What follows belongs to an exercise in optimizing a design on an open flow for small area, a short achievable clock period and few clock cycles per item; a production flow would make more cautious choices. Where RTL was checked, it was by simulation tests only, not by an equivalence proof against the original. The series may have gaps, and a smaller design here may also do less where the tests do not look. No functional check of the RTL was part of runs 2 to 7.

[flow/config.mk]
export PLATFORM = sky130hd
export DESIGN_NAME = xtea_top
export DESIGN_NICKNAME = xtea_top
export VERILOG_FILES = /design/flow/design.v
export SDC_FILE = /design/flow/constraint.sdc
export NUM_CORES = 4
export LEC_CHECK = 0
export CAP_MARGIN = 20
export CORE_MARGIN = 2
export CORE_UTILIZATION = 40
export SLEW_MARGIN = 20
[flow/constraint.sdc]
create_clock -name core_clock -period 10.0 [get_ports {clock}]
set_input_delay 2.0000 -clock core_clock [delete_from_list [all_inputs] [get_ports {clock}]]
set_output_delay 2.0000 -clock core_clock [all_outputs]
set_load 0.01 [all_outputs]
[flow/design.v]
module xtea_enc(
    input clock, reset, en, start,
    input[127:0] data_i, key,
    output ready,
    output[127:0] data_o
);
reg[127:0] d, k, result;
wire[31:0] y0, z0, y1, z1;
assign y0 = d[127:96], z0 = d[95:64],
       y1 = d[ 63:32], z1 = d[31:0];
reg[31:0] sum, delta;
wire[1:0] idx;
wire[31:0] key_at_idx;
reg[6:0] i;
reg[2:0] EA, PE;
always @(posedge clock, posedge reset)
begin
    if(reset) begin
        EA <= 3'b000;
    end
    else begin
        EA <= PE;
    end
end
always @*
begin
case(EA)
        3'b000:
            if(start && en) PE <= 3'b001;
            else            PE <= 3'b000;
        3'b001:
            if(i<32)    PE <= 3'b010;
            else        PE <= 3'b101;
        3'b010:      PE <= 3'b011;
        3'b011:      PE <= 3'b001;
        3'b101:          PE <= 3'b000;
        default:        PE <= 3'b000;
    endcase
end
always @(posedge clock, posedge reset)
begin
    if(reset) begin
        d <= 0;
        k <= 0;
        result <= 0;
        sum <= 0;
        delta <= 32'h9E3779B9;
        i <= 0;
    end
    else
        case(EA)
            3'b000:
            begin
                d <= {data_i[31:0], data_i[63:32], data_i[95:64], data_i[127:96]};
                k <= {key[31:0], key[63:32], key[95:64], key[127:96]};
                sum <= 0;
                delta <= 32'h9E3779B9;
                i <= 0;
            end
            3'b011:
            begin
                d[95:64] <= z0 + ((((y0 << 4) ^ (y0 >> 5)) + y0) ^ (sum + key_at_idx));
                d[31:0] <= z1 + ((((y1 << 4) ^ (y1 >> 5)) + y1) ^ (sum + key_at_idx));
                i <= i + 1;
            end
            3'b010:
            begin
                d[127:96] <= y0 + ((((z0 << 4) ^ (z0 >> 5)) + z0) ^ (sum + key_at_idx));
                d[63:32] <= y1 + ((((z1 << 4) ^ (z1 >> 5)) + z1) ^ (sum + key_at_idx));
                sum <= sum + delta;
            end
            3'b101:
                result <= d;
            default: begin 
            end
        endcase
end
assign ready = (EA == 3'b101) ? 1 : 0;
assign data_o = {result[31:0], result[63:32], result[95:64], result[127:96]};
assign idx = (EA == 3'b010) ? sum & 3 :
             (EA == 3'b011) ? (sum>>11) & 3 : 0;
assign key_at_idx = (idx == 0) ? k[127:96] :
                    (idx == 1) ? k[ 95:64] : 
                    (idx == 2) ? k[ 63:32] : k[31:0];
endmodule
module xtea_dec(
    input clock, reset, en, start,
    input[127:0] data_i, key,
    output ready,
    output[127:0] data_o
);
reg[127:0] d, k, result;
wire[31:0] y0, z0, y1, z1;
assign y0 = d[127:96], z0 = d[95:64],
       y1 = d[ 63:32], z1 = d[31:0];
reg[31:0] sum, delta;
wire[1:0] idx;
wire[31:0] key_at_idx;
reg[6:0] i;
reg[2:0] EA, PE;
always @(posedge clock, posedge reset)
begin
    if(reset) begin
        EA <= 3'b000;
    end
    else begin
        EA <= PE;
    end
end
always @*
begin
case(EA)
        3'b000:
            if(start && !en) PE <= 3'b001;
            else             PE <= 3'b000;
        3'b001:
            if(i<32)    PE <= 3'b011;
            else        PE <= 3'b101;
        3'b011:      PE <= 3'b010;
        3'b010:      PE <= 3'b001;
        3'b101:          PE <= 3'b000;
        default:        PE <= 3'b000;
    endcase
end
always @(posedge clock, posedge reset)
begin
    if(reset) begin
        d <= 0;
        k <= 0;
        result <= 0;
        sum <= 32'hC6EF3720;
        delta <= 32'h9E3779B9;
        i <= 0;
    end
    else
        case(EA)
            3'b000:
            begin
                d <= {data_i[31:0], data_i[63:32], data_i[95:64], data_i[127:96]};
                k <= {key[31:0], key[63:32], key[95:64], key[127:96]};
                sum <= 32'hC6EF3720;
                delta <= 32'h9E3779B9;
                i <= 0;
            end
            3'b010:
            begin
                d[127:96] <= y0 - ((((z0 << 4) ^ (z0 >> 5)) + z0) ^ (sum + key_at_idx));
                d[63:32] <= y1 - ((((z1 << 4) ^ (z1 >> 5)) + z1) ^ (sum + key_at_idx));
                i <= i + 1;
            end
            3'b011:
            begin
                d[95:64] <= z0 - ((((y0 << 4) ^ (y0 >> 5)) + y0) ^ (sum + key_at_idx));
                d[31:0] <= z1 - ((((y1 << 4) ^ (y1 >> 5)) + y1) ^ (sum + key_at_idx));
                sum <= sum - delta;
            end
            3'b101:
            begin
                result <= d;
            end
            default: begin 
            end
        endcase
end
assign ready = (EA == 3'b101) ? 1 : 0;
assign data_o = {result[31:0], result[63:32], result[95:64], result[127:96]};
assign idx = (EA == 3'b010) ? sum & 3 :
             (EA == 3'b011) ? (sum>>11) & 3 : 0;
assign key_at_idx = (idx == 0) ? k[127:96] :
                    (idx == 1) ? k[ 95:64] : 
                    (idx == 2) ? k[ 63:32] : k[31:0];
endmodule
module xtea_top(
    input clock, reset, cfg, start,
    input[127:0] data_i, key,
    output busy, ready,
    output[127:0] data_o
);
reg[2:0] EA, PE;
wire[127:0] enc_out, dec_out;
wire enc_r, dec_r;
always @(posedge clock, posedge reset)
begin
    if(reset) begin
        EA <= 3'b000;
    end
    else begin
        EA <= PE;
    end
end
always @*
begin
    case(EA)
        3'b000:
        begin
            if(start && cfg)   
                PE <= 3'b001;
            else if(start && !cfg) 
                    PE <= 3'b010;
                 else 
                    PE <= 3'b000;
        end
        3'b001:
            if(enc_r)   PE <= 3'b011;
            else        PE <= 3'b001;
        3'b010:
            if(dec_r)   PE <= 3'b100;
            else        PE <= 3'b010;
        3'b011:      PE <= 3'b000;
        3'b100:      PE <= 3'b000;
        default:        PE <= 3'b000;
    endcase
end
xtea_enc ENC_DRIVER(
    .clock(clock), .reset(reset), .en(cfg),
    .start(start && (EA == 3'b000)), .data_i(data_i), .key(key), 
    .ready(enc_r), .data_o(enc_out)
);
xtea_dec DEC_DRIVER(
    .clock(clock), .reset(reset), .en(cfg),
    .start(start && (EA == 3'b000)), .data_i(data_i), .key(key), 
    .ready(dec_r), .data_o(dec_out)
);
assign data_o = (EA == 3'b011) ? enc_out :
                (EA == 3'b100) ? dec_out : 0;
assign ready = (EA == 3'b011) || (EA == 3'b100);
assign busy = (EA != 3'b000) ? 1 : 0; 
endmodule
[flow/run.sh]
#!/bin/bash
# synth_recipe.tcl (not shown) runs the flow's synth.tcl, then flattens the netlist and writes it again
# the make line also repeats each setting of config.mk as NAME=value (left out here)
make -C /OpenROAD-flow-scripts/flow DESIGN_CONFIG=/design/flow/config.mk WORK_HOME=/design/flow/orfs CLKGATE_MAP_FILE= SYNTH_SCRIPT=/design/flow/synth_recipe.tcl finish
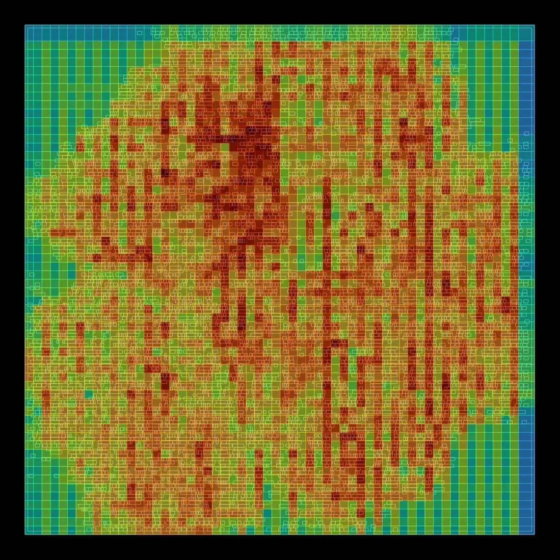
*Track usage over the die, run 1*
fin util: 46.4%
GR Layer Usage met1: 42.9%
post-detailed-route wirelength per cell: 27.3 um
Most Used Layer, Global Route: met2
GR met3 Demand/Resource: 4.68%

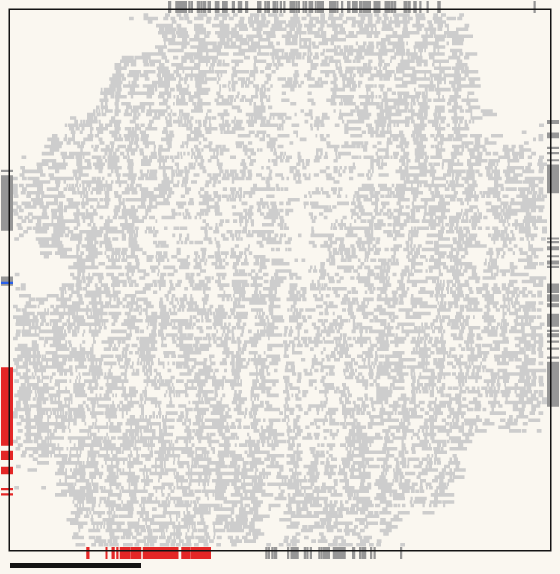
*I/O pins on the die edge, run 1*
Bar = 100 um. Pins as bars across the die edge, other pins in gray.
| port | color | pins | direction | edge |
|---|---|---|---|---|
| `key` | red | 128 | input | 73 south, 55 west |
| `start` | blue | 1 | input | west |

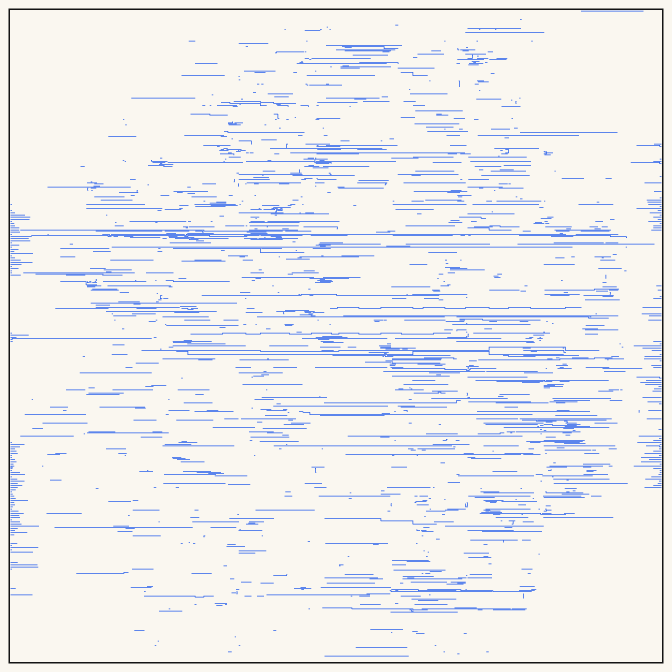
*The metal 3 layer, run 1*
wire length on this layer: 18700 um
main direction: horizontal
nets with wire on the layer: 899
longest straight run: 292 um

==> out/summary.txt, run 1 <==
DRT antenna net count -> 0
Initial Utilization -> 40.2%
via count -> 59517
count of cell types in the netlist -> 93
cts bufs inserted -> 102
antenna cells -> 4
Critical Path Start -> DEC_DRIVER.EA[0]$_DFF_PP0_
outcome -> finished clean
crit path to -> DEC_DRIVER.d[127]$_DFFE_PP0P_
r2r setup slk -> 1350 ps
bufs w/o clock -> 477
crit path DAT -> 9220 ps
largest class -> multi-input gates
Crit path max-delay family -> compound AO/OA/AOI/OAI gates
main combinational cell family by area after synthesis -> compound AO/OA/AOI/OAI gates
Final Hold Violating Endpoints -> 0
Skew-Pair Late Insertion Delay -> 790 ps
Worst Setup End Kind -> flip-flop
synth cell count leaders -> 929 x nand2_1, 838 x dfrtp_1, 582 x ha_1
crit path time final -> 8650 ps
critical path class -> flip-flop to flip-flop
Adder-Cell Fraction of Synth Area -> 11.4%
dpl ws -> 1640 ps
critical path depth -> 32
hpwl dp -> 209000 um
first-pass GRT wire length -> 392000 um
Final WS setup -> 1350 ps
Worst setup SP type -> flip-flop
Yosys warning count -> 3
Avg Cell Area, Syn -> 9.12 um^2
Worst slew margin -> 15.2%
crit share post-route -> 86.5%
drt initial violations -> 5803
Async SR Flop Fraction -> 100%
vias per cell -> 5.98
Synth Area in XOR/XNOR -> 12.5%
clock buffer count -> 149
Testbench counts for the RTL of run 1, summed over its fixed seeds: cycles 32,000, ops 320.
==> run 2, diff against run 1 <==
==> flow/design.v (replaced) <==
module xtea_top(
    input clock, reset, cfg, start,
    input[127:0] data_i, key,
    output busy, ready,
    output[127:0] data_o
);
localparam [31:0] DELTA = 32'h9E3779B9;
reg        busy_r, ready_r;
reg        dec;
reg [6:0]  cnt;
reg [31:0] a0, b0, a1, b1;
reg [127:0] k;
reg [31:0] s;     
reg [31:0] skr;   
always @(posedge clock, posedge reset)
begin
    if(reset) begin
        busy_r  <= 1'b0;
        ready_r <= 1'b0;
    end
    else begin
        busy_r  <= busy_r ? !ready_r : start;
        ready_r <= busy_r && !ready_r && (cnt == 7'd64);
    end
end
assign busy  = busy_r;
assign ready = ready_r;
wire swp = dec ? (cnt == 7'd0) : (cnt == 7'd64);
wire [1:0]  idx = cnt[0] ? s[1:0] : s[12:11];
wire [31:0] kx  = (idx == 2'd0) ? k[ 31: 0] :
                  (idx == 2'd1) ? k[ 63:32] :
                  (idx == 2'd2) ? k[ 95:64] : k[127:96];
wire [31:0] sk_next = (s + kx) ^ {32{dec}};
wire        s_upd = cnt[0] ^ dec;
function [31:0] mix(input [31:0] v);
    mix = ((v << 4) ^ (v >> 5)) + v;
endfunction
wire [31:0] n0 = a0 + (mix(b0) ^ skr) + {31'd0, dec};
wire [31:0] n1 = a1 + (mix(b1) ^ skr) + {31'd0, dec};
always @(posedge clock)
begin
    if(!busy_r) begin
        a0  <= data_i[ 31: 0];
        b0  <= data_i[ 63:32];
        a1  <= data_i[ 95:64];
        b1  <= data_i[127:96];
        k   <= key;
        dec <= !cfg;
        cnt <= 7'd0;
        s   <= cfg ? DELTA : 32'hC6EF3720;
        skr <= key[31:0];
    end
    else begin
        a0  <= b0;
        a1  <= b1;
        b0  <= swp ? a0 : n0;
        b1  <= swp ? a1 : n1;
        cnt <= cnt + 7'd1;
        skr <= sk_next;
        if(s_upd)
            s <= dec ? s - DELTA : s + DELTA;
    end
end
assign data_o = {a1, b1, a0, b0};
endmodule
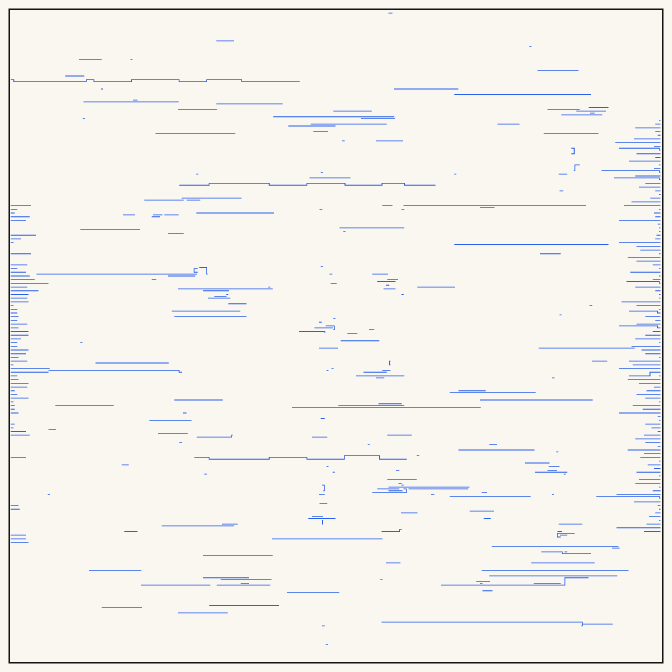
*The metal 3 layer, run 2*
wire length on this layer: 3570 um
nets with wire on the layer: 294
main direction: horizontal
longest straight run: 73.6 um
share of all routed wire: 5.1%

==> run 2 against run 1 <==
Clock skew decreased by 32 ps. Non-clock buffer count decreased by 78. Area after synthesis decreased by 67%. Clock-buffer cell count decreased by 96. First-iteration DRC count decreased by 80%. Critical path type unchanged. Routed wire length decreased by 74%. Fmax increased by 50%. Synthesized cell count decreased by 70%. Global-route usage decreased by 7.6 points. Worst setup slack improved by 2900 ps. Largest cell class unchanged.
==> out/summary.txt, run 2 <==
Most Used Layer, Global Route -> met2
Crit path max-delay family -> compound AO/OA/AOI/OAI gates
count of cell types in the netlist -> 93 (unchanged)
r2r setup slk -> 4230 ps (+2880 ps)
drt initial violations -> 1143 (-80%)
GR Layer Usage met1 -> 31.5% (-11 points)
Worst setup SP type -> flip-flop
via count -> 18331 (-69%)
Initial Utilization -> 40.3% (+0.16 points)
Critical Path Start -> b0[5]$_DFF_P_
Async SR Flop Fraction -> 0.606% (-99 points)
Final Hold Violating Endpoints -> 0 (unchanged)
DRT antenna net count -> 0 (unchanged)
crit path DAT -> 6200 ps (-3020 ps)
clock buffer count -> 53 (-64%)
crit share post-route -> 57.7% (-29 points)
Synth Area in XOR/XNOR -> 12.5% (-0.032 points)
Worst Setup End Kind -> flip-flop
hpwl dp -> 53800 um (-74%)
largest class -> multi-input gates
crit path time final -> 5770 ps (-2880 ps)
outcome -> finished clean
Skew-Pair Late Insertion Delay -> 590 ps (-200 ps)
dpl ws -> 4240 ps (+2600 ps)
main combinational cell family by area after synthesis -> compound AO/OA/AOI/OAI gates
Avg Cell Area, Syn -> 9.93 um^2 (+8.9%)
antenna cells -> 2 (-2)
cts bufs inserted -> 42 (-59%)
synth-to-layout area growth -> 27.3%
Worst slew margin -> 32.1% (+17 points)
crit path to -> b0[31]$_DFF_P_
critical path depth -> 22 (-31%)
synth cell count leaders -> 261 x a21oi_1, 199 x ha_1, 199 x nor2_1
Yosys warning count -> 1 (-2)
Adder-Cell Fraction of Synth Area -> 11.9% (+0.54 points)
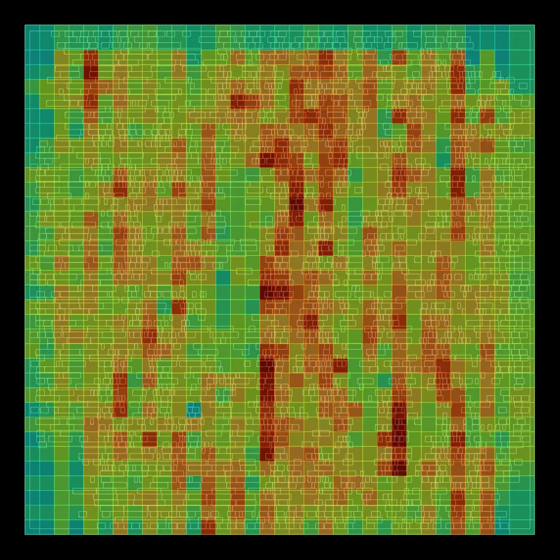
*Track usage over the die, run 2*
fin util: 51.3%
post-detailed-route wirelength per cell: 20.5 um

==> run 3, diff against run 2 <==
--- a/flow/design.v
+++ b/flow/design.v
@@ -12,6 +12,7 @@
 reg [127:0] k;
 reg [31:0] s;     
 reg [31:0] skr;   
+reg [1:0]  idx;   
 always @(posedge clock, posedge reset)
 begin
     if(reset) begin
@@ -26,12 +27,13 @@
 assign busy  = busy_r;
 assign ready = ready_r;
 wire swp = dec ? (cnt == 7'd0) : (cnt == 7'd64);
-wire [1:0]  idx = cnt[0] ? s[1:0] : s[12:11];
 wire [31:0] kx  = (idx == 2'd0) ? k[ 31: 0] :
                   (idx == 2'd1) ? k[ 63:32] :
                   (idx == 2'd2) ? k[ 95:64] : k[127:96];
 wire [31:0] sk_next = (s + kx) ^ {32{dec}};
 wire        s_upd = cnt[0] ^ dec;
+wire [12:0] s_nx  = !s_upd ? s[12:0] : dec ? s[12:0] - DELTA[12:0] : s[12:0] + DELTA[12:0];
+wire [1:0]  idx_next = cnt[0] ? s_nx[12:11] : s_nx[1:0];
 function [31:0] mix(input [31:0] v);
     mix = ((v << 4) ^ (v >> 5)) + v;
 endfunction
@@ -49,6 +51,7 @@
         cnt <= 7'd0;
         s   <= cfg ? DELTA : 32'hC6EF3720;
         skr <= key[31:0];
+        idx <= {1'b1, cfg};
     end
     else begin
         a0  <= b0;
@@ -57,6 +60,7 @@
         b1  <= swp ? a1 : n1;
         cnt <= cnt + 7'd1;
         skr <= sk_next;
+        idx <= idx_next;
         if(s_upd)
             s <= dec ? s - DELTA : s + DELTA;
     end
--- a/flow/config.mk
+++ b/flow/config.mk
@@ -7,5 +7,6 @@
 export LEC_CHECK = 0
 export CAP_MARGIN = 20
 export CORE_MARGIN = 2
-export CORE_UTILIZATION = 40
+export CORE_UTILIZATION = 70
+export SETUP_SLACK_MARGIN = 5
 export SLEW_MARGIN = 20
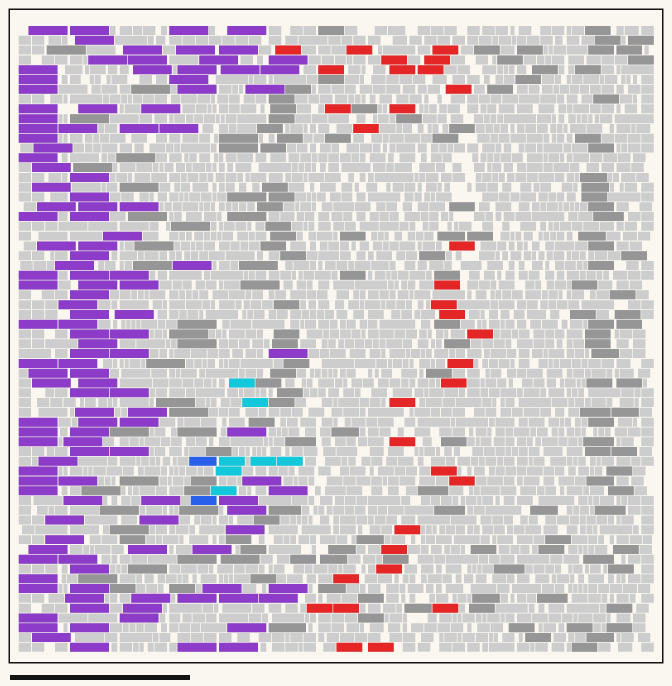
*Sequential cells colored by netlist name, run 3*
Bar = 50 um. Other sequential cells in the stronger gray, the rest of the logic in the fainter gray.
| netlist name | color | placed flops |
|---|---|---|
| `cnt` | cyan | 7 |
| `k` | purple | 128 |
| `a0` | red | 32 |
| `idx` | blue | 2 |
not colored: 163

==> run 3 against run 2 <==
Global-route usage grew 23 points. Die area fell by 43%. Cell count fell by 9.6%.
==> out/summary.txt, run 3 <==
outcome -> finished clean
Most Used Layer, Global Route -> met2
critical path depth -> 20 (-9.1%)
crit path to -> b0[24]$_DFF_P_
r2r setup slk -> 4840 ps (+610 ps)
Worst slew margin -> 29.6% (-2.5 points)
GR met3 Demand/Resource -> 10.8%
cts bufs inserted -> 37 (-12%)
Yosys warning count -> 1 (unchanged)
DRT antenna net count -> 0 (unchanged)
Synth area leader -> edfxtp_1
fin util -> 92.0% (+41 points)
Worst Setup End Kind -> flip-flop
clock buffer count -> 53 (unchanged)
crit path DAT -> 5580 ps (-620 ps)
fillers -> 1110
antenna cells -> 2 (unchanged)
main combinational cell family by area after synthesis -> compound AO/OA/AOI/OAI gates
sequential share of the synthesized area -> 37.6%
Adder-Cell Fraction of Synth Area -> 12.1% (+0.12 points)
dpl ws -> 4380 ps (+141 ps)
via count -> 21796 (+19%)
Critical Path Start -> b0[8]$_DFF_P_
Synth Area in XOR/XNOR -> 12.4% (-0.079 points)
synth-to-layout area growth -> 28.8%
crit path time final -> 5160 ps (-609 ps)
Async SR Flop Fraction -> 0.602% (-0.0037 points)
post-detailed-route wirelength per cell -> 26.9 um (+31%)
dpl cell area -> 0.0262 mm^2
hpwl dp -> 52100 um (-3.1%)
reg2reg start -> b0[8]$_DFF_P_
Post-CTS Resized -> 40
Final Hold Violating Endpoints -> 0 (unchanged)
Yosys reg bits -> 332
crit share post-route -> 51.6% (-6.1 points)
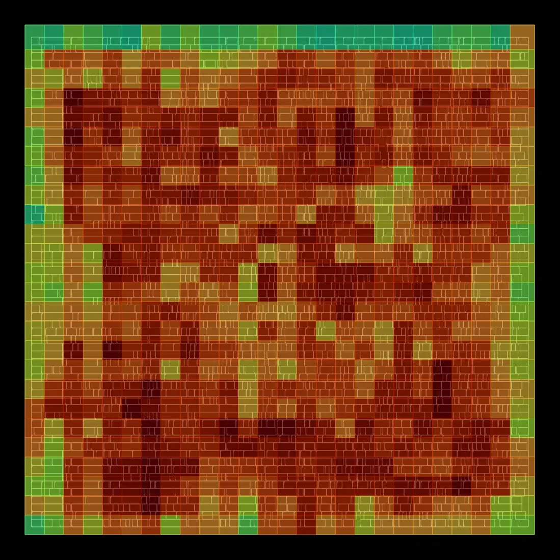
*Track usage over the die, run 3*
M2 GR Usage: 77.9%
GR Layer Usage met1: 53.4%

==> run 4, diff against run 3 <==
==> flow/flow/run.sh (new file) <==
#!/bin/bash
# Standard layout, except that the port buffers are the smallest buffer.
set -euo pipefail
export BUFFER_PORTS_ARGS="-buffer_cell sky130_fd_sc_hd__buf_1"
bash standard.sh > standard.log 2>&1
==> flow/standard.sh (new file) <==
#!/bin/bash
# synth_recipe.tcl (not shown) runs the flow's synth.tcl, then flattens the netlist and writes it again
# the make line also repeats each setting of config.mk as NAME=value (left out here)
make -C /OpenROAD-flow-scripts/flow DESIGN_CONFIG=/design/flow/config.mk WORK_HOME=/design/flow/orfs CLKGATE_MAP_FILE= SYNTH_SCRIPT=/design/flow/synth_recipe.tcl "${@:-finish}"
--- a/flow/config.mk
+++ b/flow/config.mk
@@ -8,5 +8,4 @@
 export CAP_MARGIN = 20
 export CORE_MARGIN = 2
 export CORE_UTILIZATION = 70
-export SETUP_SLACK_MARGIN = 5
 export SLEW_MARGIN = 20
removed: flow/run.sh
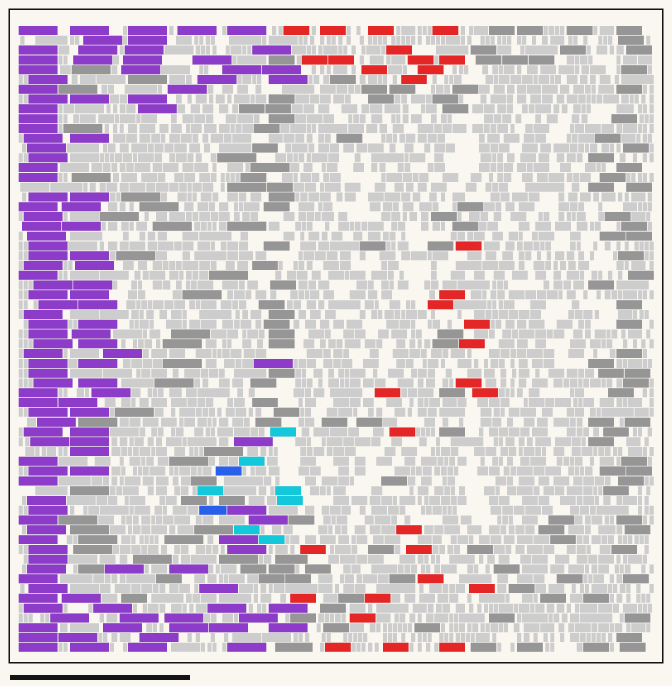
*Sequential cells colored by netlist name, run 4*
Bar = 50 um. Other sequential cells in the stronger gray, the rest of the logic in the fainter gray.
| netlist name | color | placed flops |
|---|---|---|
| `a0` | red | 32 |
| `k` | purple | 128 |
| `cnt` | cyan | 7 |
| `idx` | blue | 2 |

==> run 4 against run 3 <==
Register-to-register slack worse by 660 ps. Largest cell class unchanged. Critical path depth increased by 4. Still clean on timing, DRC and antenna. Area after synthesis unchanged. Clock skew fell by 11 ps. Design area shrank 12%.
==> out/summary.txt, run 4 <==
crit path DAT -> 6270 ps (+690 ps)
post-detailed-route wirelength per cell -> 20.9 um (-22%)
antenna cells -> 0 (-2)
crit path time final -> 5820 ps (+661 ps)
dpl cell area -> 0.0238 mm^2 (-9.3%)
sequential share of the synthesized area -> 37.6% (unchanged)
Synth Area in XOR/XNOR -> 12.4% (unchanged)
Synth area leader -> edfxtp_1
via count -> 19226 (-12%)
worst hold start -> a1[27]$_DFF_P_
share of layout cells above drive strength 1 -> 7.16%
DRT antenna net count -> 0 (unchanged)
DRC -> 0
CTS Hold Buffers Added -> 0
RSZ-0062 raised after global routing -> false
Logic inverters -> 52
Final Hold Violating Endpoints -> 0 (unchanged)
outcome -> finished clean
number of flops mapped to enable cells by yosys -> 161
crit share post-route -> 58.2% (+6.6 points)
synth-to-layout area growth -> 13.7%
dpl ws -> 4320 ps (-59.6 ps)
Yosys reg bits -> 332 (unchanged)
Worst Setup End Kind -> flip-flop
Critical Path Start -> b1[6]$_DFF_P_
main combinational cell family by area after synthesis -> compound AO/OA/AOI/OAI gates
critical path depth -> 24 (+20%)
crit path to -> b1[31]$_DFF_P_
hpwl dp -> 47000 um (-9.8%)
cell area after layout -> 0.0250 mm^2
fraction of area in non-clock buffers -> 6.21%
reg2reg start -> b1[6]$_DFF_P_
cts bufs inserted -> 36 (-2.7%)
required time worst endpoint -> 10450 ps
M2 GR Usage -> 63.7% (-14 points)
r2r setup slk -> 4180 ps (-660 ps)
row cnt -> 64
fillers -> 1927 (+74%)
Final TNS setup -> 0 ps
GR Layer Usage met1 -> 46.4% (-7.0 points)
CP Max Fanout -> 6
Worst slew margin -> 35.3% (+5.7 points)
Layout Cells excl Fill -> 3020
Worst setup SP type -> flip-flop
Most Used Layer, Global Route -> met2
vias per cell -> 6.37
Yosys warning count -> 1 (unchanged)
die width -> 181 um
seq_cells -> 332
Adder-Cell Fraction of Synth Area -> 12.1% (unchanged)
Post-CTS Resized -> 0 (-100%)
final setup fails -> 0
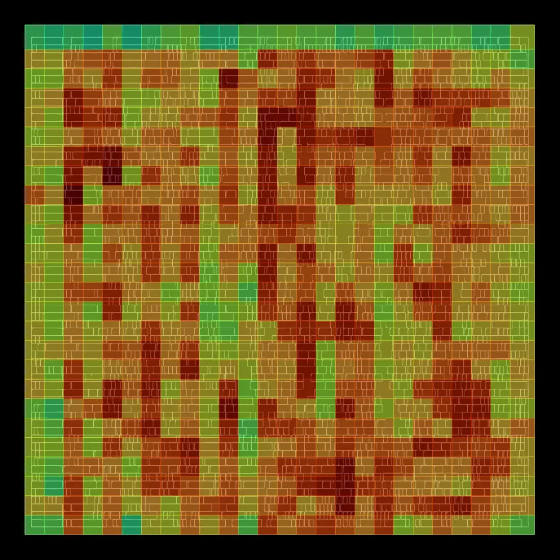
*Track usage over the die, run 4*
GR met3 Demand/Resource: 6.31%
GRT Overall Usage: 37.3%
fin util: 81.2%

==> run 5, diff against run 4 <==
--- a/flow/design.v
+++ b/flow/design.v
@@ -26,7 +26,8 @@
 end
 assign busy  = busy_r;
 assign ready = ready_r;
-wire swp = dec ? (cnt == 7'd0) : (cnt == 7'd64);
+reg swp;
+wire run = !swp;
 wire [31:0] kx  = (idx == 2'd0) ? k[ 31: 0] :
                   (idx == 2'd1) ? k[ 63:32] :
                   (idx == 2'd2) ? k[ 95:64] : k[127:96];
@@ -37,8 +38,8 @@
 function [31:0] mix(input [31:0] v);
     mix = ((v << 4) ^ (v >> 5)) + v;
 endfunction
-wire [31:0] n0 = a0 + (mix(b0) ^ skr) + {31'd0, dec};
-wire [31:0] n1 = a1 + (mix(b1) ^ skr) + {31'd0, dec};
+wire [31:0] n0 = a0 + ((mix(b0) ^ skr) & {32{run}}) + {31'd0, dec & run};
+wire [31:0] n1 = a1 + ((mix(b1) ^ skr) & {32{run}}) + {31'd0, dec & run};
 always @(posedge clock)
 begin
     if(!busy_r) begin
@@ -52,12 +53,14 @@
         s   <= cfg ? DELTA : 32'hC6EF3720;
         skr <= key[31:0];
         idx <= {1'b1, cfg};
+        swp <= !cfg;
     end
     else begin
         a0  <= b0;
         a1  <= b1;
-        b0  <= swp ? a0 : n0;
-        b1  <= swp ? a1 : n1;
+        b0  <= n0;
+        b1  <= n1;
+        swp <= !dec && (cnt == 7'd63);
         cnt <= cnt + 7'd1;
         skr <= sk_next;
         idx <= idx_next;
==> flow/flow/run.sh (replaced) <==
#!/bin/bash
# Standard layout, except that the port buffers are the smallest buffer and
# timing repair aims well below the clock period.
set -euo pipefail
export BUFFER_PORTS_ARGS="-buffer_cell sky130_fd_sc_hd__buf_1"
bash standard.sh SETUP_SLACK_MARGIN=6.5 finish > standard.log 2>&1
--- a/flow/config.mk
+++ b/flow/config.mk
@@ -7,5 +7,5 @@
 export LEC_CHECK = 0
 export CAP_MARGIN = 20
 export CORE_MARGIN = 2
-export CORE_UTILIZATION = 70
+export CORE_UTILIZATION = 60
 export SLEW_MARGIN = 20
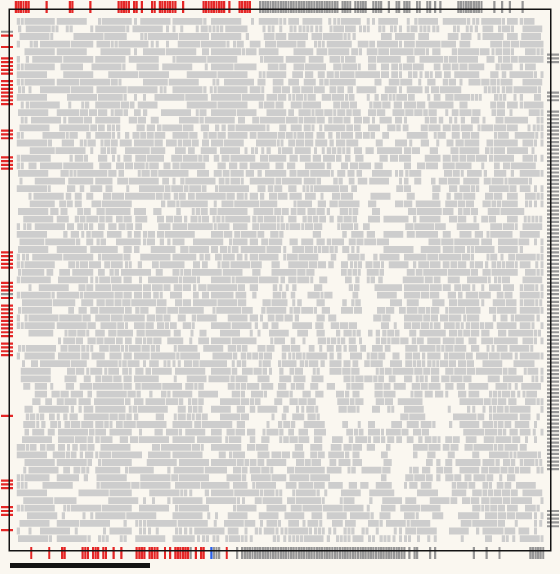
*I/O pins on the die edge, run 5*
Bar = 50 um. Pins as bars across the die edge, other pins in gray.
| port | color | pins | direction | edge |
|---|---|---|---|---|
| `start` | blue | 1 | input | south |
| `key` | red | 128 | input | 51 west, 43 north, 34 south |
all pins by edge: 118 south, 113 north, 106 east, 53 west

==> run 5 against run 4 <==
Critical endpoint is now b0[30]$_DFF_P_. Via count down 3.8%. Critical path type unchanged. Worst hold slack got worse by 8.9 ps. Still clean on timing, DRC and antenna.
==> out/summary.txt, run 5 <==
sequential share of the synthesized area -> 38.6% (+1.0 points)
M2 GR Usage -> 59.1% (-4.7 points)
crit path time final -> 5260 ps (-561 ps)
Yosys warning count -> 1 (unchanged)
CP Max Fanout -> 4 (-2)
number of flops mapped to enable cells by yosys -> 161 (unchanged)
fraction of area in non-clock buffers -> 10.1% (+3.9 points)
Synth area leader -> edfxtp_1
crit path to -> b0[30]$_DFF_P_
share of layout cells above drive strength 1 -> 23.9% (+17 points)
Synth Area in XOR/XNOR -> 12.7% (+0.27 points)
Worst Setup End Kind -> flip-flop
Yosys reg bits -> 333 (+0.30%)
cts bufs inserted -> 39 (+8.3%)
seq_cells -> 333 (+0.30%)
required time worst endpoint -> 10450 ps (about the same)
GR Layer Usage met1 -> 41.2% (-5.2 points)
multi-input logic portion of the cell area -> 52.1%
fin util -> 77.9% (-3.3 points)
synth-to-layout area growth -> 28.6%
dpl ws -> 4520 ps (+197 ps)
dpl cell area -> 0.0237 mm^2 (about the same)
Multi-input gate area -> 0.0144 mm^2
DRC -> 0 (unchanged)
CTS Hold Buffers Added -> 0 (unchanged)
crit path DAT -> 5710 ps (-560 ps)
antenna cells -> 7 (+7)
Post-CTS Resized -> 184 (+184)
DRT antenna net count -> 0 (unchanged)
critical path depth -> 23 (-4.2%)
row cnt -> 69 (+7.8%)
worst hold start -> cnt[6]$_SDFF_PN0_
post-detailed-route wirelength per cell -> 21.6 um (+3.5%)
cell area after layout -> 0.0276 mm^2 (+10%)
Most Used Layer, Global Route -> met2
Critical Path Start -> b0[0]$_DFF_P_
GRT Overall Usage -> 33.9% (-3.4 points)
vias per cell -> 6.01 (-5.5%)
GR met3 Demand/Resource -> 4.67% (-1.6 points)
die width -> 193 um (+6.6%)
Final TNS setup -> 0 ps (unchanged)
outcome -> finished clean
DR top layer -> met4
r2r setup slk -> 4740 ps (+560 ps)
via count -> 18497 (-3.8%)
hpwl dp -> 47300 um (+0.53%)
crit share post-route -> 52.6% (-5.6 points)
Adder-Cell Fraction of Synth Area -> 11.9% (-0.18 points)
reg2reg start -> b0[0]$_DFF_P_
Logic inverters -> 40 (-23%)
fillers -> 2354 (+22%)
Worst setup SP type -> flip-flop
Worst slew margin -> 22.9% (-12 points)
Final Hold Violating Endpoints -> 0 (unchanged)
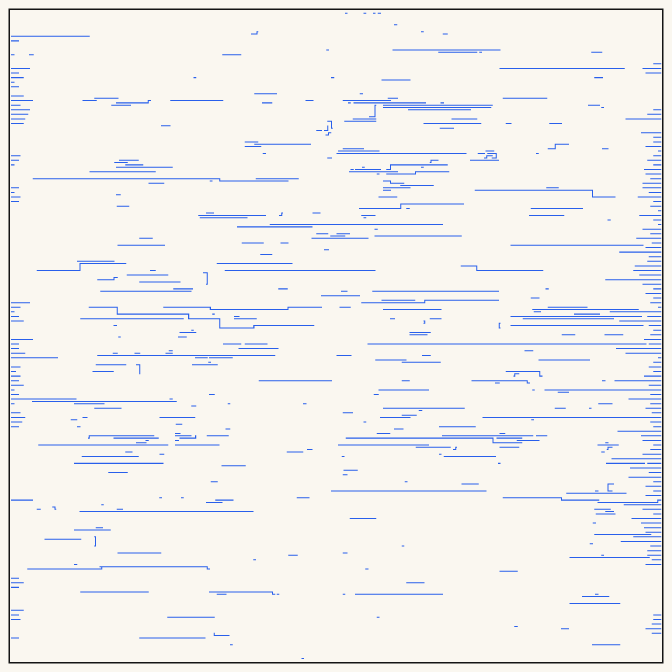
*The metal 3 layer, run 5*
longest straight run: 82.3 um
main direction: horizontal
wire length on this layer: 3850 um
share of all routed wire: 5.8%

==> run 6: a larger rewrite; changed files in full <==
==> flow/design.v <==
module xtea_sx(input [31:0] b, k, output [31:0] s, bk);
assign s[0] = b[5];
assign s[1] = b[6];
assign s[2] = b[7];
assign s[3] = b[8];
assign s[4] = b[0] ^ b[9];
assign s[5] = b[1] ^ b[10];
assign s[6] = b[2] ^ b[11];
assign s[7] = b[3] ^ b[12];
assign s[8] = b[4] ^ b[13];
assign s[9] = b[5] ^ b[14];
assign s[10] = b[6] ^ b[15];
assign s[11] = b[7] ^ b[16];
assign s[12] = b[8] ^ b[17];
assign s[13] = b[9] ^ b[18];
assign s[14] = b[10] ^ b[19];
assign s[15] = b[11] ^ b[20];
assign s[16] = b[12] ^ b[21];
assign s[17] = b[13] ^ b[22];
assign s[18] = b[14] ^ b[23];
assign s[19] = b[15] ^ b[24];
assign s[20] = b[16] ^ b[25];
assign s[21] = b[17] ^ b[26];
assign s[22] = b[18] ^ b[27];
assign s[23] = b[19] ^ b[28];
assign s[24] = b[20] ^ b[29];
assign s[25] = b[21] ^ b[30];
assign s[26] = b[22] ^ b[31];
assign s[27] = b[23];
assign s[28] = b[24];
assign s[29] = b[25];
assign s[30] = b[26];
assign s[31] = b[27];
assign bk = b ^ k;
endmodule
module xtea_pg1(input [31:0] s, b, bk, input go, output [30:0] gn, pn, output [31:0] hk);
assign gn = ~(s[30:0] & b[30:0] & {31{go}});
assign pn = ~(s[30:0] ^ b[30:0]);
assign hk = s ^ bk;
endmodule
module xtea_euv(input [31:0] a, hk, input go, output [31:0] e, u, v);
wire [31:0] hg = hk & {32{go}};
assign e = a ^ hg;
assign u = a & hg;
assign v = a & ~hg;
endmodule
module xtea_pg2(input [30:0] c, input [31:0] e, u, v, input cin, output [30:0] gn, pn, output p31);
assign pn[0] = ~e[0];
assign gn[0] = ~(u[0] | (e[0] & cin));
assign pn[1] = e[1] ^ c[0];
assign gn[1] = ~(c[0] ? u[1] : v[1]);
assign pn[2] = ~(e[2] ^ c[1]);
assign gn[2] = ~(c[1] ? v[2] : u[2]);
assign pn[3] = ~(e[3] ^ c[2]);
assign gn[3] = ~(c[2] ? v[3] : u[3]);
assign pn[4] = e[4] ^ c[3];
assign gn[4] = ~(c[3] ? u[4] : v[4]);
assign pn[5] = ~(e[5] ^ c[4]);
assign gn[5] = ~(c[4] ? v[5] : u[5]);
assign pn[6] = ~(e[6] ^ c[5]);
assign gn[6] = ~(c[5] ? v[6] : u[6]);
assign pn[7] = ~(e[7] ^ c[6]);
assign gn[7] = ~(c[6] ? v[7] : u[7]);
assign pn[8] = ~(e[8] ^ c[7]);
assign gn[8] = ~(c[7] ? v[8] : u[8]);
assign pn[9] = ~(e[9] ^ c[8]);
assign gn[9] = ~(c[8] ? v[9] : u[9]);
assign pn[10] = e[10] ^ c[9];
assign gn[10] = ~(c[9] ? u[10] : v[10]);
assign pn[11] = ~(e[11] ^ c[10]);
assign gn[11] = ~(c[10] ? v[11] : u[11]);
assign pn[12] = e[12] ^ c[11];
assign gn[12] = ~(c[11] ? u[12] : v[12]);
assign pn[13] = ~(e[13] ^ c[12]);
assign gn[13] = ~(c[12] ? v[13] : u[13]);
assign pn[14] = e[14] ^ c[13];
assign gn[14] = ~(c[13] ? u[14] : v[14]);
assign pn[15] = ~(e[15] ^ c[14]);
assign gn[15] = ~(c[14] ? v[15] : u[15]);
assign pn[16] = e[16] ^ c[15];
assign gn[16] = ~(c[15] ? u[16] : v[16]);
assign pn[17] = ~(e[17] ^ c[16]);
assign gn[17] = ~(c[16] ? v[17] : u[17]);
assign pn[18] = ~(e[18] ^ c[17]);
assign gn[18] = ~(c[17] ? v[18] : u[18]);
assign pn[19] = ~(e[19] ^ c[18]);
assign gn[19] = ~(c[18] ? v[19] : u[19]);
assign pn[20] = ~(e[20] ^ c[19]);
assign gn[20] = ~(c[19] ? v[20] : u[20]);
assign pn[21] = ~(e[21] ^ c[20]);
assign gn[21] = ~(c[20] ? v[21] : u[21]);
assign pn[22] = ~(e[22] ^ c[21]);
assign gn[22] = ~(c[21] ? v[22] : u[22]);
assign pn[23] = ~(e[23] ^ c[22]);
assign gn[23] = ~(c[22] ? v[23] : u[23]);
assign pn[24] = ~(e[24] ^ c[23]);
assign gn[24] = ~(c[23] ? v[24] : u[24]);
assign pn[25] = ~(e[25] ^ c[24]);
assign gn[25] = ~(c[24] ? v[25] : u[25]);
assign pn[26] = ~(e[26] ^ c[25]);
assign gn[26] = ~(c[25] ? v[26] : u[26]);
assign pn[27] = ~(e[27] ^ c[26]);
assign gn[27] = ~(c[26] ? v[27] : u[27]);
assign pn[28] = ~(e[28] ^ c[27]);
assign gn[28] = ~(c[27] ? v[28] : u[28]);
assign pn[29] = ~(e[29] ^ c[28]);
assign gn[29] = ~(c[28] ? v[29] : u[29]);
assign pn[30] = ~(e[30] ^ c[29]);
assign gn[30] = ~(c[29] ? v[30] : u[30]);
assign p31 = e[31] ^ c[30];
endmodule
module xtea_q(input [30:0] pn, input p31, input [31:0] d, input busy, output [31:0] q);
assign q[0] = busy ? ~pn[0] : d[0];
assign q[1] = busy ? ~pn[1] : d[1];
assign q[2] = busy ? ~pn[2] : d[2];
assign q[3] = busy ? ~pn[3] : d[3];
assign q[4] = busy ? ~pn[4] : d[4];
assign q[5] = busy ? ~pn[5] : d[5];
assign q[6] = busy ? ~pn[6] : d[6];
assign q[7] = busy ? ~pn[7] : d[7];
assign q[8] = busy ? ~pn[8] : d[8];
assign q[9] = busy ? ~pn[9] : d[9];
assign q[10] = busy ? ~pn[10] : d[10];
assign q[11] = busy ? ~pn[11] : d[11];
assign q[12] = busy ? ~pn[12] : d[12];
assign q[13] = busy ? ~pn[13] : d[13];
assign q[14] = busy ? ~pn[14] : d[14];
assign q[15] = busy ? ~pn[15] : d[15];
assign q[16] = busy ? ~pn[16] : d[16];
assign q[17] = busy ? ~pn[17] : d[17];
assign q[18] = busy ? ~pn[18] : d[18];
assign q[19] = busy ? ~pn[19] : d[19];
assign q[20] = busy ? ~pn[20] : d[20];
assign q[21] = busy ? ~pn[21] : d[21];
assign q[22] = busy ? ~pn[22] : d[22];
assign q[23] = busy ? ~pn[23] : d[23];
assign q[24] = busy ? ~pn[24] : d[24];
assign q[25] = busy ? ~pn[25] : d[25];
assign q[26] = busy ? ~pn[26] : d[26];
assign q[27] = busy ? ~pn[27] : d[27];
assign q[28] = busy ? ~pn[28] : d[28];
assign q[29] = busy ? ~pn[29] : d[29];
assign q[30] = busy ? ~pn[30] : d[30];
assign q[31] = busy ? p31 : d[31];
endmodule
module xtea_sum(input [31:0] q, input [30:0] C, input cin, output [31:0] n);
assign n[0] = q[0] ^ cin;
assign n[1] = ~(q[1] ^ C[0]);
assign n[2] = q[2] ^ C[1];
assign n[3] = q[3] ^ C[2];
assign n[4] = ~(q[4] ^ C[3]);
assign n[5] = q[5] ^ C[4];
assign n[6] = q[6] ^ C[5];
assign n[7] = q[7] ^ C[6];
assign n[8] = q[8] ^ C[7];
assign n[9] = q[9] ^ C[8];
assign n[10] = ~(q[10] ^ C[9]);
assign n[11] = q[11] ^ C[10];
assign n[12] = ~(q[12] ^ C[11]);
assign n[13] = q[13] ^ C[12];
assign n[14] = ~(q[14] ^ C[13]);
assign n[15] = q[15] ^ C[14];
assign n[16] = ~(q[16] ^ C[15]);
assign n[17] = q[17] ^ C[16];
assign n[18] = q[18] ^ C[17];
assign n[19] = q[19] ^ C[18];
assign n[20] = q[20] ^ C[19];
assign n[21] = q[21] ^ C[20];
assign n[22] = q[22] ^ C[21];
assign n[23] = q[23] ^ C[22];
assign n[24] = q[24] ^ C[23];
assign n[25] = q[25] ^ C[24];
assign n[26] = q[26] ^ C[25];
assign n[27] = q[27] ^ C[26];
assign n[28] = q[28] ^ C[27];
assign n[29] = q[29] ^ C[28];
assign n[30] = q[30] ^ C[29];
assign n[31] = q[31] ^ C[30];
endmodule
module xtea_step(input [31:0] a, b, k, d, input go, cin, busy, output [31:0] n);
wire [31:0] s, bk, hk, e, u, v, q;
wire [30:0] g1n, p1n, c, g2n, p2n, C;
wire p31;
xtea_sx  SX  (.b(b), .k(k), .s(s), .bk(bk));
xtea_pg1 PG1 (.s(s), .b(b), .bk(bk), .go(go), .gn(g1n), .pn(p1n), .hk(hk));
xtea_pfx_hc PF (.g(g1n), .p(p1n), .G(c));
xtea_euv EUV (.a(a), .hk(hk), .go(go), .e(e), .u(u), .v(v));
xtea_pg2 PG2 (.c(c), .e(e), .u(u), .v(v), .cin(cin), .gn(g2n), .pn(p2n), .p31(p31));
xtea_pfx_hc PS (.g(g2n), .p(p2n), .G(C));
xtea_q   Q   (.pn(p2n), .p31(p31), .d(d), .busy(busy), .q(q));
xtea_sum SUM (.q(q), .C(C), .cin(cin), .n(n));
endmodule
module xtea_add(input [31:0] x, y, input inv, output [31:0] r);
wire [30:0] gn = ~(x[30:0] & y[30:0]);
wire [30:0] pn = ~(x[30:0] ^ y[30:0]);
wire [30:0] G;
xtea_pfx_hc PF (.g(gn), .p(pn), .G(G));
assign r[0] = x[0] ^ y[0] ^ inv;
assign r[1] = ~(x[1] ^ y[1] ^ inv ^ G[0]);
assign r[2] = x[2] ^ y[2] ^ inv ^ G[1];
assign r[3] = x[3] ^ y[3] ^ inv ^ G[2];
assign r[4] = ~(x[4] ^ y[4] ^ inv ^ G[3]);
assign r[5] = x[5] ^ y[5] ^ inv ^ G[4];
assign r[6] = x[6] ^ y[6] ^ inv ^ G[5];
assign r[7] = x[7] ^ y[7] ^ inv ^ G[6];
assign r[8] = x[8] ^ y[8] ^ inv ^ G[7];
assign r[9] = x[9] ^ y[9] ^ inv ^ G[8];
assign r[10] = ~(x[10] ^ y[10] ^ inv ^ G[9]);
assign r[11] = x[11] ^ y[11] ^ inv ^ G[10];
assign r[12] = ~(x[12] ^ y[12] ^ inv ^ G[11]);
assign r[13] = x[13] ^ y[13] ^ inv ^ G[12];
assign r[14] = ~(x[14] ^ y[14] ^ inv ^ G[13]);
assign r[15] = x[15] ^ y[15] ^ inv ^ G[14];
assign r[16] = ~(x[16] ^ y[16] ^ inv ^ G[15]);
assign r[17] = x[17] ^ y[17] ^ inv ^ G[16];
assign r[18] = x[18] ^ y[18] ^ inv ^ G[17];
assign r[19] = x[19] ^ y[19] ^ inv ^ G[18];
assign r[20] = x[20] ^ y[20] ^ inv ^ G[19];
assign r[21] = x[21] ^ y[21] ^ inv ^ G[20];
assign r[22] = x[22] ^ y[22] ^ inv ^ G[21];
assign r[23] = x[23] ^ y[23] ^ inv ^ G[22];
assign r[24] = x[24] ^ y[24] ^ inv ^ G[23];
assign r[25] = x[25] ^ y[25] ^ inv ^ G[24];
assign r[26] = x[26] ^ y[26] ^ inv ^ G[25];
assign r[27] = x[27] ^ y[27] ^ inv ^ G[26];
assign r[28] = x[28] ^ y[28] ^ inv ^ G[27];
assign r[29] = x[29] ^ y[29] ^ inv ^ G[28];
assign r[30] = x[30] ^ y[30] ^ inv ^ G[29];
assign r[31] = x[31] ^ y[31] ^ inv ^ G[30];
endmodule
module xtea_top(
    input clock, reset, cfg, start,
    input[127:0] data_i, key,
    output busy, ready,
    output[127:0] data_o
);
localparam [31:0] DELTA = 32'h9E3779B9;
reg        busy_r, ready_r;
reg        dec;
reg        go;       
reg [6:0]  cnt;
reg [31:0] a0, b0, a1, b1;
reg [127:0] k;
reg [31:0] s;        
reg [31:0] skr;      
reg [3:0]  ksel;     
always @(posedge clock, posedge reset)
begin
    if(reset) begin
        busy_r  <= 1'b0;
        ready_r <= 1'b0;
        go      <= 1'b0;
    end
    else begin
        busy_r  <= busy_r ? !ready_r : start;
        ready_r <= busy_r && !ready_r && (cnt == 7'd64);
        go      <= busy_r ? !ready_r && !(!dec && cnt == 7'd63) : start && cfg;
    end
end
assign busy  = busy_r;
assign ready = ready_r;
wire cin = dec & go;
wire [31:0] kx = (k[ 31: 0] & {32{ksel[0]}}) | (k[ 63:32] & {32{ksel[1]}}) |
                 (k[ 95:64] & {32{ksel[2]}}) | (k[127:96] & {32{ksel[3]}});
wire [31:0] sk_next;
xtea_add SKA (.x(s), .y(kx), .inv(dec), .r(sk_next));
wire        s_upd = cnt[0] ^ dec;
wire [31:0] s_add;
xtea_add SDA (.x(s), .y(dec ? 32'h61C88647 : DELTA), .inv(1'b0), .r(s_add));
wire [31:0] s_nx = s_upd ? s_add : s;
wire [1:0]  idx_next = cnt[0] ? s_nx[12:11] : s_nx[1:0];
wire [31:0] n0, n1;
xtea_step STEP0 (.a(a0), .b(b0), .k(skr), .d(data_i[ 63:32]), .go(go), .cin(cin), .busy(busy_r), .n(n0));
xtea_step STEP1 (.a(a1), .b(b1), .k(skr), .d(data_i[127:96]), .go(go), .cin(cin), .busy(busy_r), .n(n1));
always @(posedge clock)
begin
    b0 <= n0;
    b1 <= n1;
    if(!busy_r) begin
        a0   <= data_i[ 31: 0];
        a1   <= data_i[ 95:64];
        k    <= key;
        dec  <= !cfg;
        cnt  <= 7'd0;
        s    <= cfg ? DELTA : 32'hC6EF3720;
        skr  <= key[31:0];
        ksel <= cfg ? 4'b1000 : 4'b0100;
    end
    else begin
        a0   <= b0;
        a1   <= b1;
        cnt  <= cnt + 7'd1;
        skr  <= sk_next;
        s    <= s_nx;
        ksel <= 4'b0001 << idx_next;
    end
end
assign data_o = {a1, b1, a0, b0};
endmodule
module xtea_pfx_hc_l1(
    input gh_1,
    input ph_1,
    input gl_1,
    output go_1,
    input gh_3,
    input ph_3,
    input gl_3,
    input pl_3,
    output go_3,
    output po_3,
    input gh_5,
    input ph_5,
    input gl_5,
    input pl_5,
    output go_5,
    output po_5,
    input gh_7,
    input ph_7,
    input gl_7,
    input pl_7,
    output go_7,
    output po_7,
    input gh_9,
    input ph_9,
    input gl_9,
    input pl_9,
    output go_9,
    output po_9,
    input gh_11,
    input ph_11,
    input gl_11,
    input pl_11,
    output go_11,
    output po_11,
    input gh_13,
    input ph_13,
    input gl_13,
    input pl_13,
    output go_13,
    output po_13,
    input gh_15,
    input ph_15,
    input gl_15,
    input pl_15,
    output go_15,
    output po_15,
    input gh_17,
    input ph_17,
    input gl_17,
    input pl_17,
    output go_17,
    output po_17,
    input gh_19,
    input ph_19,
    input gl_19,
    input pl_19,
    output go_19,
    output po_19,
    input gh_21,
    input ph_21,
    input gl_21,
    input pl_21,
    output go_21,
    output po_21,
    input gh_23,
    input ph_23,
    input gl_23,
    input pl_23,
    output go_23,
    output po_23,
    input gh_25,
    input ph_25,
    input gl_25,
    input pl_25,
    output go_25,
    output po_25,
    input gh_27,
    input ph_27,
    input gl_27,
    input pl_27,
    output go_27,
    output po_27,
    input gh_29,
    input ph_29,
    input gl_29,
    input pl_29,
    output go_29,
    output po_29
);
assign go_1 = (~gh_1 | (~ph_1 & ~gl_1));
assign go_3 = (~gh_3 | (~ph_3 & ~gl_3));
assign po_3 = (~ph_3 & ~pl_3);
assign go_5 = (~gh_5 | (~ph_5 & ~gl_5));
assign po_5 = (~ph_5 & ~pl_5);
assign go_7 = (~gh_7 | (~ph_7 & ~gl_7));
assign po_7 = (~ph_7 & ~pl_7);
assign go_9 = (~gh_9 | (~ph_9 & ~gl_9));
assign po_9 = (~ph_9 & ~pl_9);
assign go_11 = (~gh_11 | (~ph_11 & ~gl_11));
assign po_11 = (~ph_11 & ~pl_11);
assign go_13 = (~gh_13 | (~ph_13 & ~gl_13));
assign po_13 = (~ph_13 & ~pl_13);
assign go_15 = (~gh_15 | (~ph_15 & ~gl_15));
assign po_15 = (~ph_15 & ~pl_15);
assign go_17 = (~gh_17 | (~ph_17 & ~gl_17));
assign po_17 = (~ph_17 & ~pl_17);
assign go_19 = (~gh_19 | (~ph_19 & ~gl_19));
assign po_19 = (~ph_19 & ~pl_19);
assign go_21 = (~gh_21 | (~ph_21 & ~gl_21));
assign po_21 = (~ph_21 & ~pl_21);
assign go_23 = (~gh_23 | (~ph_23 & ~gl_23));
assign po_23 = (~ph_23 & ~pl_23);
assign go_25 = (~gh_25 | (~ph_25 & ~gl_25));
assign po_25 = (~ph_25 & ~pl_25);
assign go_27 = (~gh_27 | (~ph_27 & ~gl_27));
assign po_27 = (~ph_27 & ~pl_27);
assign go_29 = (~gh_29 | (~ph_29 & ~gl_29));
assign po_29 = (~ph_29 & ~pl_29);
endmodule
module xtea_pfx_hc_l2(
    input gh_3,
    input ph_3,
    input gl_3,
    output go_3,
    input gh_5,
    input ph_5,
    input gl_5,
    input pl_5,
    output go_5,
    output po_5,
    input gh_7,
    input ph_7,
    input gl_7,
    input pl_7,
    output go_7,
    output po_7,
    input gh_9,
    input ph_9,
    input gl_9,
    input pl_9,
    output go_9,
    output po_9,
    input gh_11,
    input ph_11,
    input gl_11,
    input pl_11,
    output go_11,
    output po_11,
    input gh_13,
    input ph_13,
    input gl_13,
    input pl_13,
    output go_13,
    output po_13,
    input gh_15,
    input ph_15,
    input gl_15,
    input pl_15,
    output go_15,
    output po_15,
    input gh_17,
    input ph_17,
    input gl_17,
    input pl_17,
    output go_17,
    output po_17,
    input gh_19,
    input ph_19,
    input gl_19,
    input pl_19,
    output go_19,
    output po_19,
    input gh_21,
    input ph_21,
    input gl_21,
    input pl_21,
    output go_21,
    output po_21,
    input gh_23,
    input ph_23,
    input gl_23,
    input pl_23,
    output go_23,
    output po_23,
    input gh_25,
    input ph_25,
    input gl_25,
    input pl_25,
    output go_25,
    output po_25,
    input gh_27,
    input ph_27,
    input gl_27,
    input pl_27,
    output go_27,
    output po_27,
    input gh_29,
    input ph_29,
    input gl_29,
    input pl_29,
    output go_29,
    output po_29
);
assign go_3 = ~(gh_3 | (ph_3 & gl_3));
assign go_5 = ~(gh_5 | (ph_5 & gl_5));
assign po_5 = ~(ph_5 & pl_5);
assign go_7 = ~(gh_7 | (ph_7 & gl_7));
assign po_7 = ~(ph_7 & pl_7);
assign go_9 = ~(gh_9 | (ph_9 & gl_9));
assign po_9 = ~(ph_9 & pl_9);
assign go_11 = ~(gh_11 | (ph_11 & gl_11));
assign po_11 = ~(ph_11 & pl_11);
assign go_13 = ~(gh_13 | (ph_13 & gl_13));
assign po_13 = ~(ph_13 & pl_13);
assign go_15 = ~(gh_15 | (ph_15 & gl_15));
assign po_15 = ~(ph_15 & pl_15);
assign go_17 = ~(gh_17 | (ph_17 & gl_17));
assign po_17 = ~(ph_17 & pl_17);
assign go_19 = ~(gh_19 | (ph_19 & gl_19));
assign po_19 = ~(ph_19 & pl_19);
assign go_21 = ~(gh_21 | (ph_21 & gl_21));
assign po_21 = ~(ph_21 & pl_21);
assign go_23 = ~(gh_23 | (ph_23 & gl_23));
assign po_23 = ~(ph_23 & pl_23);
assign go_25 = ~(gh_25 | (ph_25 & gl_25));
assign po_25 = ~(ph_25 & pl_25);
assign go_27 = ~(gh_27 | (ph_27 & gl_27));
assign po_27 = ~(ph_27 & pl_27);
assign go_29 = ~(gh_29 | (ph_29 & gl_29));
assign po_29 = ~(ph_29 & pl_29);
endmodule
module xtea_pfx_hc_l3(
    input gh_5,
    input ph_5,
    input gl_5,
    output go_5,
    input gh_7,
    input ph_7,
    input gl_7,
    output go_7,
    input gh_9,
    input ph_9,
    input gl_9,
    input pl_9,
    output go_9,
    output po_9,
    input gh_11,
    input ph_11,
    input gl_11,
    input pl_11,
    output go_11,
    output po_11,
    input gh_13,
    input ph_13,
    input gl_13,
    input pl_13,
    output go_13,
    output po_13,
    input gh_15,
    input ph_15,
    input gl_15,
    input pl_15,
    output go_15,
    output po_15,
    input gh_17,
    input ph_17,
    input gl_17,
    input pl_17,
    output go_17,
    output po_17,
    input gh_19,
    input ph_19,
    input gl_19,
    input pl_19,
    output go_19,
    output po_19,
    input gh_21,
    input ph_21,
    input gl_21,
    input pl_21,
    output go_21,
    output po_21,
    input gh_23,
    input ph_23,
    input gl_23,
    input pl_23,
    output go_23,
    output po_23,
    input gh_25,
    input ph_25,
    input gl_25,
    input pl_25,
    output go_25,
    output po_25,
    input gh_27,
    input ph_27,
    input gl_27,
    input pl_27,
    output go_27,
    output po_27,
    input gh_29,
    input ph_29,
    input gl_29,
    input pl_29,
    output go_29,
    output po_29
);
assign go_5 = (~gh_5 | (~ph_5 & gl_5));
assign go_7 = (~gh_7 | (~ph_7 & ~gl_7));
assign go_9 = (~gh_9 | (~ph_9 & ~gl_9));
assign po_9 = (~ph_9 & ~pl_9);
assign go_11 = (~gh_11 | (~ph_11 & ~gl_11));
assign po_11 = (~ph_11 & ~pl_11);
assign go_13 = (~gh_13 | (~ph_13 & ~gl_13));
assign po_13 = (~ph_13 & ~pl_13);
assign go_15 = (~gh_15 | (~ph_15 & ~gl_15));
assign po_15 = (~ph_15 & ~pl_15);
assign go_17 = (~gh_17 | (~ph_17 & ~gl_17));
assign po_17 = (~ph_17 & ~pl_17);
assign go_19 = (~gh_19 | (~ph_19 & ~gl_19));
assign po_19 = (~ph_19 & ~pl_19);
assign go_21 = (~gh_21 | (~ph_21 & ~gl_21));
assign po_21 = (~ph_21 & ~pl_21);
assign go_23 = (~gh_23 | (~ph_23 & ~gl_23));
assign po_23 = (~ph_23 & ~pl_23);
assign go_25 = (~gh_25 | (~ph_25 & ~gl_25));
assign po_25 = (~ph_25 & ~pl_25);
assign go_27 = (~gh_27 | (~ph_27 & ~gl_27));
assign po_27 = (~ph_27 & ~pl_27);
assign go_29 = (~gh_29 | (~ph_29 & ~gl_29));
assign po_29 = (~ph_29 & ~pl_29);
endmodule
module xtea_pfx_hc_l4(
    input gh_9,
    input ph_9,
    input gl_9,
    output go_9,
    input gh_11,
    input ph_11,
    input gl_11,
    output go_11,
    input gh_13,
    input ph_13,
    input gl_13,
    output go_13,
    input gh_15,
    input ph_15,
    input gl_15,
    output go_15,
    input gh_17,
    input ph_17,
    input gl_17,
    input pl_17,
    output go_17,
    output po_17,
    input gh_19,
    input ph_19,
    input gl_19,
    input pl_19,
    output go_19,
    output po_19,
    input gh_21,
    input ph_21,
    input gl_21,
    input pl_21,
    output go_21,
    output po_21,
    input gh_23,
    input ph_23,
    input gl_23,
    input pl_23,
    output go_23,
    output po_23,
    input gh_25,
    input ph_25,
    input gl_25,
    input pl_25,
    output go_25,
    output po_25,
    input gh_27,
    input ph_27,
    input gl_27,
    input pl_27,
    output go_27,
    output po_27,
    input gh_29,
    input ph_29,
    input gl_29,
    input pl_29,
    output go_29,
    output po_29
);
assign go_9 = ~(gh_9 | (ph_9 & gl_9));
assign go_11 = ~(gh_11 | (ph_11 & ~gl_11));
assign go_13 = ~(gh_13 | (ph_13 & gl_13));
assign go_15 = ~(gh_15 | (ph_15 & gl_15));
assign go_17 = ~(gh_17 | (ph_17 & gl_17));
assign po_17 = ~(ph_17 & pl_17);
assign go_19 = ~(gh_19 | (ph_19 & gl_19));
assign po_19 = ~(ph_19 & pl_19);
assign go_21 = ~(gh_21 | (ph_21 & gl_21));
assign po_21 = ~(ph_21 & pl_21);
assign go_23 = ~(gh_23 | (ph_23 & gl_23));
assign po_23 = ~(ph_23 & pl_23);
assign go_25 = ~(gh_25 | (ph_25 & gl_25));
assign po_25 = ~(ph_25 & pl_25);
assign go_27 = ~(gh_27 | (ph_27 & gl_27));
assign po_27 = ~(ph_27 & pl_27);
assign go_29 = ~(gh_29 | (ph_29 & gl_29));
assign po_29 = ~(ph_29 & pl_29);
endmodule
module xtea_pfx_hc_l5(
    input gh_17,
    input ph_17,
    input gl_17,
    output go_17,
    input gh_19,
    input ph_19,
    input gl_19,
    output go_19,
    input gh_21,
    input ph_21,
    input gl_21,
    output go_21,
    input gh_23,
    input ph_23,
    input gl_23,
    output go_23,
    input gh_25,
    input ph_25,
    input gl_25,
    output go_25,
    input gh_27,
    input ph_27,
    input gl_27,
    output go_27,
    input gh_29,
    input ph_29,
    input gl_29,
    output go_29
);
assign go_17 = (~gh_17 | (~ph_17 & gl_17));
assign go_19 = (~gh_19 | (~ph_19 & ~gl_19));
assign go_21 = (~gh_21 | (~ph_21 & gl_21));
assign go_23 = (~gh_23 | (~ph_23 & gl_23));
assign go_25 = (~gh_25 | (~ph_25 & ~gl_25));
assign go_27 = (~gh_27 | (~ph_27 & ~gl_27));
assign go_29 = (~gh_29 | (~ph_29 & ~gl_29));
endmodule
module xtea_pfx_hc_l6(
    input gh_2,
    input ph_2,
    input gl_2,
    output go_2,
    input gh_4,
    input ph_4,
    input gl_4,
    output go_4,
    input gh_6,
    input ph_6,
    input gl_6,
    output go_6,
    input gh_8,
    input ph_8,
    input gl_8,
    output go_8,
    input gh_10,
    input ph_10,
    input gl_10,
    output go_10,
    input gh_12,
    input ph_12,
    input gl_12,
    output go_12,
    input gh_14,
    input ph_14,
    input gl_14,
    output go_14,
    input gh_16,
    input ph_16,
    input gl_16,
    output go_16,
    input gh_18,
    input ph_18,
    input gl_18,
    output go_18,
    input gh_20,
    input ph_20,
    input gl_20,
    output go_20,
    input gh_22,
    input ph_22,
    input gl_22,
    output go_22,
    input gh_24,
    input ph_24,
    input gl_24,
    output go_24,
    input gh_26,
    input ph_26,
    input gl_26,
    output go_26,
    input gh_28,
    input ph_28,
    input gl_28,
    output go_28,
    input gh_30,
    input ph_30,
    input gl_30,
    output go_30
);
assign go_2 = (~gh_2 | (~ph_2 & gl_2));
assign go_4 = (~gh_4 | (~ph_4 & ~gl_4));
assign go_6 = (~gh_6 | (~ph_6 & gl_6));
assign go_8 = (~gh_8 | (~ph_8 & gl_8));
assign go_10 = (~gh_10 | (~ph_10 & ~gl_10));
assign go_12 = (~gh_12 | (~ph_12 & ~gl_12));
assign go_14 = (~gh_14 | (~ph_14 & ~gl_14));
assign go_16 = (~gh_16 | (~ph_16 & ~gl_16));
assign go_18 = (~gh_18 | (~ph_18 & gl_18));
assign go_20 = (~gh_20 | (~ph_20 & gl_20));
assign go_22 = (~gh_22 | (~ph_22 & gl_22));
assign go_24 = (~gh_24 | (~ph_24 & gl_24));
assign go_26 = (~gh_26 | (~ph_26 & gl_26));
assign go_28 = (~gh_28 | (~ph_28 & gl_28));
assign go_30 = (~gh_30 | (~ph_30 & gl_30));
endmodule
module xtea_pfx_hc(input [30:0] g, p, output [30:0] G);
wire G1_1, G1_3, G1_5, G1_7, G1_9, G1_11, G1_13, G1_15, G1_17, G1_19, G1_21, G1_23, G1_25, G1_27, G1_29, P1_3, P1_5, P1_7, P1_9, P1_11, P1_13, P1_15, P1_17, P1_19, P1_21, P1_23, P1_25, P1_27, P1_29, G2_3, G2_5, G2_7, G2_9, G2_11, G2_13, G2_15, G2_17, G2_19, G2_21, G2_23, G2_25, G2_27, G2_29, P2_5, P2_7, P2_9, P2_11, P2_13, P2_15, P2_17, P2_19, P2_21, P2_23, P2_25, P2_27, P2_29, G3_5, G3_7, G3_9, G3_11, G3_13, G3_15, G3_17, G3_19, G3_21, G3_23, G3_25, G3_27, G3_29, P3_9, P3_11, P3_13, P3_15, P3_17, P3_19, P3_21, P3_23, P3_25, P3_27, P3_29, G4_9, G4_11, G4_13, G4_15, G4_17, G4_19, G4_21, G4_23, G4_25, G4_27, G4_29, P4_17, P4_19, P4_21, P4_23, P4_25, P4_27, P4_29, G5_17, G5_19, G5_21, G5_23, G5_25, G5_27, G5_29, G6_2, G6_4, G6_6, G6_8, G6_10, G6_12, G6_14, G6_16, G6_18, G6_20, G6_22, G6_24, G6_26, G6_28, G6_30;
xtea_pfx_hc_l1 L1 (.gh_1(g[1]), .ph_1(p[1]), .gl_1(g[0]), .go_1(G1_1), .gh_3(g[3]), .ph_3(p[3]), .gl_3(g[2]), .pl_3(p[2]), .go_3(G1_3), .po_3(P1_3), .gh_5(g[5]), .ph_5(p[5]), .gl_5(g[4]), .pl_5(p[4]), .go_5(G1_5), .po_5(P1_5), .gh_7(g[7]), .ph_7(p[7]), .gl_7(g[6]), .pl_7(p[6]), .go_7(G1_7), .po_7(P1_7), .gh_9(g[9]), .ph_9(p[9]), .gl_9(g[8]), .pl_9(p[8]), .go_9(G1_9), .po_9(P1_9), .gh_11(g[11]), .ph_11(p[11]), .gl_11(g[10]), .pl_11(p[10]), .go_11(G1_11), .po_11(P1_11), .gh_13(g[13]), .ph_13(p[13]), .gl_13(g[12]), .pl_13(p[12]), .go_13(G1_13), .po_13(P1_13), .gh_15(g[15]), .ph_15(p[15]), .gl_15(g[14]), .pl_15(p[14]), .go_15(G1_15), .po_15(P1_15), .gh_17(g[17]), .ph_17(p[17]), .gl_17(g[16]), .pl_17(p[16]), .go_17(G1_17), .po_17(P1_17), .gh_19(g[19]), .ph_19(p[19]), .gl_19(g[18]), .pl_19(p[18]), .go_19(G1_19), .po_19(P1_19), .gh_21(g[21]), .ph_21(p[21]), .gl_21(g[20]), .pl_21(p[20]), .go_21(G1_21), .po_21(P1_21), .gh_23(g[23]), .ph_23(p[23]), .gl_23(g[22]), .pl_23(p[22]), .go_23(G1_23), .po_23(P1_23), .gh_25(g[25]), .ph_25(p[25]), .gl_25(g[24]), .pl_25(p[24]), .go_25(G1_25), .po_25(P1_25), .gh_27(g[27]), .ph_27(p[27]), .gl_27(g[26]), .pl_27(p[26]), .go_27(G1_27), .po_27(P1_27), .gh_29(g[29]), .ph_29(p[29]), .gl_29(g[28]), .pl_29(p[28]), .go_29(G1_29), .po_29(P1_29));
xtea_pfx_hc_l2 L2 (.gh_3(G1_3), .ph_3(P1_3), .gl_3(G1_1), .go_3(G2_3), .gh_5(G1_5), .ph_5(P1_5), .gl_5(G1_3), .pl_5(P1_3), .go_5(G2_5), .po_5(P2_5), .gh_7(G1_7), .ph_7(P1_7), .gl_7(G1_5), .pl_7(P1_5), .go_7(G2_7), .po_7(P2_7), .gh_9(G1_9), .ph_9(P1_9), .gl_9(G1_7), .pl_9(P1_7), .go_9(G2_9), .po_9(P2_9), .gh_11(G1_11), .ph_11(P1_11), .gl_11(G1_9), .pl_11(P1_9), .go_11(G2_11), .po_11(P2_11), .gh_13(G1_13), .ph_13(P1_13), .gl_13(G1_11), .pl_13(P1_11), .go_13(G2_13), .po_13(P2_13), .gh_15(G1_15), .ph_15(P1_15), .gl_15(G1_13), .pl_15(P1_13), .go_15(G2_15), .po_15(P2_15), .gh_17(G1_17), .ph_17(P1_17), .gl_17(G1_15), .pl_17(P1_15), .go_17(G2_17), .po_17(P2_17), .gh_19(G1_19), .ph_19(P1_19), .gl_19(G1_17), .pl_19(P1_17), .go_19(G2_19), .po_19(P2_19), .gh_21(G1_21), .ph_21(P1_21), .gl_21(G1_19), .pl_21(P1_19), .go_21(G2_21), .po_21(P2_21), .gh_23(G1_23), .ph_23(P1_23), .gl_23(G1_21), .pl_23(P1_21), .go_23(G2_23), .po_23(P2_23), .gh_25(G1_25), .ph_25(P1_25), .gl_25(G1_23), .pl_25(P1_23), .go_25(G2_25), .po_25(P2_25), .gh_27(G1_27), .ph_27(P1_27), .gl_27(G1_25), .pl_27(P1_25), .go_27(G2_27), .po_27(P2_27), .gh_29(G1_29), .ph_29(P1_29), .gl_29(G1_27), .pl_29(P1_27), .go_29(G2_29), .po_29(P2_29));
xtea_pfx_hc_l3 L3 (.gh_5(G2_5), .ph_5(P2_5), .gl_5(G1_1), .go_5(G3_5), .gh_7(G2_7), .ph_7(P2_7), .gl_7(G2_3), .go_7(G3_7), .gh_9(G2_9), .ph_9(P2_9), .gl_9(G2_5), .pl_9(P2_5), .go_9(G3_9), .po_9(P3_9), .gh_11(G2_11), .ph_11(P2_11), .gl_11(G2_7), .pl_11(P2_7), .go_11(G3_11), .po_11(P3_11), .gh_13(G2_13), .ph_13(P2_13), .gl_13(G2_9), .pl_13(P2_9), .go_13(G3_13), .po_13(P3_13), .gh_15(G2_15), .ph_15(P2_15), .gl_15(G2_11), .pl_15(P2_11), .go_15(G3_15), .po_15(P3_15), .gh_17(G2_17), .ph_17(P2_17), .gl_17(G2_13), .pl_17(P2_13), .go_17(G3_17), .po_17(P3_17), .gh_19(G2_19), .ph_19(P2_19), .gl_19(G2_15), .pl_19(P2_15), .go_19(G3_19), .po_19(P3_19), .gh_21(G2_21), .ph_21(P2_21), .gl_21(G2_17), .pl_21(P2_17), .go_21(G3_21), .po_21(P3_21), .gh_23(G2_23), .ph_23(P2_23), .gl_23(G2_19), .pl_23(P2_19), .go_23(G3_23), .po_23(P3_23), .gh_25(G2_25), .ph_25(P2_25), .gl_25(G2_21), .pl_25(P2_21), .go_25(G3_25), .po_25(P3_25), .gh_27(G2_27), .ph_27(P2_27), .gl_27(G2_23), .pl_27(P2_23), .go_27(G3_27), .po_27(P3_27), .gh_29(G2_29), .ph_29(P2_29), .gl_29(G2_25), .pl_29(P2_25), .go_29(G3_29), .po_29(P3_29));
xtea_pfx_hc_l4 L4 (.gh_9(G3_9), .ph_9(P3_9), .gl_9(G1_1), .go_9(G4_9), .gh_11(G3_11), .ph_11(P3_11), .gl_11(G2_3), .go_11(G4_11), .gh_13(G3_13), .ph_13(P3_13), .gl_13(G3_5), .go_13(G4_13), .gh_15(G3_15), .ph_15(P3_15), .gl_15(G3_7), .go_15(G4_15), .gh_17(G3_17), .ph_17(P3_17), .gl_17(G3_9), .pl_17(P3_9), .go_17(G4_17), .po_17(P4_17), .gh_19(G3_19), .ph_19(P3_19), .gl_19(G3_11), .pl_19(P3_11), .go_19(G4_19), .po_19(P4_19), .gh_21(G3_21), .ph_21(P3_21), .gl_21(G3_13), .pl_21(P3_13), .go_21(G4_21), .po_21(P4_21), .gh_23(G3_23), .ph_23(P3_23), .gl_23(G3_15), .pl_23(P3_15), .go_23(G4_23), .po_23(P4_23), .gh_25(G3_25), .ph_25(P3_25), .gl_25(G3_17), .pl_25(P3_17), .go_25(G4_25), .po_25(P4_25), .gh_27(G3_27), .ph_27(P3_27), .gl_27(G3_19), .pl_27(P3_19), .go_27(G4_27), .po_27(P4_27), .gh_29(G3_29), .ph_29(P3_29), .gl_29(G3_21), .pl_29(P3_21), .go_29(G4_29), .po_29(P4_29));
xtea_pfx_hc_l5 L5 (.gh_17(G4_17), .ph_17(P4_17), .gl_17(G1_1), .go_17(G5_17), .gh_19(G4_19), .ph_19(P4_19), .gl_19(G2_3), .go_19(G5_19), .gh_21(G4_21), .ph_21(P4_21), .gl_21(G3_5), .go_21(G5_21), .gh_23(G4_23), .ph_23(P4_23), .gl_23(G3_7), .go_23(G5_23), .gh_25(G4_25), .ph_25(P4_25), .gl_25(G4_9), .go_25(G5_25), .gh_27(G4_27), .ph_27(P4_27), .gl_27(G4_11), .go_27(G5_27), .gh_29(G4_29), .ph_29(P4_29), .gl_29(G4_13), .go_29(G5_29));
xtea_pfx_hc_l6 L6 (.gh_2(g[2]), .ph_2(p[2]), .gl_2(G1_1), .go_2(G6_2), .gh_4(g[4]), .ph_4(p[4]), .gl_4(G2_3), .go_4(G6_4), .gh_6(g[6]), .ph_6(p[6]), .gl_6(G3_5), .go_6(G6_6), .gh_8(g[8]), .ph_8(p[8]), .gl_8(G3_7), .go_8(G6_8), .gh_10(g[10]), .ph_10(p[10]), .gl_10(G4_9), .go_10(G6_10), .gh_12(g[12]), .ph_12(p[12]), .gl_12(G4_11), .go_12(G6_12), .gh_14(g[14]), .ph_14(p[14]), .gl_14(G4_13), .go_14(G6_14), .gh_16(g[16]), .ph_16(p[16]), .gl_16(G4_15), .go_16(G6_16), .gh_18(g[18]), .ph_18(p[18]), .gl_18(G5_17), .go_18(G6_18), .gh_20(g[20]), .ph_20(p[20]), .gl_20(G5_19), .go_20(G6_20), .gh_22(g[22]), .ph_22(p[22]), .gl_22(G5_21), .go_22(G6_22), .gh_24(g[24]), .ph_24(p[24]), .gl_24(G5_23), .go_24(G6_24), .gh_26(g[26]), .ph_26(p[26]), .gl_26(G5_25), .go_26(G6_26), .gh_28(g[28]), .ph_28(p[28]), .gl_28(G5_27), .go_28(G6_28), .gh_30(g[30]), .ph_30(p[30]), .gl_30(G5_29), .go_30(G6_30));
assign G[0] = g[0];
assign G[1] = G1_1;
assign G[2] = G6_2;
assign G[3] = G2_3;
assign G[4] = G6_4;
assign G[5] = G3_5;
assign G[6] = G6_6;
assign G[7] = G3_7;
assign G[8] = G6_8;
assign G[9] = G4_9;
assign G[10] = G6_10;
assign G[11] = G4_11;
assign G[12] = G6_12;
assign G[13] = G4_13;
assign G[14] = G6_14;
assign G[15] = G4_15;
assign G[16] = G6_16;
assign G[17] = G5_17;
assign G[18] = G6_18;
assign G[19] = G5_19;
assign G[20] = G6_20;
assign G[21] = G5_21;
assign G[22] = G6_22;
assign G[23] = G5_23;
assign G[24] = G6_24;
assign G[25] = G5_25;
assign G[26] = G6_26;
assign G[27] = G5_27;
assign G[28] = G6_28;
assign G[29] = G5_29;
assign G[30] = G6_30;
endmodule
==> flow/flow/run.sh <==
#!/bin/bash
# Standard layout, except that the port buffers are the smallest buffer.
set -euo pipefail
export BUFFER_PORTS_ARGS="-buffer_cell sky130_fd_sc_hd__buf_1"
bash standard.sh finish > standard.log 2>&1
==> flow/config.mk <==
export PLATFORM = sky130hd
export DESIGN_NAME = xtea_top
export DESIGN_NICKNAME = xtea_top
export VERILOG_FILES = /design/flow/design.v
export SDC_FILE = /design/flow/constraint.sdc
export NUM_CORES = 4
export LEC_CHECK = 0
export CAP_MARGIN = 20
export CORE_MARGIN = 2
export CORE_UTILIZATION = 60
export SLEW_MARGIN = 20
export SYNTH_HIERARCHICAL = 1
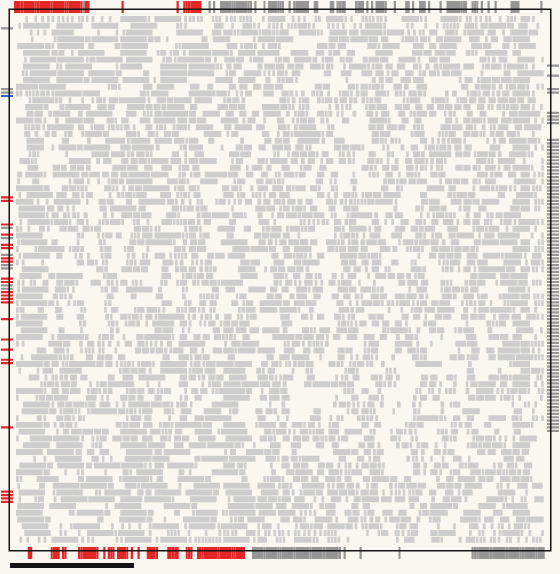
*I/O pins on the die edge, run 6*
Bar = 50 um. Pins as bars across the die edge, other pins in gray.
| port | color | pins | direction | edge |
|---|---|---|---|---|
| `key` | red | 128 | input | 62 south, 42 north, 24 west |
| `start` | blue | 1 | input | west |
all pins by edge: 136 south, 124 north, 95 east, 35 west

==> run 6 against run 5 <==
Fmax decreased by 2.8%. Die area increased by 26%. Routed wire length increased by 15%. Cell count increased by 24%. Largest cell class unchanged. Critical path depth decreased by 7. Worst setup slack got worse by 150 ps. Utilization decreased by 14 points. Worst hold slack improved by 19 ps. Still clean.
==> out/summary.txt, run 6 <==
outcome -> finished clean
Critical Path Start -> go$_DFF_PP0_
crit path time final -> 5410 ps (+150 ps)
fraction of area in non-clock buffers -> 5.40% (-4.7 points)
GR met3 Demand/Resource -> 4.74% (+0.068 points)
dpl ws -> 4800 ps (+287 ps)
Final TNS setup -> 0 ps (unchanged)
cts bufs inserted -> 40 (+2.6%)
Most Used Layer, Global Route -> met2
CTS Hold Buffers Added -> 0 (unchanged)
share of layout cells above drive strength 1 -> 12.1% (-12 points)
crit path to -> b1[31]$_DFF_P_
reg2reg start -> go$_DFF_PP0_
row cnt -> 78 (+13%)
required time worst endpoint -> 10510 ps (+60 ps)
cell area after layout -> 0.0288 mm^2 (+4.3%)
synth-to-layout area growth -> 5.55%
via count -> 20637 (+12%)
Logic inverters -> 408 (+920%)
crit path DAT -> 5920 ps (+210 ps)
CP Max Fanout -> 81 (+77)
Multi-input gate area -> 0.0153 mm^2 (+6.6%)
die width -> 217 um (+12%)
GR Layer Usage met1 -> 40.2% (-1.1 points)
Post-CTS Resized -> 0 (-100%)
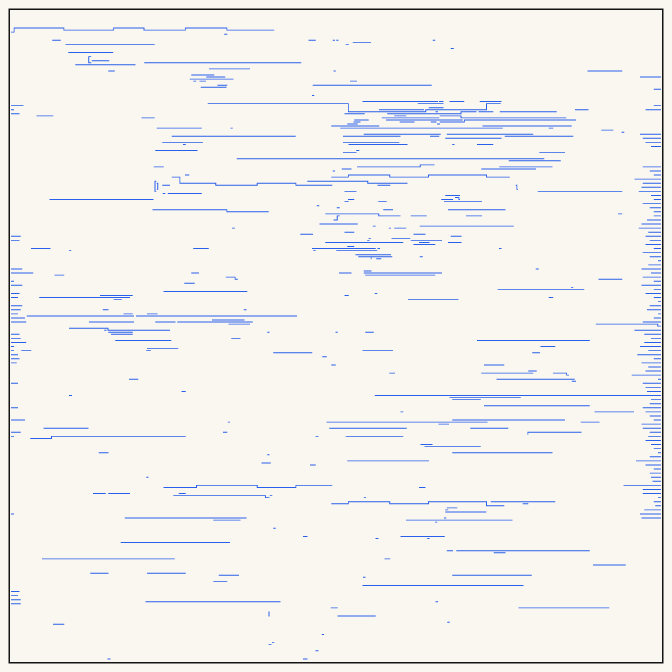
*The metal 3 layer, run 6*
nets with wire on the layer: 311
wire length on this layer: 4110 um
share of all routed wire: 5.4%
longest straight run: 102 um
main direction: horizontal

## Run 7: large edit since run 6, in outline
flow/design.v: 867 -> 1297 lines; modules unchanged: 9
  xtea_sx: edited, 35 -> 34 lines
  xtea_pg1: edited, 5 -> 5 lines
  xtea_e: new, 4 lines
  xtea_pg2: edited, 65 -> 65 lines
  xtea_step: edited, 13 -> 13 lines
  xtea_add: edited, 38 -> 39 lines
  xtea_sadd: new, 40 lines
  xtea_top: edited, 69 -> 69 lines
  xtea_pfx_bk_l1: new, 120 lines
  xtea_pfx_bk_l2: new, 56 lines
  xtea_pfx_bk_l3: new, 24 lines
  xtea_pfx_bk_l4: new, 8 lines
  xtea_pfx_bk_l5: new, 8 lines
  xtea_pfx_bk_l6: new, 18 lines
  xtea_pfx_bk_l7: new, 38 lines
  xtea_pfx_bk_l8: new, 78 lines
  xtea_pfx_bk: new, 42 lines
  removed: xtea_euv
==> module xtea_pfx_bk_l7 as of run 7 <==
module xtea_pfx_bk_l7(
    input gh_5,
    input ph_5,
    input gl_5,
    output go_5,
    input gh_9,
    input ph_9,
    input gl_9,
    output go_9,
    input gh_13,
    input ph_13,
    input gl_13,
    output go_13,
    input gh_17,
    input ph_17,
    input gl_17,
    output go_17,
    input gh_21,
    input ph_21,
    input gl_21,
    output go_21,
    input gh_25,
    input ph_25,
    input gl_25,
    output go_25,
    input gh_29,
    input ph_29,
    input gl_29,
    output go_29
);
assign go_5 = ~(gh_5 | (ph_5 & ~gl_5));
assign go_9 = ~(gh_9 | (ph_9 & gl_9));
assign go_13 = ~(gh_13 | (ph_13 & gl_13));
assign go_17 = ~(gh_17 | (ph_17 & ~gl_17));
assign go_21 = ~(gh_21 | (ph_21 & gl_21));
assign go_25 = ~(gh_25 | (ph_25 & ~gl_25));
assign go_29 = ~(gh_29 | (ph_29 & gl_29));
endmodule
==> module xtea_pfx_bk as of run 7 <==
module xtea_pfx_bk(input [30:0] g, p, output [30:0] G);
wire G1_1, G1_3, G1_5, G1_7, G1_9, G1_11, G1_13, G1_15, G1_17, G1_19, G1_21, G1_23, G1_25, G1_27, G1_29, P1_3, P1_5, P1_7, P1_9, P1_11, P1_13, P1_15, P1_17, P1_19, P1_21, P1_23, P1_25, P1_27, P1_29, G2_3, G2_7, G2_11, G2_15, G2_19, G2_23, G2_27, P2_7, P2_11, P2_15, P2_19, P2_23, P2_27, G3_7, G3_15, G3_23, P3_15, P3_23, G4_15, G5_23, G6_11, G6_19, G6_27, G7_5, G7_9, G7_13, G7_17, G7_21, G7_25, G7_29, G8_2, G8_4, G8_6, G8_8, G8_10, G8_12, G8_14, G8_16, G8_18, G8_20, G8_22, G8_24, G8_26, G8_28, G8_30;
xtea_pfx_bk_l1 L1 (.gh_1(g[1]), .ph_1(p[1]), .gl_1(g[0]), .go_1(G1_1), .gh_3(g[3]), .ph_3(p[3]), .gl_3(g[2]), .pl_3(p[2]), .go_3(G1_3), .po_3(P1_3), .gh_5(g[5]), .ph_5(p[5]), .gl_5(g[4]), .pl_5(p[4]), .go_5(G1_5), .po_5(P1_5), .gh_7(g[7]), .ph_7(p[7]), .gl_7(g[6]), .pl_7(p[6]), .go_7(G1_7), .po_7(P1_7), .gh_9(g[9]), .ph_9(p[9]), .gl_9(g[8]), .pl_9(p[8]), .go_9(G1_9), .po_9(P1_9), .gh_11(g[11]), .ph_11(p[11]), .gl_11(g[10]), .pl_11(p[10]), .go_11(G1_11), .po_11(P1_11), .gh_13(g[13]), .ph_13(p[13]), .gl_13(g[12]), .pl_13(p[12]), .go_13(G1_13), .po_13(P1_13), .gh_15(g[15]), .ph_15(p[15]), .gl_15(g[14]), .pl_15(p[14]), .go_15(G1_15), .po_15(P1_15), .gh_17(g[17]), .ph_17(p[17]), .gl_17(g[16]), .pl_17(p[16]), .go_17(G1_17), .po_17(P1_17), .gh_19(g[19]), .ph_19(p[19]), .gl_19(g[18]), .pl_19(p[18]), .go_19(G1_19), .po_19(P1_19), .gh_21(g[21]), .ph_21(p[21]), .gl_21(g[20]), .pl_21(p[20]), .go_21(G1_21), .po_21(P1_21), .gh_23(g[23]), .ph_23(p[23]), .gl_23(g[22]), .pl_23(p[22]), .go_23(G1_23), .po_23(P1_23), .gh_25(g[25]), .ph_25(p[25]), .gl_25(g[24]), .pl_25(p[24]), .go_25(G1_25), .po_25(P1_25), .gh_27(g[27]), .ph_27(p[27]), .gl_27(g[26]), .pl_27(p[26]), .go_27(G1_27), .po_27(P1_27), .gh_29(g[29]), .ph_29(p[29]), .gl_29(g[28]), .pl_29(p[28]), .go_29(G1_29), .po_29(P1_29));
xtea_pfx_bk_l2 L2 (.gh_3(G1_3), .ph_3(P1_3), .gl_3(G1_1), .go_3(G2_3), .gh_7(G1_7), .ph_7(P1_7), .gl_7(G1_5), .pl_7(P1_5), .go_7(G2_7), .po_7(P2_7), .gh_11(G1_11), .ph_11(P1_11), .gl_11(G1_9), .pl_11(P1_9), .go_11(G2_11), .po_11(P2_11), .gh_15(G1_15), .ph_15(P1_15), .gl_15(G1_13), .pl_15(P1_13), .go_15(G2_15), .po_15(P2_15), .gh_19(G1_19), .ph_19(P1_19), .gl_19(G1_17), .pl_19(P1_17), .go_19(G2_19), .po_19(P2_19), .gh_23(G1_23), .ph_23(P1_23), .gl_23(G1_21), .pl_23(P1_21), .go_23(G2_23), .po_23(P2_23), .gh_27(G1_27), .ph_27(P1_27), .gl_27(G1_25), .pl_27(P1_25), .go_27(G2_27), .po_27(P2_27));
xtea_pfx_bk_l3 L3 (.gh_7(G2_7), .ph_7(P2_7), .gl_7(G2_3), .go_7(G3_7), .gh_15(G2_15), .ph_15(P2_15), .gl_15(G2_11), .pl_15(P2_11), .go_15(G3_15), .po_15(P3_15), .gh_23(G2_23), .ph_23(P2_23), .gl_23(G2_19), .pl_23(P2_19), .go_23(G3_23), .po_23(P3_23));
xtea_pfx_bk_l4 L4 (.gh_15(G3_15), .ph_15(P3_15), .gl_15(G3_7), .go_15(G4_15));
xtea_pfx_bk_l5 L5 (.gh_23(G3_23), .ph_23(P3_23), .gl_23(G4_15), .go_23(G5_23));
xtea_pfx_bk_l6 L6 (.gh_11(G2_11), .ph_11(P2_11), .gl_11(G3_7), .go_11(G6_11), .gh_19(G2_19), .ph_19(P2_19), .gl_19(G4_15), .go_19(G6_19), .gh_27(G2_27), .ph_27(P2_27), .gl_27(G5_23), .go_27(G6_27));
xtea_pfx_bk_l7 L7 (.gh_5(G1_5), .ph_5(P1_5), .gl_5(G2_3), .go_5(G7_5), .gh_9(G1_9), .ph_9(P1_9), .gl_9(G3_7), .go_9(G7_9), .gh_13(G1_13), .ph_13(P1_13), .gl_13(G6_11), .go_13(G7_13), .gh_17(G1_17), .ph_17(P1_17), .gl_17(G4_15), .go_17(G7_17), .gh_21(G1_21), .ph_21(P1_21), .gl_21(G6_19), .go_21(G7_21), .gh_25(G1_25), .ph_25(P1_25), .gl_25(G5_23), .go_25(G7_25), .gh_29(G1_29), .ph_29(P1_29), .gl_29(G6_27), .go_29(G7_29));
xtea_pfx_bk_l8 L8 (.gh_2(g[2]), .ph_2(p[2]), .gl_2(G1_1), .go_2(G8_2), .gh_4(g[4]), .ph_4(p[4]), .gl_4(G2_3), .go_4(G8_4), .gh_6(g[6]), .ph_6(p[6]), .gl_6(G7_5), .go_6(G8_6), .gh_8(g[8]), .ph_8(p[8]), .gl_8(G3_7), .go_8(G8_8), .gh_10(g[10]), .ph_10(p[10]), .gl_10(G7_9), .go_10(G8_10), .gh_12(g[12]), .ph_12(p[12]), .gl_12(G6_11), .go_12(G8_12), .gh_14(g[14]), .ph_14(p[14]), .gl_14(G7_13), .go_14(G8_14), .gh_16(g[16]), .ph_16(p[16]), .gl_16(G4_15), .go_16(G8_16), .gh_18(g[18]), .ph_18(p[18]), .gl_18(G7_17), .go_18(G8_18), .gh_20(g[20]), .ph_20(p[20]), .gl_20(G6_19), .go_20(G8_20), .gh_22(g[22]), .ph_22(p[22]), .gl_22(G7_21), .go_22(G8_22), .gh_24(g[24]), .ph_24(p[24]), .gl_24(G5_23), .go_24(G8_24), .gh_26(g[26]), .ph_26(p[26]), .gl_26(G7_25), .go_26(G8_26), .gh_28(g[28]), .ph_28(p[28]), .gl_28(G6_27), .go_28(G8_28), .gh_30(g[30]), .ph_30(p[30]), .gl_30(G7_29), .go_30(G8_30));
assign G[0] = g[0];
assign G[1] = G1_1;
assign G[2] = G8_2;
assign G[3] = G2_3;
assign G[4] = G8_4;
assign G[5] = G7_5;
assign G[6] = G8_6;
assign G[7] = G3_7;
assign G[8] = G8_8;
assign G[9] = G7_9;
assign G[10] = G8_10;
assign G[11] = G6_11;
assign G[12] = G8_12;
assign G[13] = G7_13;
assign G[14] = G8_14;
assign G[15] = G4_15;
assign G[16] = G8_16;
assign G[17] = G7_17;
assign G[18] = G8_18;
assign G[19] = G6_19;
assign G[20] = G8_20;
assign G[21] = G7_21;
assign G[22] = G8_22;
assign G[23] = G5_23;
assign G[24] = G8_24;
assign G[25] = G7_25;
assign G[26] = G8_26;
assign G[27] = G6_27;
assign G[28] = G8_28;
assign G[29] = G7_29;
assign G[30] = G8_30;
endmodule
==> module xtea_pfx_bk_l3 as of run 7 <==
module xtea_pfx_bk_l3(
    input gh_7,
    input ph_7,
    input gl_7,
    output go_7,
    input gh_15,
    input ph_15,
    input gl_15,
    input pl_15,
    output go_15,
    output po_15,
    input gh_23,
    input ph_23,
    input gl_23,
    input pl_23,
    output go_23,
    output po_23
);
assign go_7 = (~gh_7 | (~ph_7 & ~gl_7));
assign go_15 = (~gh_15 | (~ph_15 & ~gl_15));
assign po_15 = (~ph_15 & ~pl_15);
assign go_23 = (~gh_23 | (~ph_23 & ~gl_23));
assign po_23 = (~ph_23 & ~pl_23);
endmodule
==> module xtea_pfx_bk_l6 as of run 7 <==
module xtea_pfx_bk_l6(
    input gh_11,
    input ph_11,
    input gl_11,
    output go_11,
    input gh_19,
    input ph_19,
    input gl_19,
    output go_19,
    input gh_27,
    input ph_27,
    input gl_27,
    output go_27
);
assign go_11 = (~gh_11 | (~ph_11 & gl_11));
assign go_19 = (~gh_19 | (~ph_19 & ~gl_19));
assign go_27 = (~gh_27 | (~ph_27 & ~gl_27));
endmodule
==> module xtea_sx as of run 7 <==
module xtea_sx(input [31:0] b, output [31:0] s);
assign s[0] = b[5];
assign s[1] = b[6];
assign s[2] = b[7];
assign s[3] = b[8];
assign s[4] = b[0] ^ b[9];
assign s[5] = b[1] ^ b[10];
assign s[6] = b[2] ^ b[11];
assign s[7] = b[3] ^ b[12];
assign s[8] = b[4] ^ b[13];
assign s[9] = b[5] ^ b[14];
assign s[10] = b[6] ^ b[15];
assign s[11] = b[7] ^ b[16];
assign s[12] = b[8] ^ b[17];
assign s[13] = b[9] ^ b[18];
assign s[14] = b[10] ^ b[19];
assign s[15] = b[11] ^ b[20];
assign s[16] = b[12] ^ b[21];
assign s[17] = b[13] ^ b[22];
assign s[18] = b[14] ^ b[23];
assign s[19] = b[15] ^ b[24];
assign s[20] = b[16] ^ b[25];
assign s[21] = b[17] ^ b[26];
assign s[22] = b[18] ^ b[27];
assign s[23] = b[19] ^ b[28];
assign s[24] = b[20] ^ b[29];
assign s[25] = b[21] ^ b[30];
assign s[26] = b[22] ^ b[31];
assign s[27] = b[23];
assign s[28] = b[24];
assign s[29] = b[25];
assign s[30] = b[26];
assign s[31] = b[27];
endmodule
==> flow/flow/run.sh (replaced) <==
#!/bin/bash
# Standard layout, except that the port buffers are the smallest buffer and
# timing repair aims well below the clock period.
set -euo pipefail
export BUFFER_PORTS_ARGS="-buffer_cell sky130_fd_sc_hd__buf_1"
bash standard.sh SETUP_SLACK_MARGIN=7 finish > standard.log 2>&1
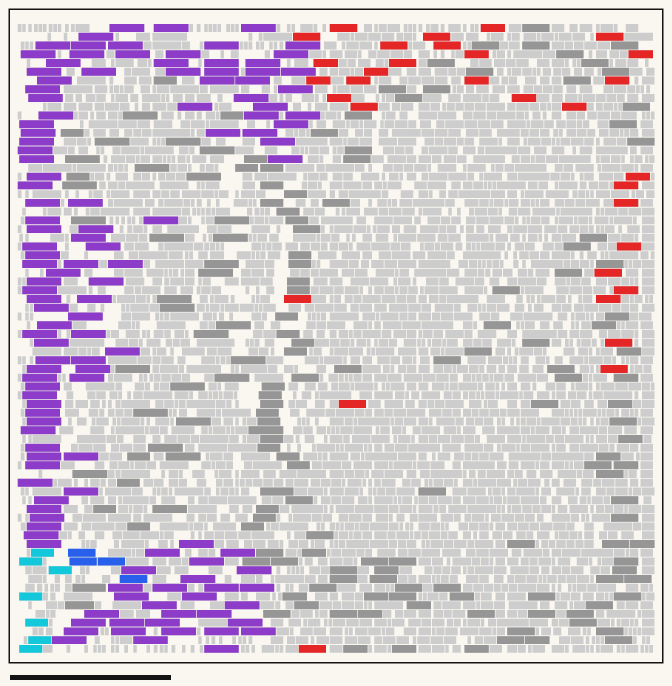
*Sequential cells colored by netlist name, run 7*
Bar = 50 um. Other sequential cells in the stronger gray, the rest of the logic in the fainter gray.
sequential portion of the cell area: 25.8%
Reg area: 0.00869 mm^2

==> run 7 against run 6 <==
Critical path type unchanged. Die area shrank 13%. Synthesized cell count decreased by 13%. Area after synthesis shrank 13%. Utilization is 23 points higher. Critical path depth grew 2. Global-route usage increased by 2.6 points.
==> out/summary.txt, run 7 <==
Final TNS setup -> 0 ps (unchanged)
crit share post-route -> 36.9%
CTS clk-pin slew, worst paths -> 60 ps
dpl cell area -> 0.0243 mm^2
dpl ws -> 5560 ps (+757 ps)
CTS Hold Buffers Added -> 0 (unchanged)
antenna cells -> 0
placed cells -> 3270
outcome -> finished clean
DIE HEIGHT -> 203 um
Critical Path Start -> b1[12]$_DFF_P_
DRC -> 0
final setup fails -> 0
cell area after layout -> 0.0337 mm^2 (+17%)
Clock Path Buffers -> 3
GR Layer Usage met1 -> 40.2% (about the same)
crit path to -> b1[29]$_DFF_P_
required time worst endpoint -> 10500 ps (about the same)
DRT antenna net count -> 0
Post-CTS Resized -> 922 (+922)
worst path bufs/invs -> 3
Worst slew margin -> 30.8%
initial antenna violation count -> 0
post-CTS setup buffer count -> 199
via count -> 21330 (+3.4%)
reg2reg start -> b1[12]$_DFF_P_
Avg Cell Area, Syn -> 9.08 um^2
Skew-Pair Late Insertion Delay -> 590 ps
Most Used Layer, Global Route -> met2
crit path time final -> 3690 ps (-1720 ps)
cts bufs inserted -> 38 (-5.0%)
GR met3 Demand/Resource -> 5.23% (+0.49 points)
row cnt -> 72 (-7.7%)
Critical Path, Cell by Cell -> xor2_2 -> ha_1 -> inv_2 -> nor2_4 -> buf_6 -> a21oi_4 -> o21ai_4 -> a21oi_4 -> o21ai_2 -> xnor2_2 -> nor2_4 -> nand2_2 -> nor2_4 -> nand2_1 -> o21ai_2 -> inv_1 -> o21ai_2 -> xor2_1
Yosys warning count -> 7
Multi-input gate area -> 0.0161 mm^2 (+5.3%)
share of layout cells above drive strength 1 -> 48.8% (+37 points)
Final Skew -> 32.6 ps
crit path DAT -> 4190 ps (-1730 ps)
seq_cells -> 335
die width -> 203 um (-6.6%)
synth-to-layout area growth -> 42.0%
CP Max Fanout -> 4 (-95%)
fraction of area in non-clock buffers -> 16.9% (+11 points)
Logic inverters -> 336 (-18%)
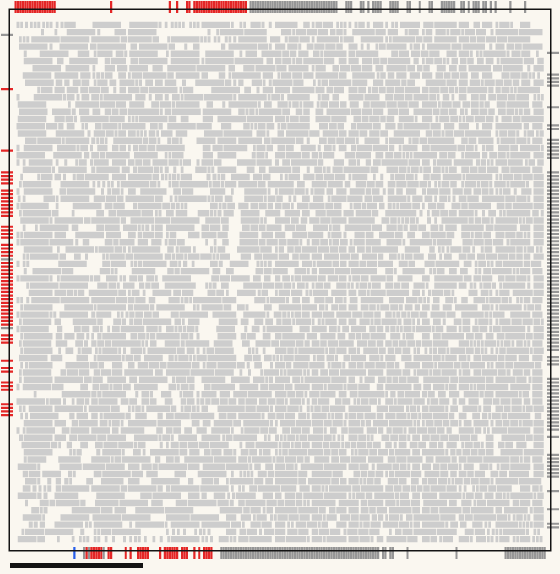
*I/O pins on the die edge, run 7*
Bar = 50 um. Pins as bars across the die edge, other pins in gray.
| port | color | pins | direction | edge |
|---|---|---|---|---|
| `key` | red | 128 | input | 53 west, 44 north, 31 south |
| `start` | blue | 1 | input | south |
all pins by edge: 123 south, 117 north, 94 east, 56 west

--- run 8: outline of the changes from run 7 ---
flow/design.v: 1297 -> 729 lines; modules unchanged: 16
  xtea_pg2: edited, 65 -> 65 lines
  xtea_sum: edited, 34 -> 34 lines
  xtea_step: edited, 13 -> 13 lines
  removed: xtea_pfx_hc_l1, xtea_pfx_hc_l2, xtea_pfx_hc_l3, xtea_pfx_hc_l4, xtea_pfx_hc_l5, xtea_pfx_hc_l6, xtea_pfx_hc
==> module xtea_sum as of run 8 <==
module xtea_sum(input [31:0] q, input [30:0] C, input cin, output [31:0] n);
assign n[0] = q[0] ^ cin;
assign n[1] = ~(q[1] ^ C[0]);
assign n[2] = q[2] ^ C[1];
assign n[3] = q[3] ^ C[2];
assign n[4] = ~(q[4] ^ C[3]);
assign n[5] = q[5] ^ C[4];
assign n[6] = ~(q[6] ^ C[5]);
assign n[7] = q[7] ^ C[6];
assign n[8] = q[8] ^ C[7];
assign n[9] = q[9] ^ C[8];
assign n[10] = ~(q[10] ^ C[9]);
assign n[11] = q[11] ^ C[10];
assign n[12] = q[12] ^ C[11];
assign n[13] = q[13] ^ C[12];
assign n[14] = ~(q[14] ^ C[13]);
assign n[15] = q[15] ^ C[14];
assign n[16] = ~(q[16] ^ C[15]);
assign n[17] = q[17] ^ C[16];
assign n[18] = ~(q[18] ^ C[17]);
assign n[19] = q[19] ^ C[18];
assign n[20] = q[20] ^ C[19];
assign n[21] = q[21] ^ C[20];
assign n[22] = ~(q[22] ^ C[21]);
assign n[23] = q[23] ^ C[22];
assign n[24] = ~(q[24] ^ C[23]);
assign n[25] = q[25] ^ C[24];
assign n[26] = ~(q[26] ^ C[25]);
assign n[27] = q[27] ^ C[26];
assign n[28] = q[28] ^ C[27];
assign n[29] = q[29] ^ C[28];
assign n[30] = ~(q[30] ^ C[29]);
assign n[31] = q[31] ^ C[30];
endmodule
==> module xtea_pg2 as of run 8 <==
module xtea_pg2(input [30:0] c, input [31:0] e, a, input cin, output [30:0] gn, pn, output p31);
assign pn[0] = ~e[0];
assign gn[0] = ~((a[0] & ~e[0]) | (e[0] & cin));
assign pn[1] = e[1] ^ c[0];
assign gn[1] = ~(a[1] & pn[1]);
assign pn[2] = ~(e[2] ^ c[1]);
assign gn[2] = ~(a[2] & pn[2]);
assign pn[3] = ~(e[3] ^ c[2]);
assign gn[3] = ~(a[3] & pn[3]);
assign pn[4] = e[4] ^ c[3];
assign gn[4] = ~(a[4] & pn[4]);
assign pn[5] = ~(e[5] ^ c[4]);
assign gn[5] = ~(a[5] & pn[5]);
assign pn[6] = e[6] ^ c[5];
assign gn[6] = ~(a[6] & pn[6]);
assign pn[7] = ~(e[7] ^ c[6]);
assign gn[7] = ~(a[7] & pn[7]);
assign pn[8] = ~(e[8] ^ c[7]);
assign gn[8] = ~(a[8] & pn[8]);
assign pn[9] = ~(e[9] ^ c[8]);
assign gn[9] = ~(a[9] & pn[9]);
assign pn[10] = e[10] ^ c[9];
assign gn[10] = ~(a[10] & pn[10]);
assign pn[11] = ~(e[11] ^ c[10]);
assign gn[11] = ~(a[11] & pn[11]);
assign pn[12] = ~(e[12] ^ c[11]);
assign gn[12] = ~(a[12] & pn[12]);
assign pn[13] = ~(e[13] ^ c[12]);
assign gn[13] = ~(a[13] & pn[13]);
assign pn[14] = e[14] ^ c[13];
assign gn[14] = ~(a[14] & pn[14]);
assign pn[15] = ~(e[15] ^ c[14]);
assign gn[15] = ~(a[15] & pn[15]);
assign pn[16] = e[16] ^ c[15];
assign gn[16] = ~(a[16] & pn[16]);
assign pn[17] = ~(e[17] ^ c[16]);
assign gn[17] = ~(a[17] & pn[17]);
assign pn[18] = e[18] ^ c[17];
assign gn[18] = ~(a[18] & pn[18]);
assign pn[19] = ~(e[19] ^ c[18]);
assign gn[19] = ~(a[19] & pn[19]);
assign pn[20] = ~(e[20] ^ c[19]);
assign gn[20] = ~(a[20] & pn[20]);
assign pn[21] = ~(e[21] ^ c[20]);
assign gn[21] = ~(a[21] & pn[21]);
assign pn[22] = e[22] ^ c[21];
assign gn[22] = ~(a[22] & pn[22]);
assign pn[23] = ~(e[23] ^ c[22]);
assign gn[23] = ~(a[23] & pn[23]);
assign pn[24] = e[24] ^ c[23];
assign gn[24] = ~(a[24] & pn[24]);
assign pn[25] = ~(e[25] ^ c[24]);
assign gn[25] = ~(a[25] & pn[25]);
assign pn[26] = e[26] ^ c[25];
assign gn[26] = ~(a[26] & pn[26]);
assign pn[27] = ~(e[27] ^ c[26]);
assign gn[27] = ~(a[27] & pn[27]);
assign pn[28] = ~(e[28] ^ c[27]);
assign gn[28] = ~(a[28] & pn[28]);
assign pn[29] = ~(e[29] ^ c[28]);
assign gn[29] = ~(a[29] & pn[29]);
assign pn[30] = e[30] ^ c[29];
assign gn[30] = ~(a[30] & pn[30]);
assign p31 = e[31] ^ c[30];
endmodule
==> module xtea_step as of run 8 <==
module xtea_step(input [31:0] a, b, k, d, input go, cin, busy, output [31:0] n);
wire [31:0] s, e, q;
wire [30:0] g1n, p1n, c, g2n, p2n, C;
wire p31, f31;
xtea_sx  SX  (.b(b), .s(s));
xtea_pg1 PG1 (.s(s), .b(b), .go(go), .gn(g1n), .pn(p1n), .p31(f31));
xtea_pfx_bk PF (.g(g1n), .p(p1n), .G(c));
xtea_e   E   (.a(a), .k(k), .pn(p1n), .p31(f31), .go(go), .e(e));
xtea_pg2 PG2 (.c(c), .e(e), .a(a), .cin(cin), .gn(g2n), .pn(p2n), .p31(p31));
xtea_pfx_bk PS (.g(g2n), .p(p2n), .G(C));
xtea_q   Q   (.pn(p2n), .p31(p31), .d(d), .busy(busy), .q(q));
xtea_sum SUM (.q(q), .C(C), .cin(cin), .n(n));
endmodule
--- a/flow/flow/run.sh
+++ b/flow/flow/run.sh
@@ -4,3 +4,3 @@
 set -euo pipefail
 export BUFFER_PORTS_ARGS="-buffer_cell sky130_fd_sc_hd__buf_1"
-bash standard.sh SETUP_SLACK_MARGIN=7 finish > standard.log 2>&1
+bash standard.sh SETUP_SLACK_MARGIN=6.3 finish > standard.log 2>&1
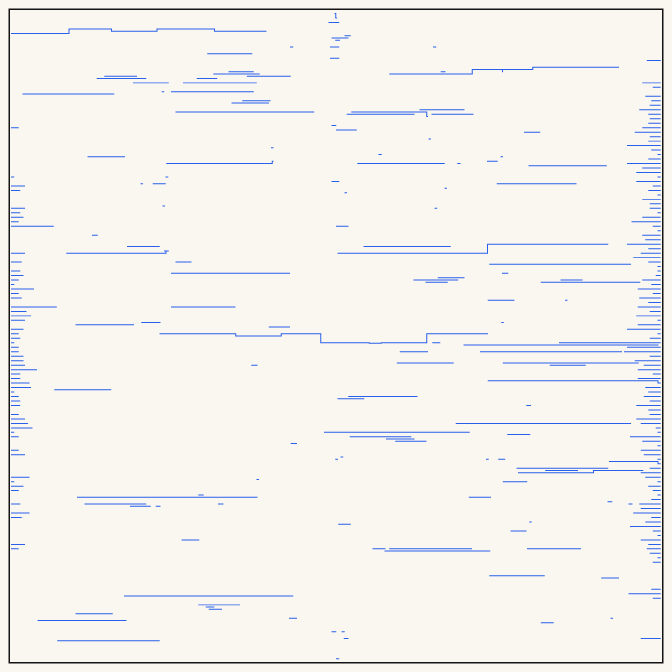
*The metal 3 layer, run 8*
share of all routed wire: 4.8%
nets with wire on the layer: 256
wire length on this layer: 2650 um
main direction: horizontal

==> run 8 against run 7 <==
Routed wire length is 36% lower. Flip-flop and latch count stayed put. Register-to-register slack gained 130 ps. First-iteration DRC count down 58%. Cell count fell by 15%. Die area fell by 4.8%. Area after synthesis down 4.9%. Non-clock buffer count shrank 305. Critical endpoint is now b0[31]$_DFF_P_. Largest cell class unchanged.
==> out/summary.txt, run 8 <==
outcome -> finished clean
reg2reg start -> b0[10]$_DFF_P_
via count -> 16153 (-24%)
share of layout cells above drive strength 1 -> 16.7% (-32 points)
Most Used Layer, Global Route -> met2
crit path DAT -> 4020 ps (-170 ps)
required time worst endpoint -> 10460 ps (-40 ps)
Critical Path, Cell by Cell -> xor2_1 -> ha_1 -> inv_1 -> nor2_2 -> nand2_2 -> o21ai_4 -> inv_2 -> o21ai_4 -> a21oi_4 -> o21ai_2 -> xnor2_2 -> nor2_2 -> a21oi_2 -> o21ai_1 -> a21oi_2 -> inv_2 -> a21oi_4 -> o21ai_4 -> a21oi_2 -> o21ai_1 -> xor2_1
synth-to-layout area growth -> 10.9%
row cnt -> 71 (-1.4%)
Multi-input gate area -> 0.0116 mm^2 (-28%)
die width -> 198 um (-2.4%)
dpl ws -> 5510 ps (-53.7 ps)
final setup fails -> 0 (unchanged)
CTS clk-pin slew, worst paths -> 60 ps (about the same)
placed cells -> 3019 (-7.7%)
Avg Cell Area, Syn -> 9.37 um^2 (+3.2%)
cell area after layout -> 0.0250 mm^2 (-26%)
DRT antenna net count -> 0 (unchanged)
initial antenna violation count -> 2 (+2)
GR Layer Usage met1 -> 37.0% (-3.2 points)
post-CTS setup buffer count -> 9 (-95%)
seq_cells -> 335 (unchanged)
Testbench counts for the RTL of run 8, summed over its fixed seeds: cycles 21,440, ops 320.
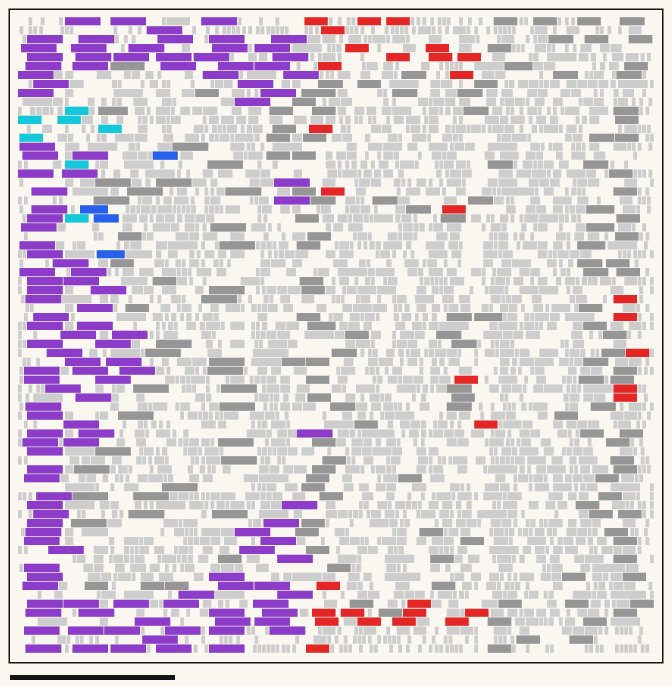
*Sequential cells colored by netlist name, run 8*
Bar = 50 um. Other sequential cells in the stronger gray, the rest of the logic in the fainter gray.
| netlist name | color | placed flops |
|---|---|---|
| `a0` | red | 32 |
| `ksel` | blue | 4 |
| `k` | purple | 128 |
| `cnt` | cyan | 7 |
not colored: 164

==> run 9, diff against run 8 <==
==> flow/flow/run.sh (replaced) <==
#!/bin/bash
# Standard layout, except that the port buffers are the smallest buffer and
# timing repair aims well below the clock period.
set -euo pipefail
export BUFFER_PORTS_ARGS="-buffer_cell sky130_fd_sc_hd__buf_1"
bash standard.sh SETUP_SLACK_MARGIN=6.6 finish > standard.log 2>&1
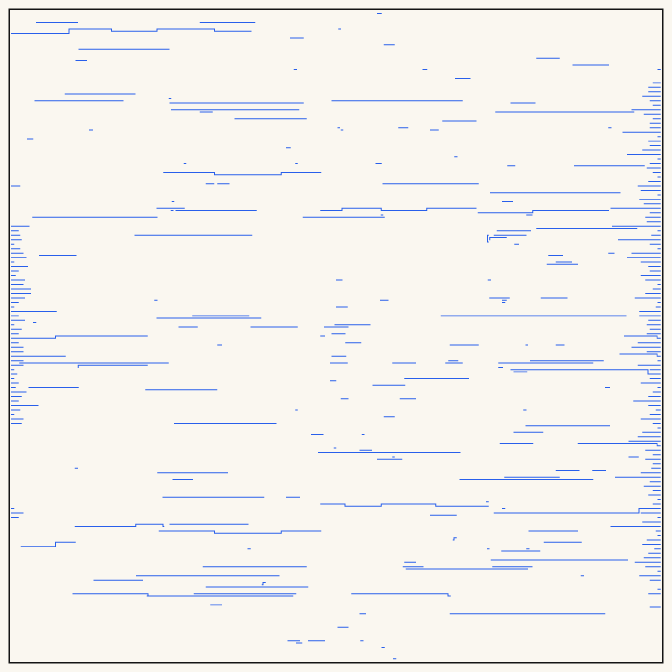
*The metal 3 layer, run 9*
share of all routed wire: 5.2%
main direction: horizontal
longest straight run: 56.1 um

==> run 9 against run 8 <==
Worst hold slack better by 5.3 ps. Critical endpoint is now b1[31]$_DFF_P_. First-iteration DRC count is 2.7% higher. Cell count rose by 1.3%. Design area grew 3.4%. Global-route usage up 1.7 points. Clock-buffer cell count grew 3. Worst setup slack better by 51 ps. Critical path type unchanged. Clock skew down 5.3 ps. Routed wire length increased by 6.8%. Critical path depth shrank 1.
==> out/summary.txt, run 9 <==
required time worst endpoint -> 10450 ps (about the same)
synth-to-layout area growth -> 14.7%
initial antenna violation count -> 2 (unchanged)
largest class -> multi-input gates
DRT antenna net count -> 0 (unchanged)
die width -> 198 um (unchanged)
GR Layer Usage met1 -> 37.3% (+0.34 points)
Most Used Layer, Global Route -> met2
hpwl dp -> 42500 um
final setup fails -> 0 (unchanged)
placed cells -> 3022 (+0.099%)
Multi-input gate area -> 0.0121 mm^2 (+3.7%)
Critical Path, Cell by Cell -> buf_6 -> buf_4 -> nand2_1 -> o21ai_4 -> a21oi_2 -> o21ai_4 -> buf_6 -> a21oi_4 -> inv_2 -> a21oi_4 -> o21ai_2 -> xnor2_2 -> nor2_2 -> a21oi_2 -> o21ai_2 -> a21oi_4 -> o21ai_4 -> a21oi_2 -> o21ai_1 -> xor2_1
H-tree depth -> 2
share of layout cells above drive strength 1 -> 21.0% (+4.3 points)
Avg Cell Area, Syn -> 9.37 um^2 (unchanged)
CTS clk-pin slew, worst paths -> 60 ps (about the same)
post-CTS setup buffer count -> 44 (+35)
via count -> 16718 (+3.5%)
critical path depth -> 20
crit path DAT -> 3960 ps (-60 ps)
Worst Setup End Kind -> flip-flop
# Taps -> 474
Mapped Cells -> 2408
row cnt -> 71 (unchanged)
worst hold start -> cnt[6]$_SDFF_PN0_
cell area after layout -> 0.0259 mm^2 (+3.4%)
Critical-path top delay cell -> dfrtp_4
outcome -> finished clean
reg2reg start -> go$_DFF_PP0_
seq_cells -> 335 (unchanged)
GR met3 Demand/Resource -> 4.31%
dpl ws -> 5610 ps (+101 ps)
Skew-Pair Late Insertion Delay -> 570 ps
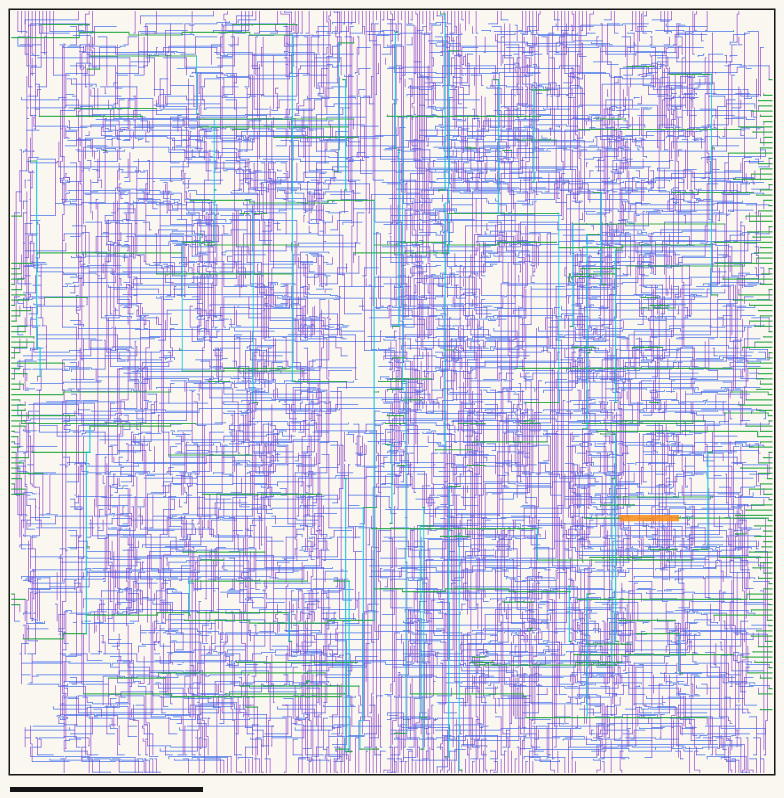
*Routed metal, one color a layer, run 9*
Bar = 50 um.
| layer | color | wire length |
|---|---|---|
| met5 | orange | 13.8 um |
| met4 | cyan | 1850 um |
| met2 | purple | 28.3 mm |
| met3 | green | 3030 um |
| met1 | blue | 25.2 mm |

==> run 10, diff against run 9 <==
==> flow/flow/run.sh (replaced) <==
#!/bin/bash
# Standard layout, except that the port buffers are the smallest buffer and
# timing repair aims well below the clock period.
set -euo pipefail
export BUFFER_PORTS_ARGS="-buffer_cell sky130_fd_sc_hd__buf_1"
bash standard.sh SETUP_SLACK_MARGIN=7 finish > standard.log 2>&1
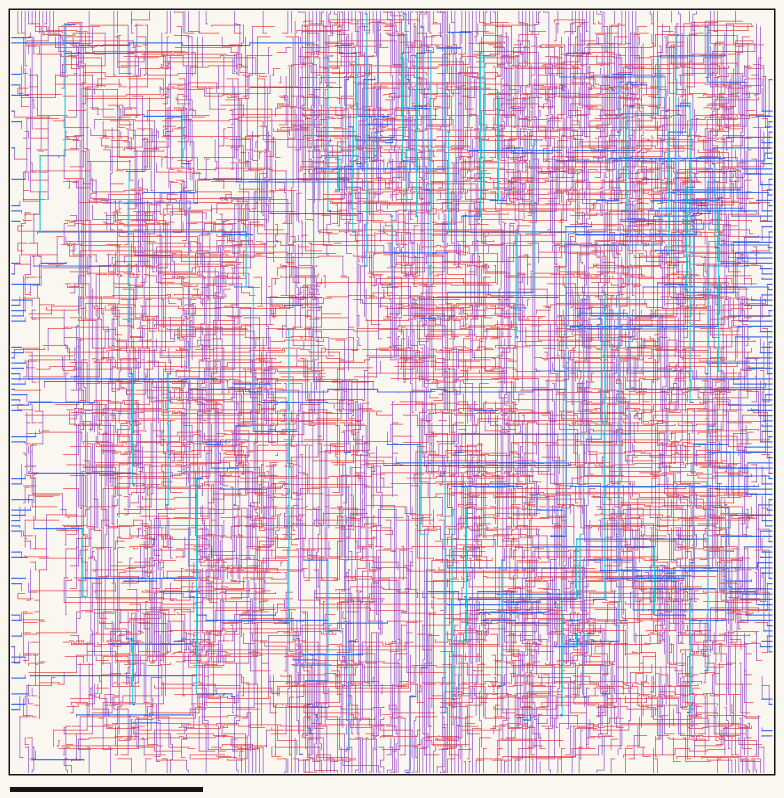
*Routed metal, one color a layer, run 10*
Bar = 50 um.
| layer | color | wire length |
|---|---|---|
| met1 | red | 26.0 mm |
| met3 | blue | 3550 um |
| met4 | cyan | 3060 um |
| met2 | purple | 33.9 mm |

==> run 10 against run 9 <==
Critical path depth increased by 2. Fmax decreased by 0.42%. Flip-flop and latch count unchanged. Sequential share of layout area decreased by 3.4 points. Clock skew increased by 8.1 ps. Utilization increased by 10 points. Register-to-register slack about the same. Routed wire length increased by 14%. Global-route usage increased by 2.6 points. Highest routed layer is now met4. Via count increased by 8.7%.
==> out/summary.txt, run 10 <==
outcome -> finished clean
share of layout cells above drive strength 1 -> 39.6% (+19 points)
via count -> 18168 (+8.7%)
initial antenna violation count -> 6 (+4)
H-tree depth -> 2 (unchanged)
die width -> 198 um (unchanged)
Worst Setup End Kind -> flip-flop
hpwl dp -> 42400 um (about the same)
DRT antenna net count -> 0 (unchanged)
largest class -> multi-input gates
critical path depth -> 22 (+10%)
dpl ws -> 5650 ps (+42.9 ps)
Mapped Cells -> 2408 (unchanged)
row cnt -> 71 (unchanged)
CTS clk-pin slew, worst paths -> 60 ps (about the same)
reg2reg start -> b0[10]$_DFF_P_
# Taps -> 474 (unchanged)
Critical-path top delay cell -> dfxtp_4
synth-to-layout area growth -> 31.9%
vias in the first global route -> 17451
Most Used Layer, Global Route -> met2
cell area after layout -> 0.0297 mm^2 (+15%)
multi-input gates -> 1496
GR Layer Usage met1 -> 38.0% (+0.66 points)
crit path DAT -> 4000 ps (+40 ps)
final setup fails -> 0 (unchanged)
post-CTS setup buffer count -> 196 (+350%)
Critical Path, Cell by Cell -> xor2_1 -> ha_1 -> inv_2 -> o21ai_2 -> a21oi_2 -> o21ai_4 -> inv_2 -> o21ai_4 -> a21oi_4 -> buf_12 -> xor2_4 -> nand2_2 -> o21ai_2 -> a21oi_2 -> o21ai_2 -> a21oi_2 -> inv_2 -> a21oi_4 -> o21ai_4 -> a21oi_2 -> o21ai_1 -> xor2_1
met2 wire length -> 33900 um
Post-CTS Resized -> 642
critical path's most frequent cell -> a21oi_2
Skew-Pair Late Insertion Delay -> 580 ps (about the same)
GR met3 Demand/Resource -> 4.04% (-0.27 points)
seq_cells -> 335 (unchanged)
placed cells -> 3020 (-0.066%)
Worst-Margin Slew -> 1040 ps
worst hold start -> cnt[6]$_SDFF_PN0_
NumNets Final -> 3250
Multi-input gate area -> 0.0131 mm^2 (+8.1%)
Avg Cell Area, Syn -> 9.37 um^2 (unchanged)
required time worst endpoint -> 10470 ps (+20 ps)
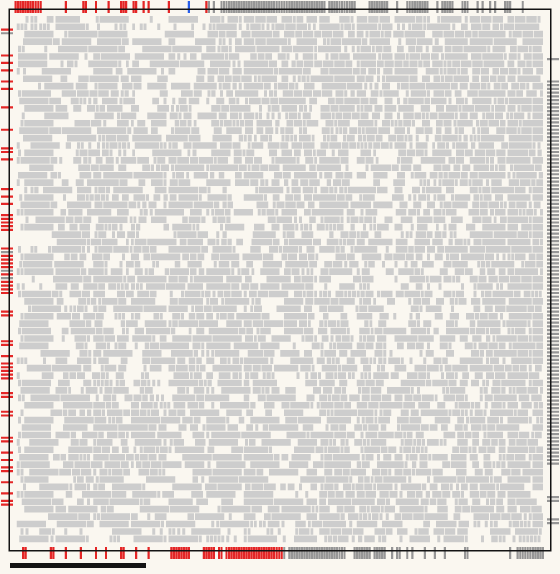
*I/O pins on the die edge, run 10*
Bar = 50 um. Pins as bars across the die edge, other pins in gray.
| port | color | pins | direction | edge |
|---|---|---|---|---|
| `start` | blue | 1 | input | north |
| `key` | red | 128 | input | 53 west, 50 south, 25 north |
all pins by edge: 116 north, 109 east, 108 south, 57 west


==> screenshots <==
Track usage over the die.
(a)
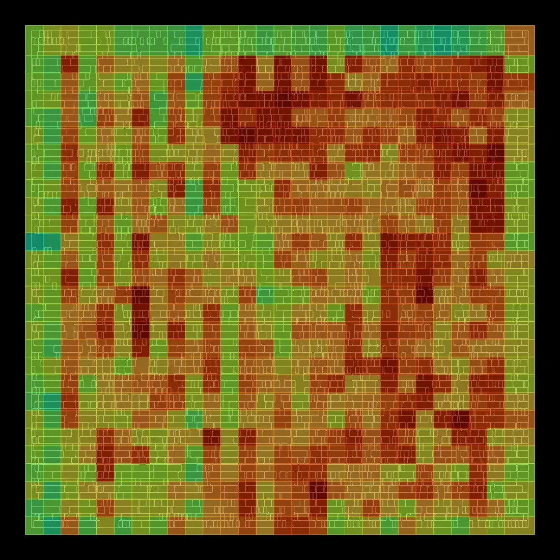
(b)
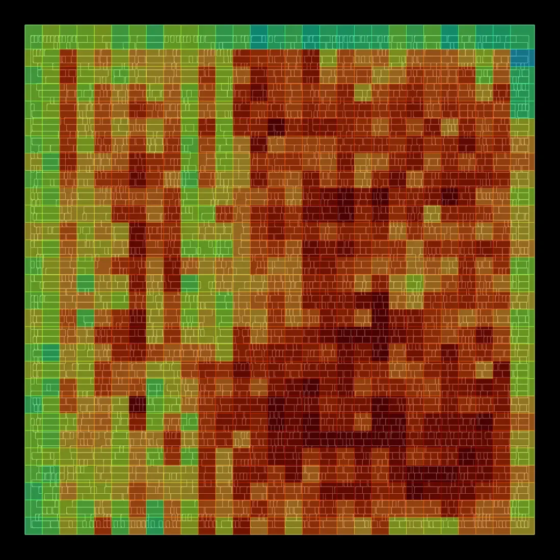
(c)
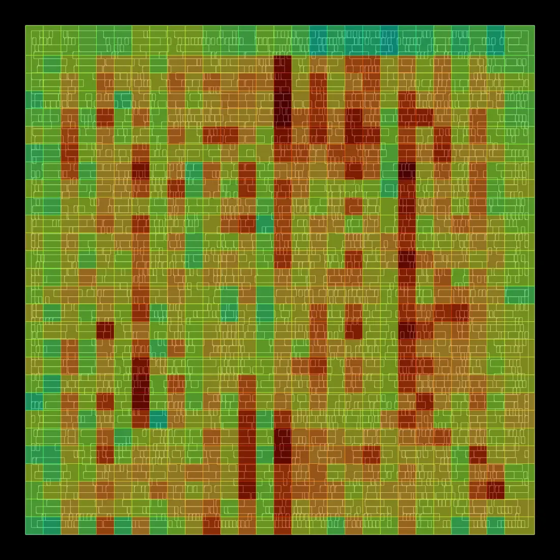
(d)
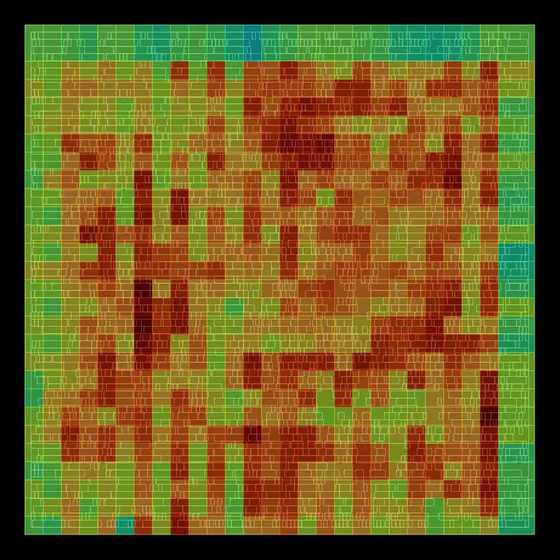
(e)
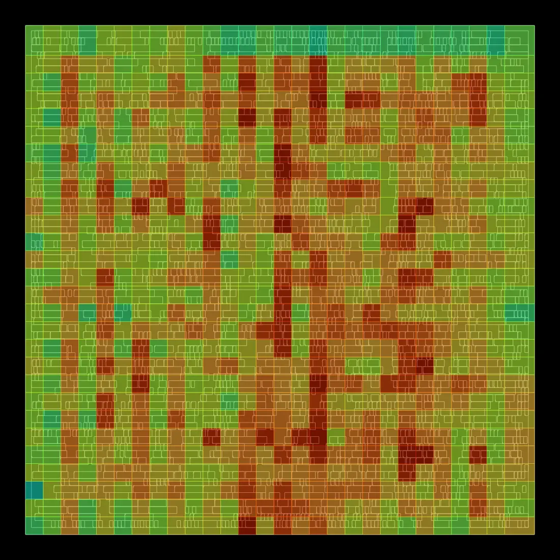
(e) -> run 9
(c) -> run 8
(d) -> run 5
(a) -> run 10
(b) -> run 7


==> layout pictures side by side <==
I/O pins on the die edge.
Bar = 50 um. Pins as bars across the die edge, other pins in gray.
picture 1
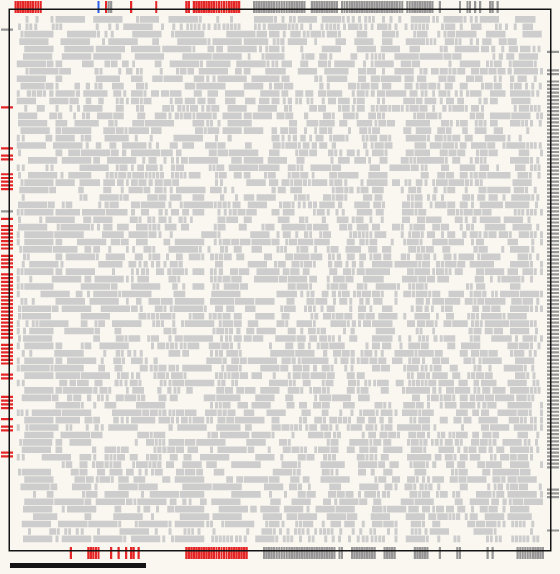
picture 2
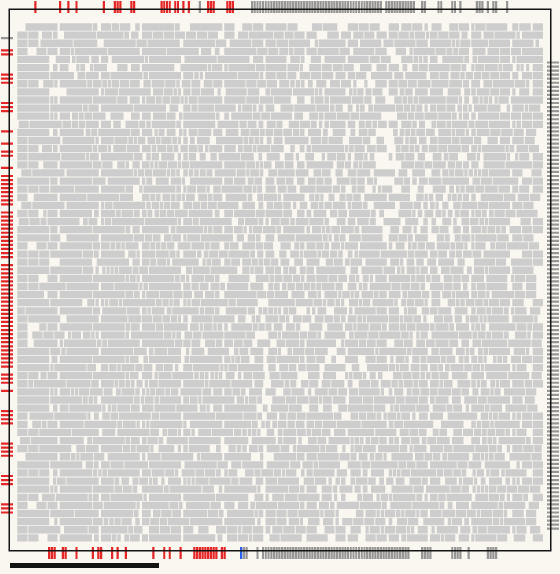
picture 3
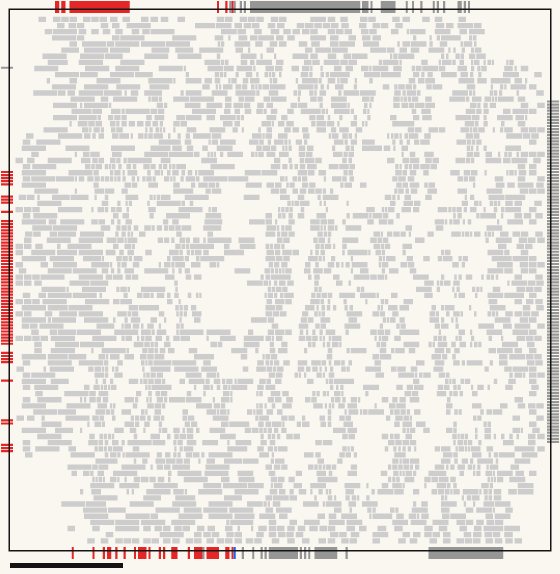
run 3 -> picture 2
run 2 -> picture 3
run 8 -> picture 1

what the ideal ports hide:
In the flow no input, the clock included, has a driving cell. The finished layouts below were timed again as built, in two steps.
Step 1, drivers: a clkbuf_16 drives clock and a buf_2 each remaining input, both assumed.
Step 2 adds t to the input delays and takes it off the output delays; t is the mean of the earliest and latest rising clock arrival at the registers after step 1. Input paths then give back, and output paths get back, about the clock's delay inside the block.
a / b / c = ideal ports / drivers / drivers and shift; a / b = the first two.
| run | t (ns) | setup WS [ns] | slew at the worst register clock pin (ns) | worst slew at a driven data input, ns |
|---|---|---|---|---|
| run 1 | 0.842 | 1.353 / 1.353 / 1.353 | 0.07 / 0.07 | 0.14 |
| run 2 | 0.626 | 4.232 / 4.232 / 4.232 | 0.06 / 0.06 | 0.10 |
| run 3 | 0.591 | 4.841 / 4.841 / 4.841 | 0.07 / 0.07 | 0.09 |
| run 4 | 0.582 | 4.181 / 4.181 / 4.181 | 0.07 / 0.07 | 0.11 |
| run 5 | 0.623 | 4.742 / 4.742 / 4.742 | 0.07 / 0.07 | 0.10 |
| run 6 | 0.641 | 4.592 / 4.592 / 4.592 | 0.07 / 0.07 | 0.07 |
| run 7 | 0.633 | 6.308 / 6.308 / 6.308 | 0.07 / 0.07 | 0.07 |
| run 8 | 0.613 | 6.435 / 6.410 / 6.435 | 0.06 / 0.06 | 0.09 |
| run 9 | 0.617 | 6.486 / 6.486 / 6.486 | 0.07 / 0.07 | 0.07 |
| run 10 | 0.627 | 6.471 / 6.471 / 6.450 | 0.06 / 0.06 | 0.10 |
After both steps setup and hold are still met in every run listed. For run 10, which loses most, drivers alone change the setup slack by 0.000 ns; drivers and shift together by -0.021 ns.
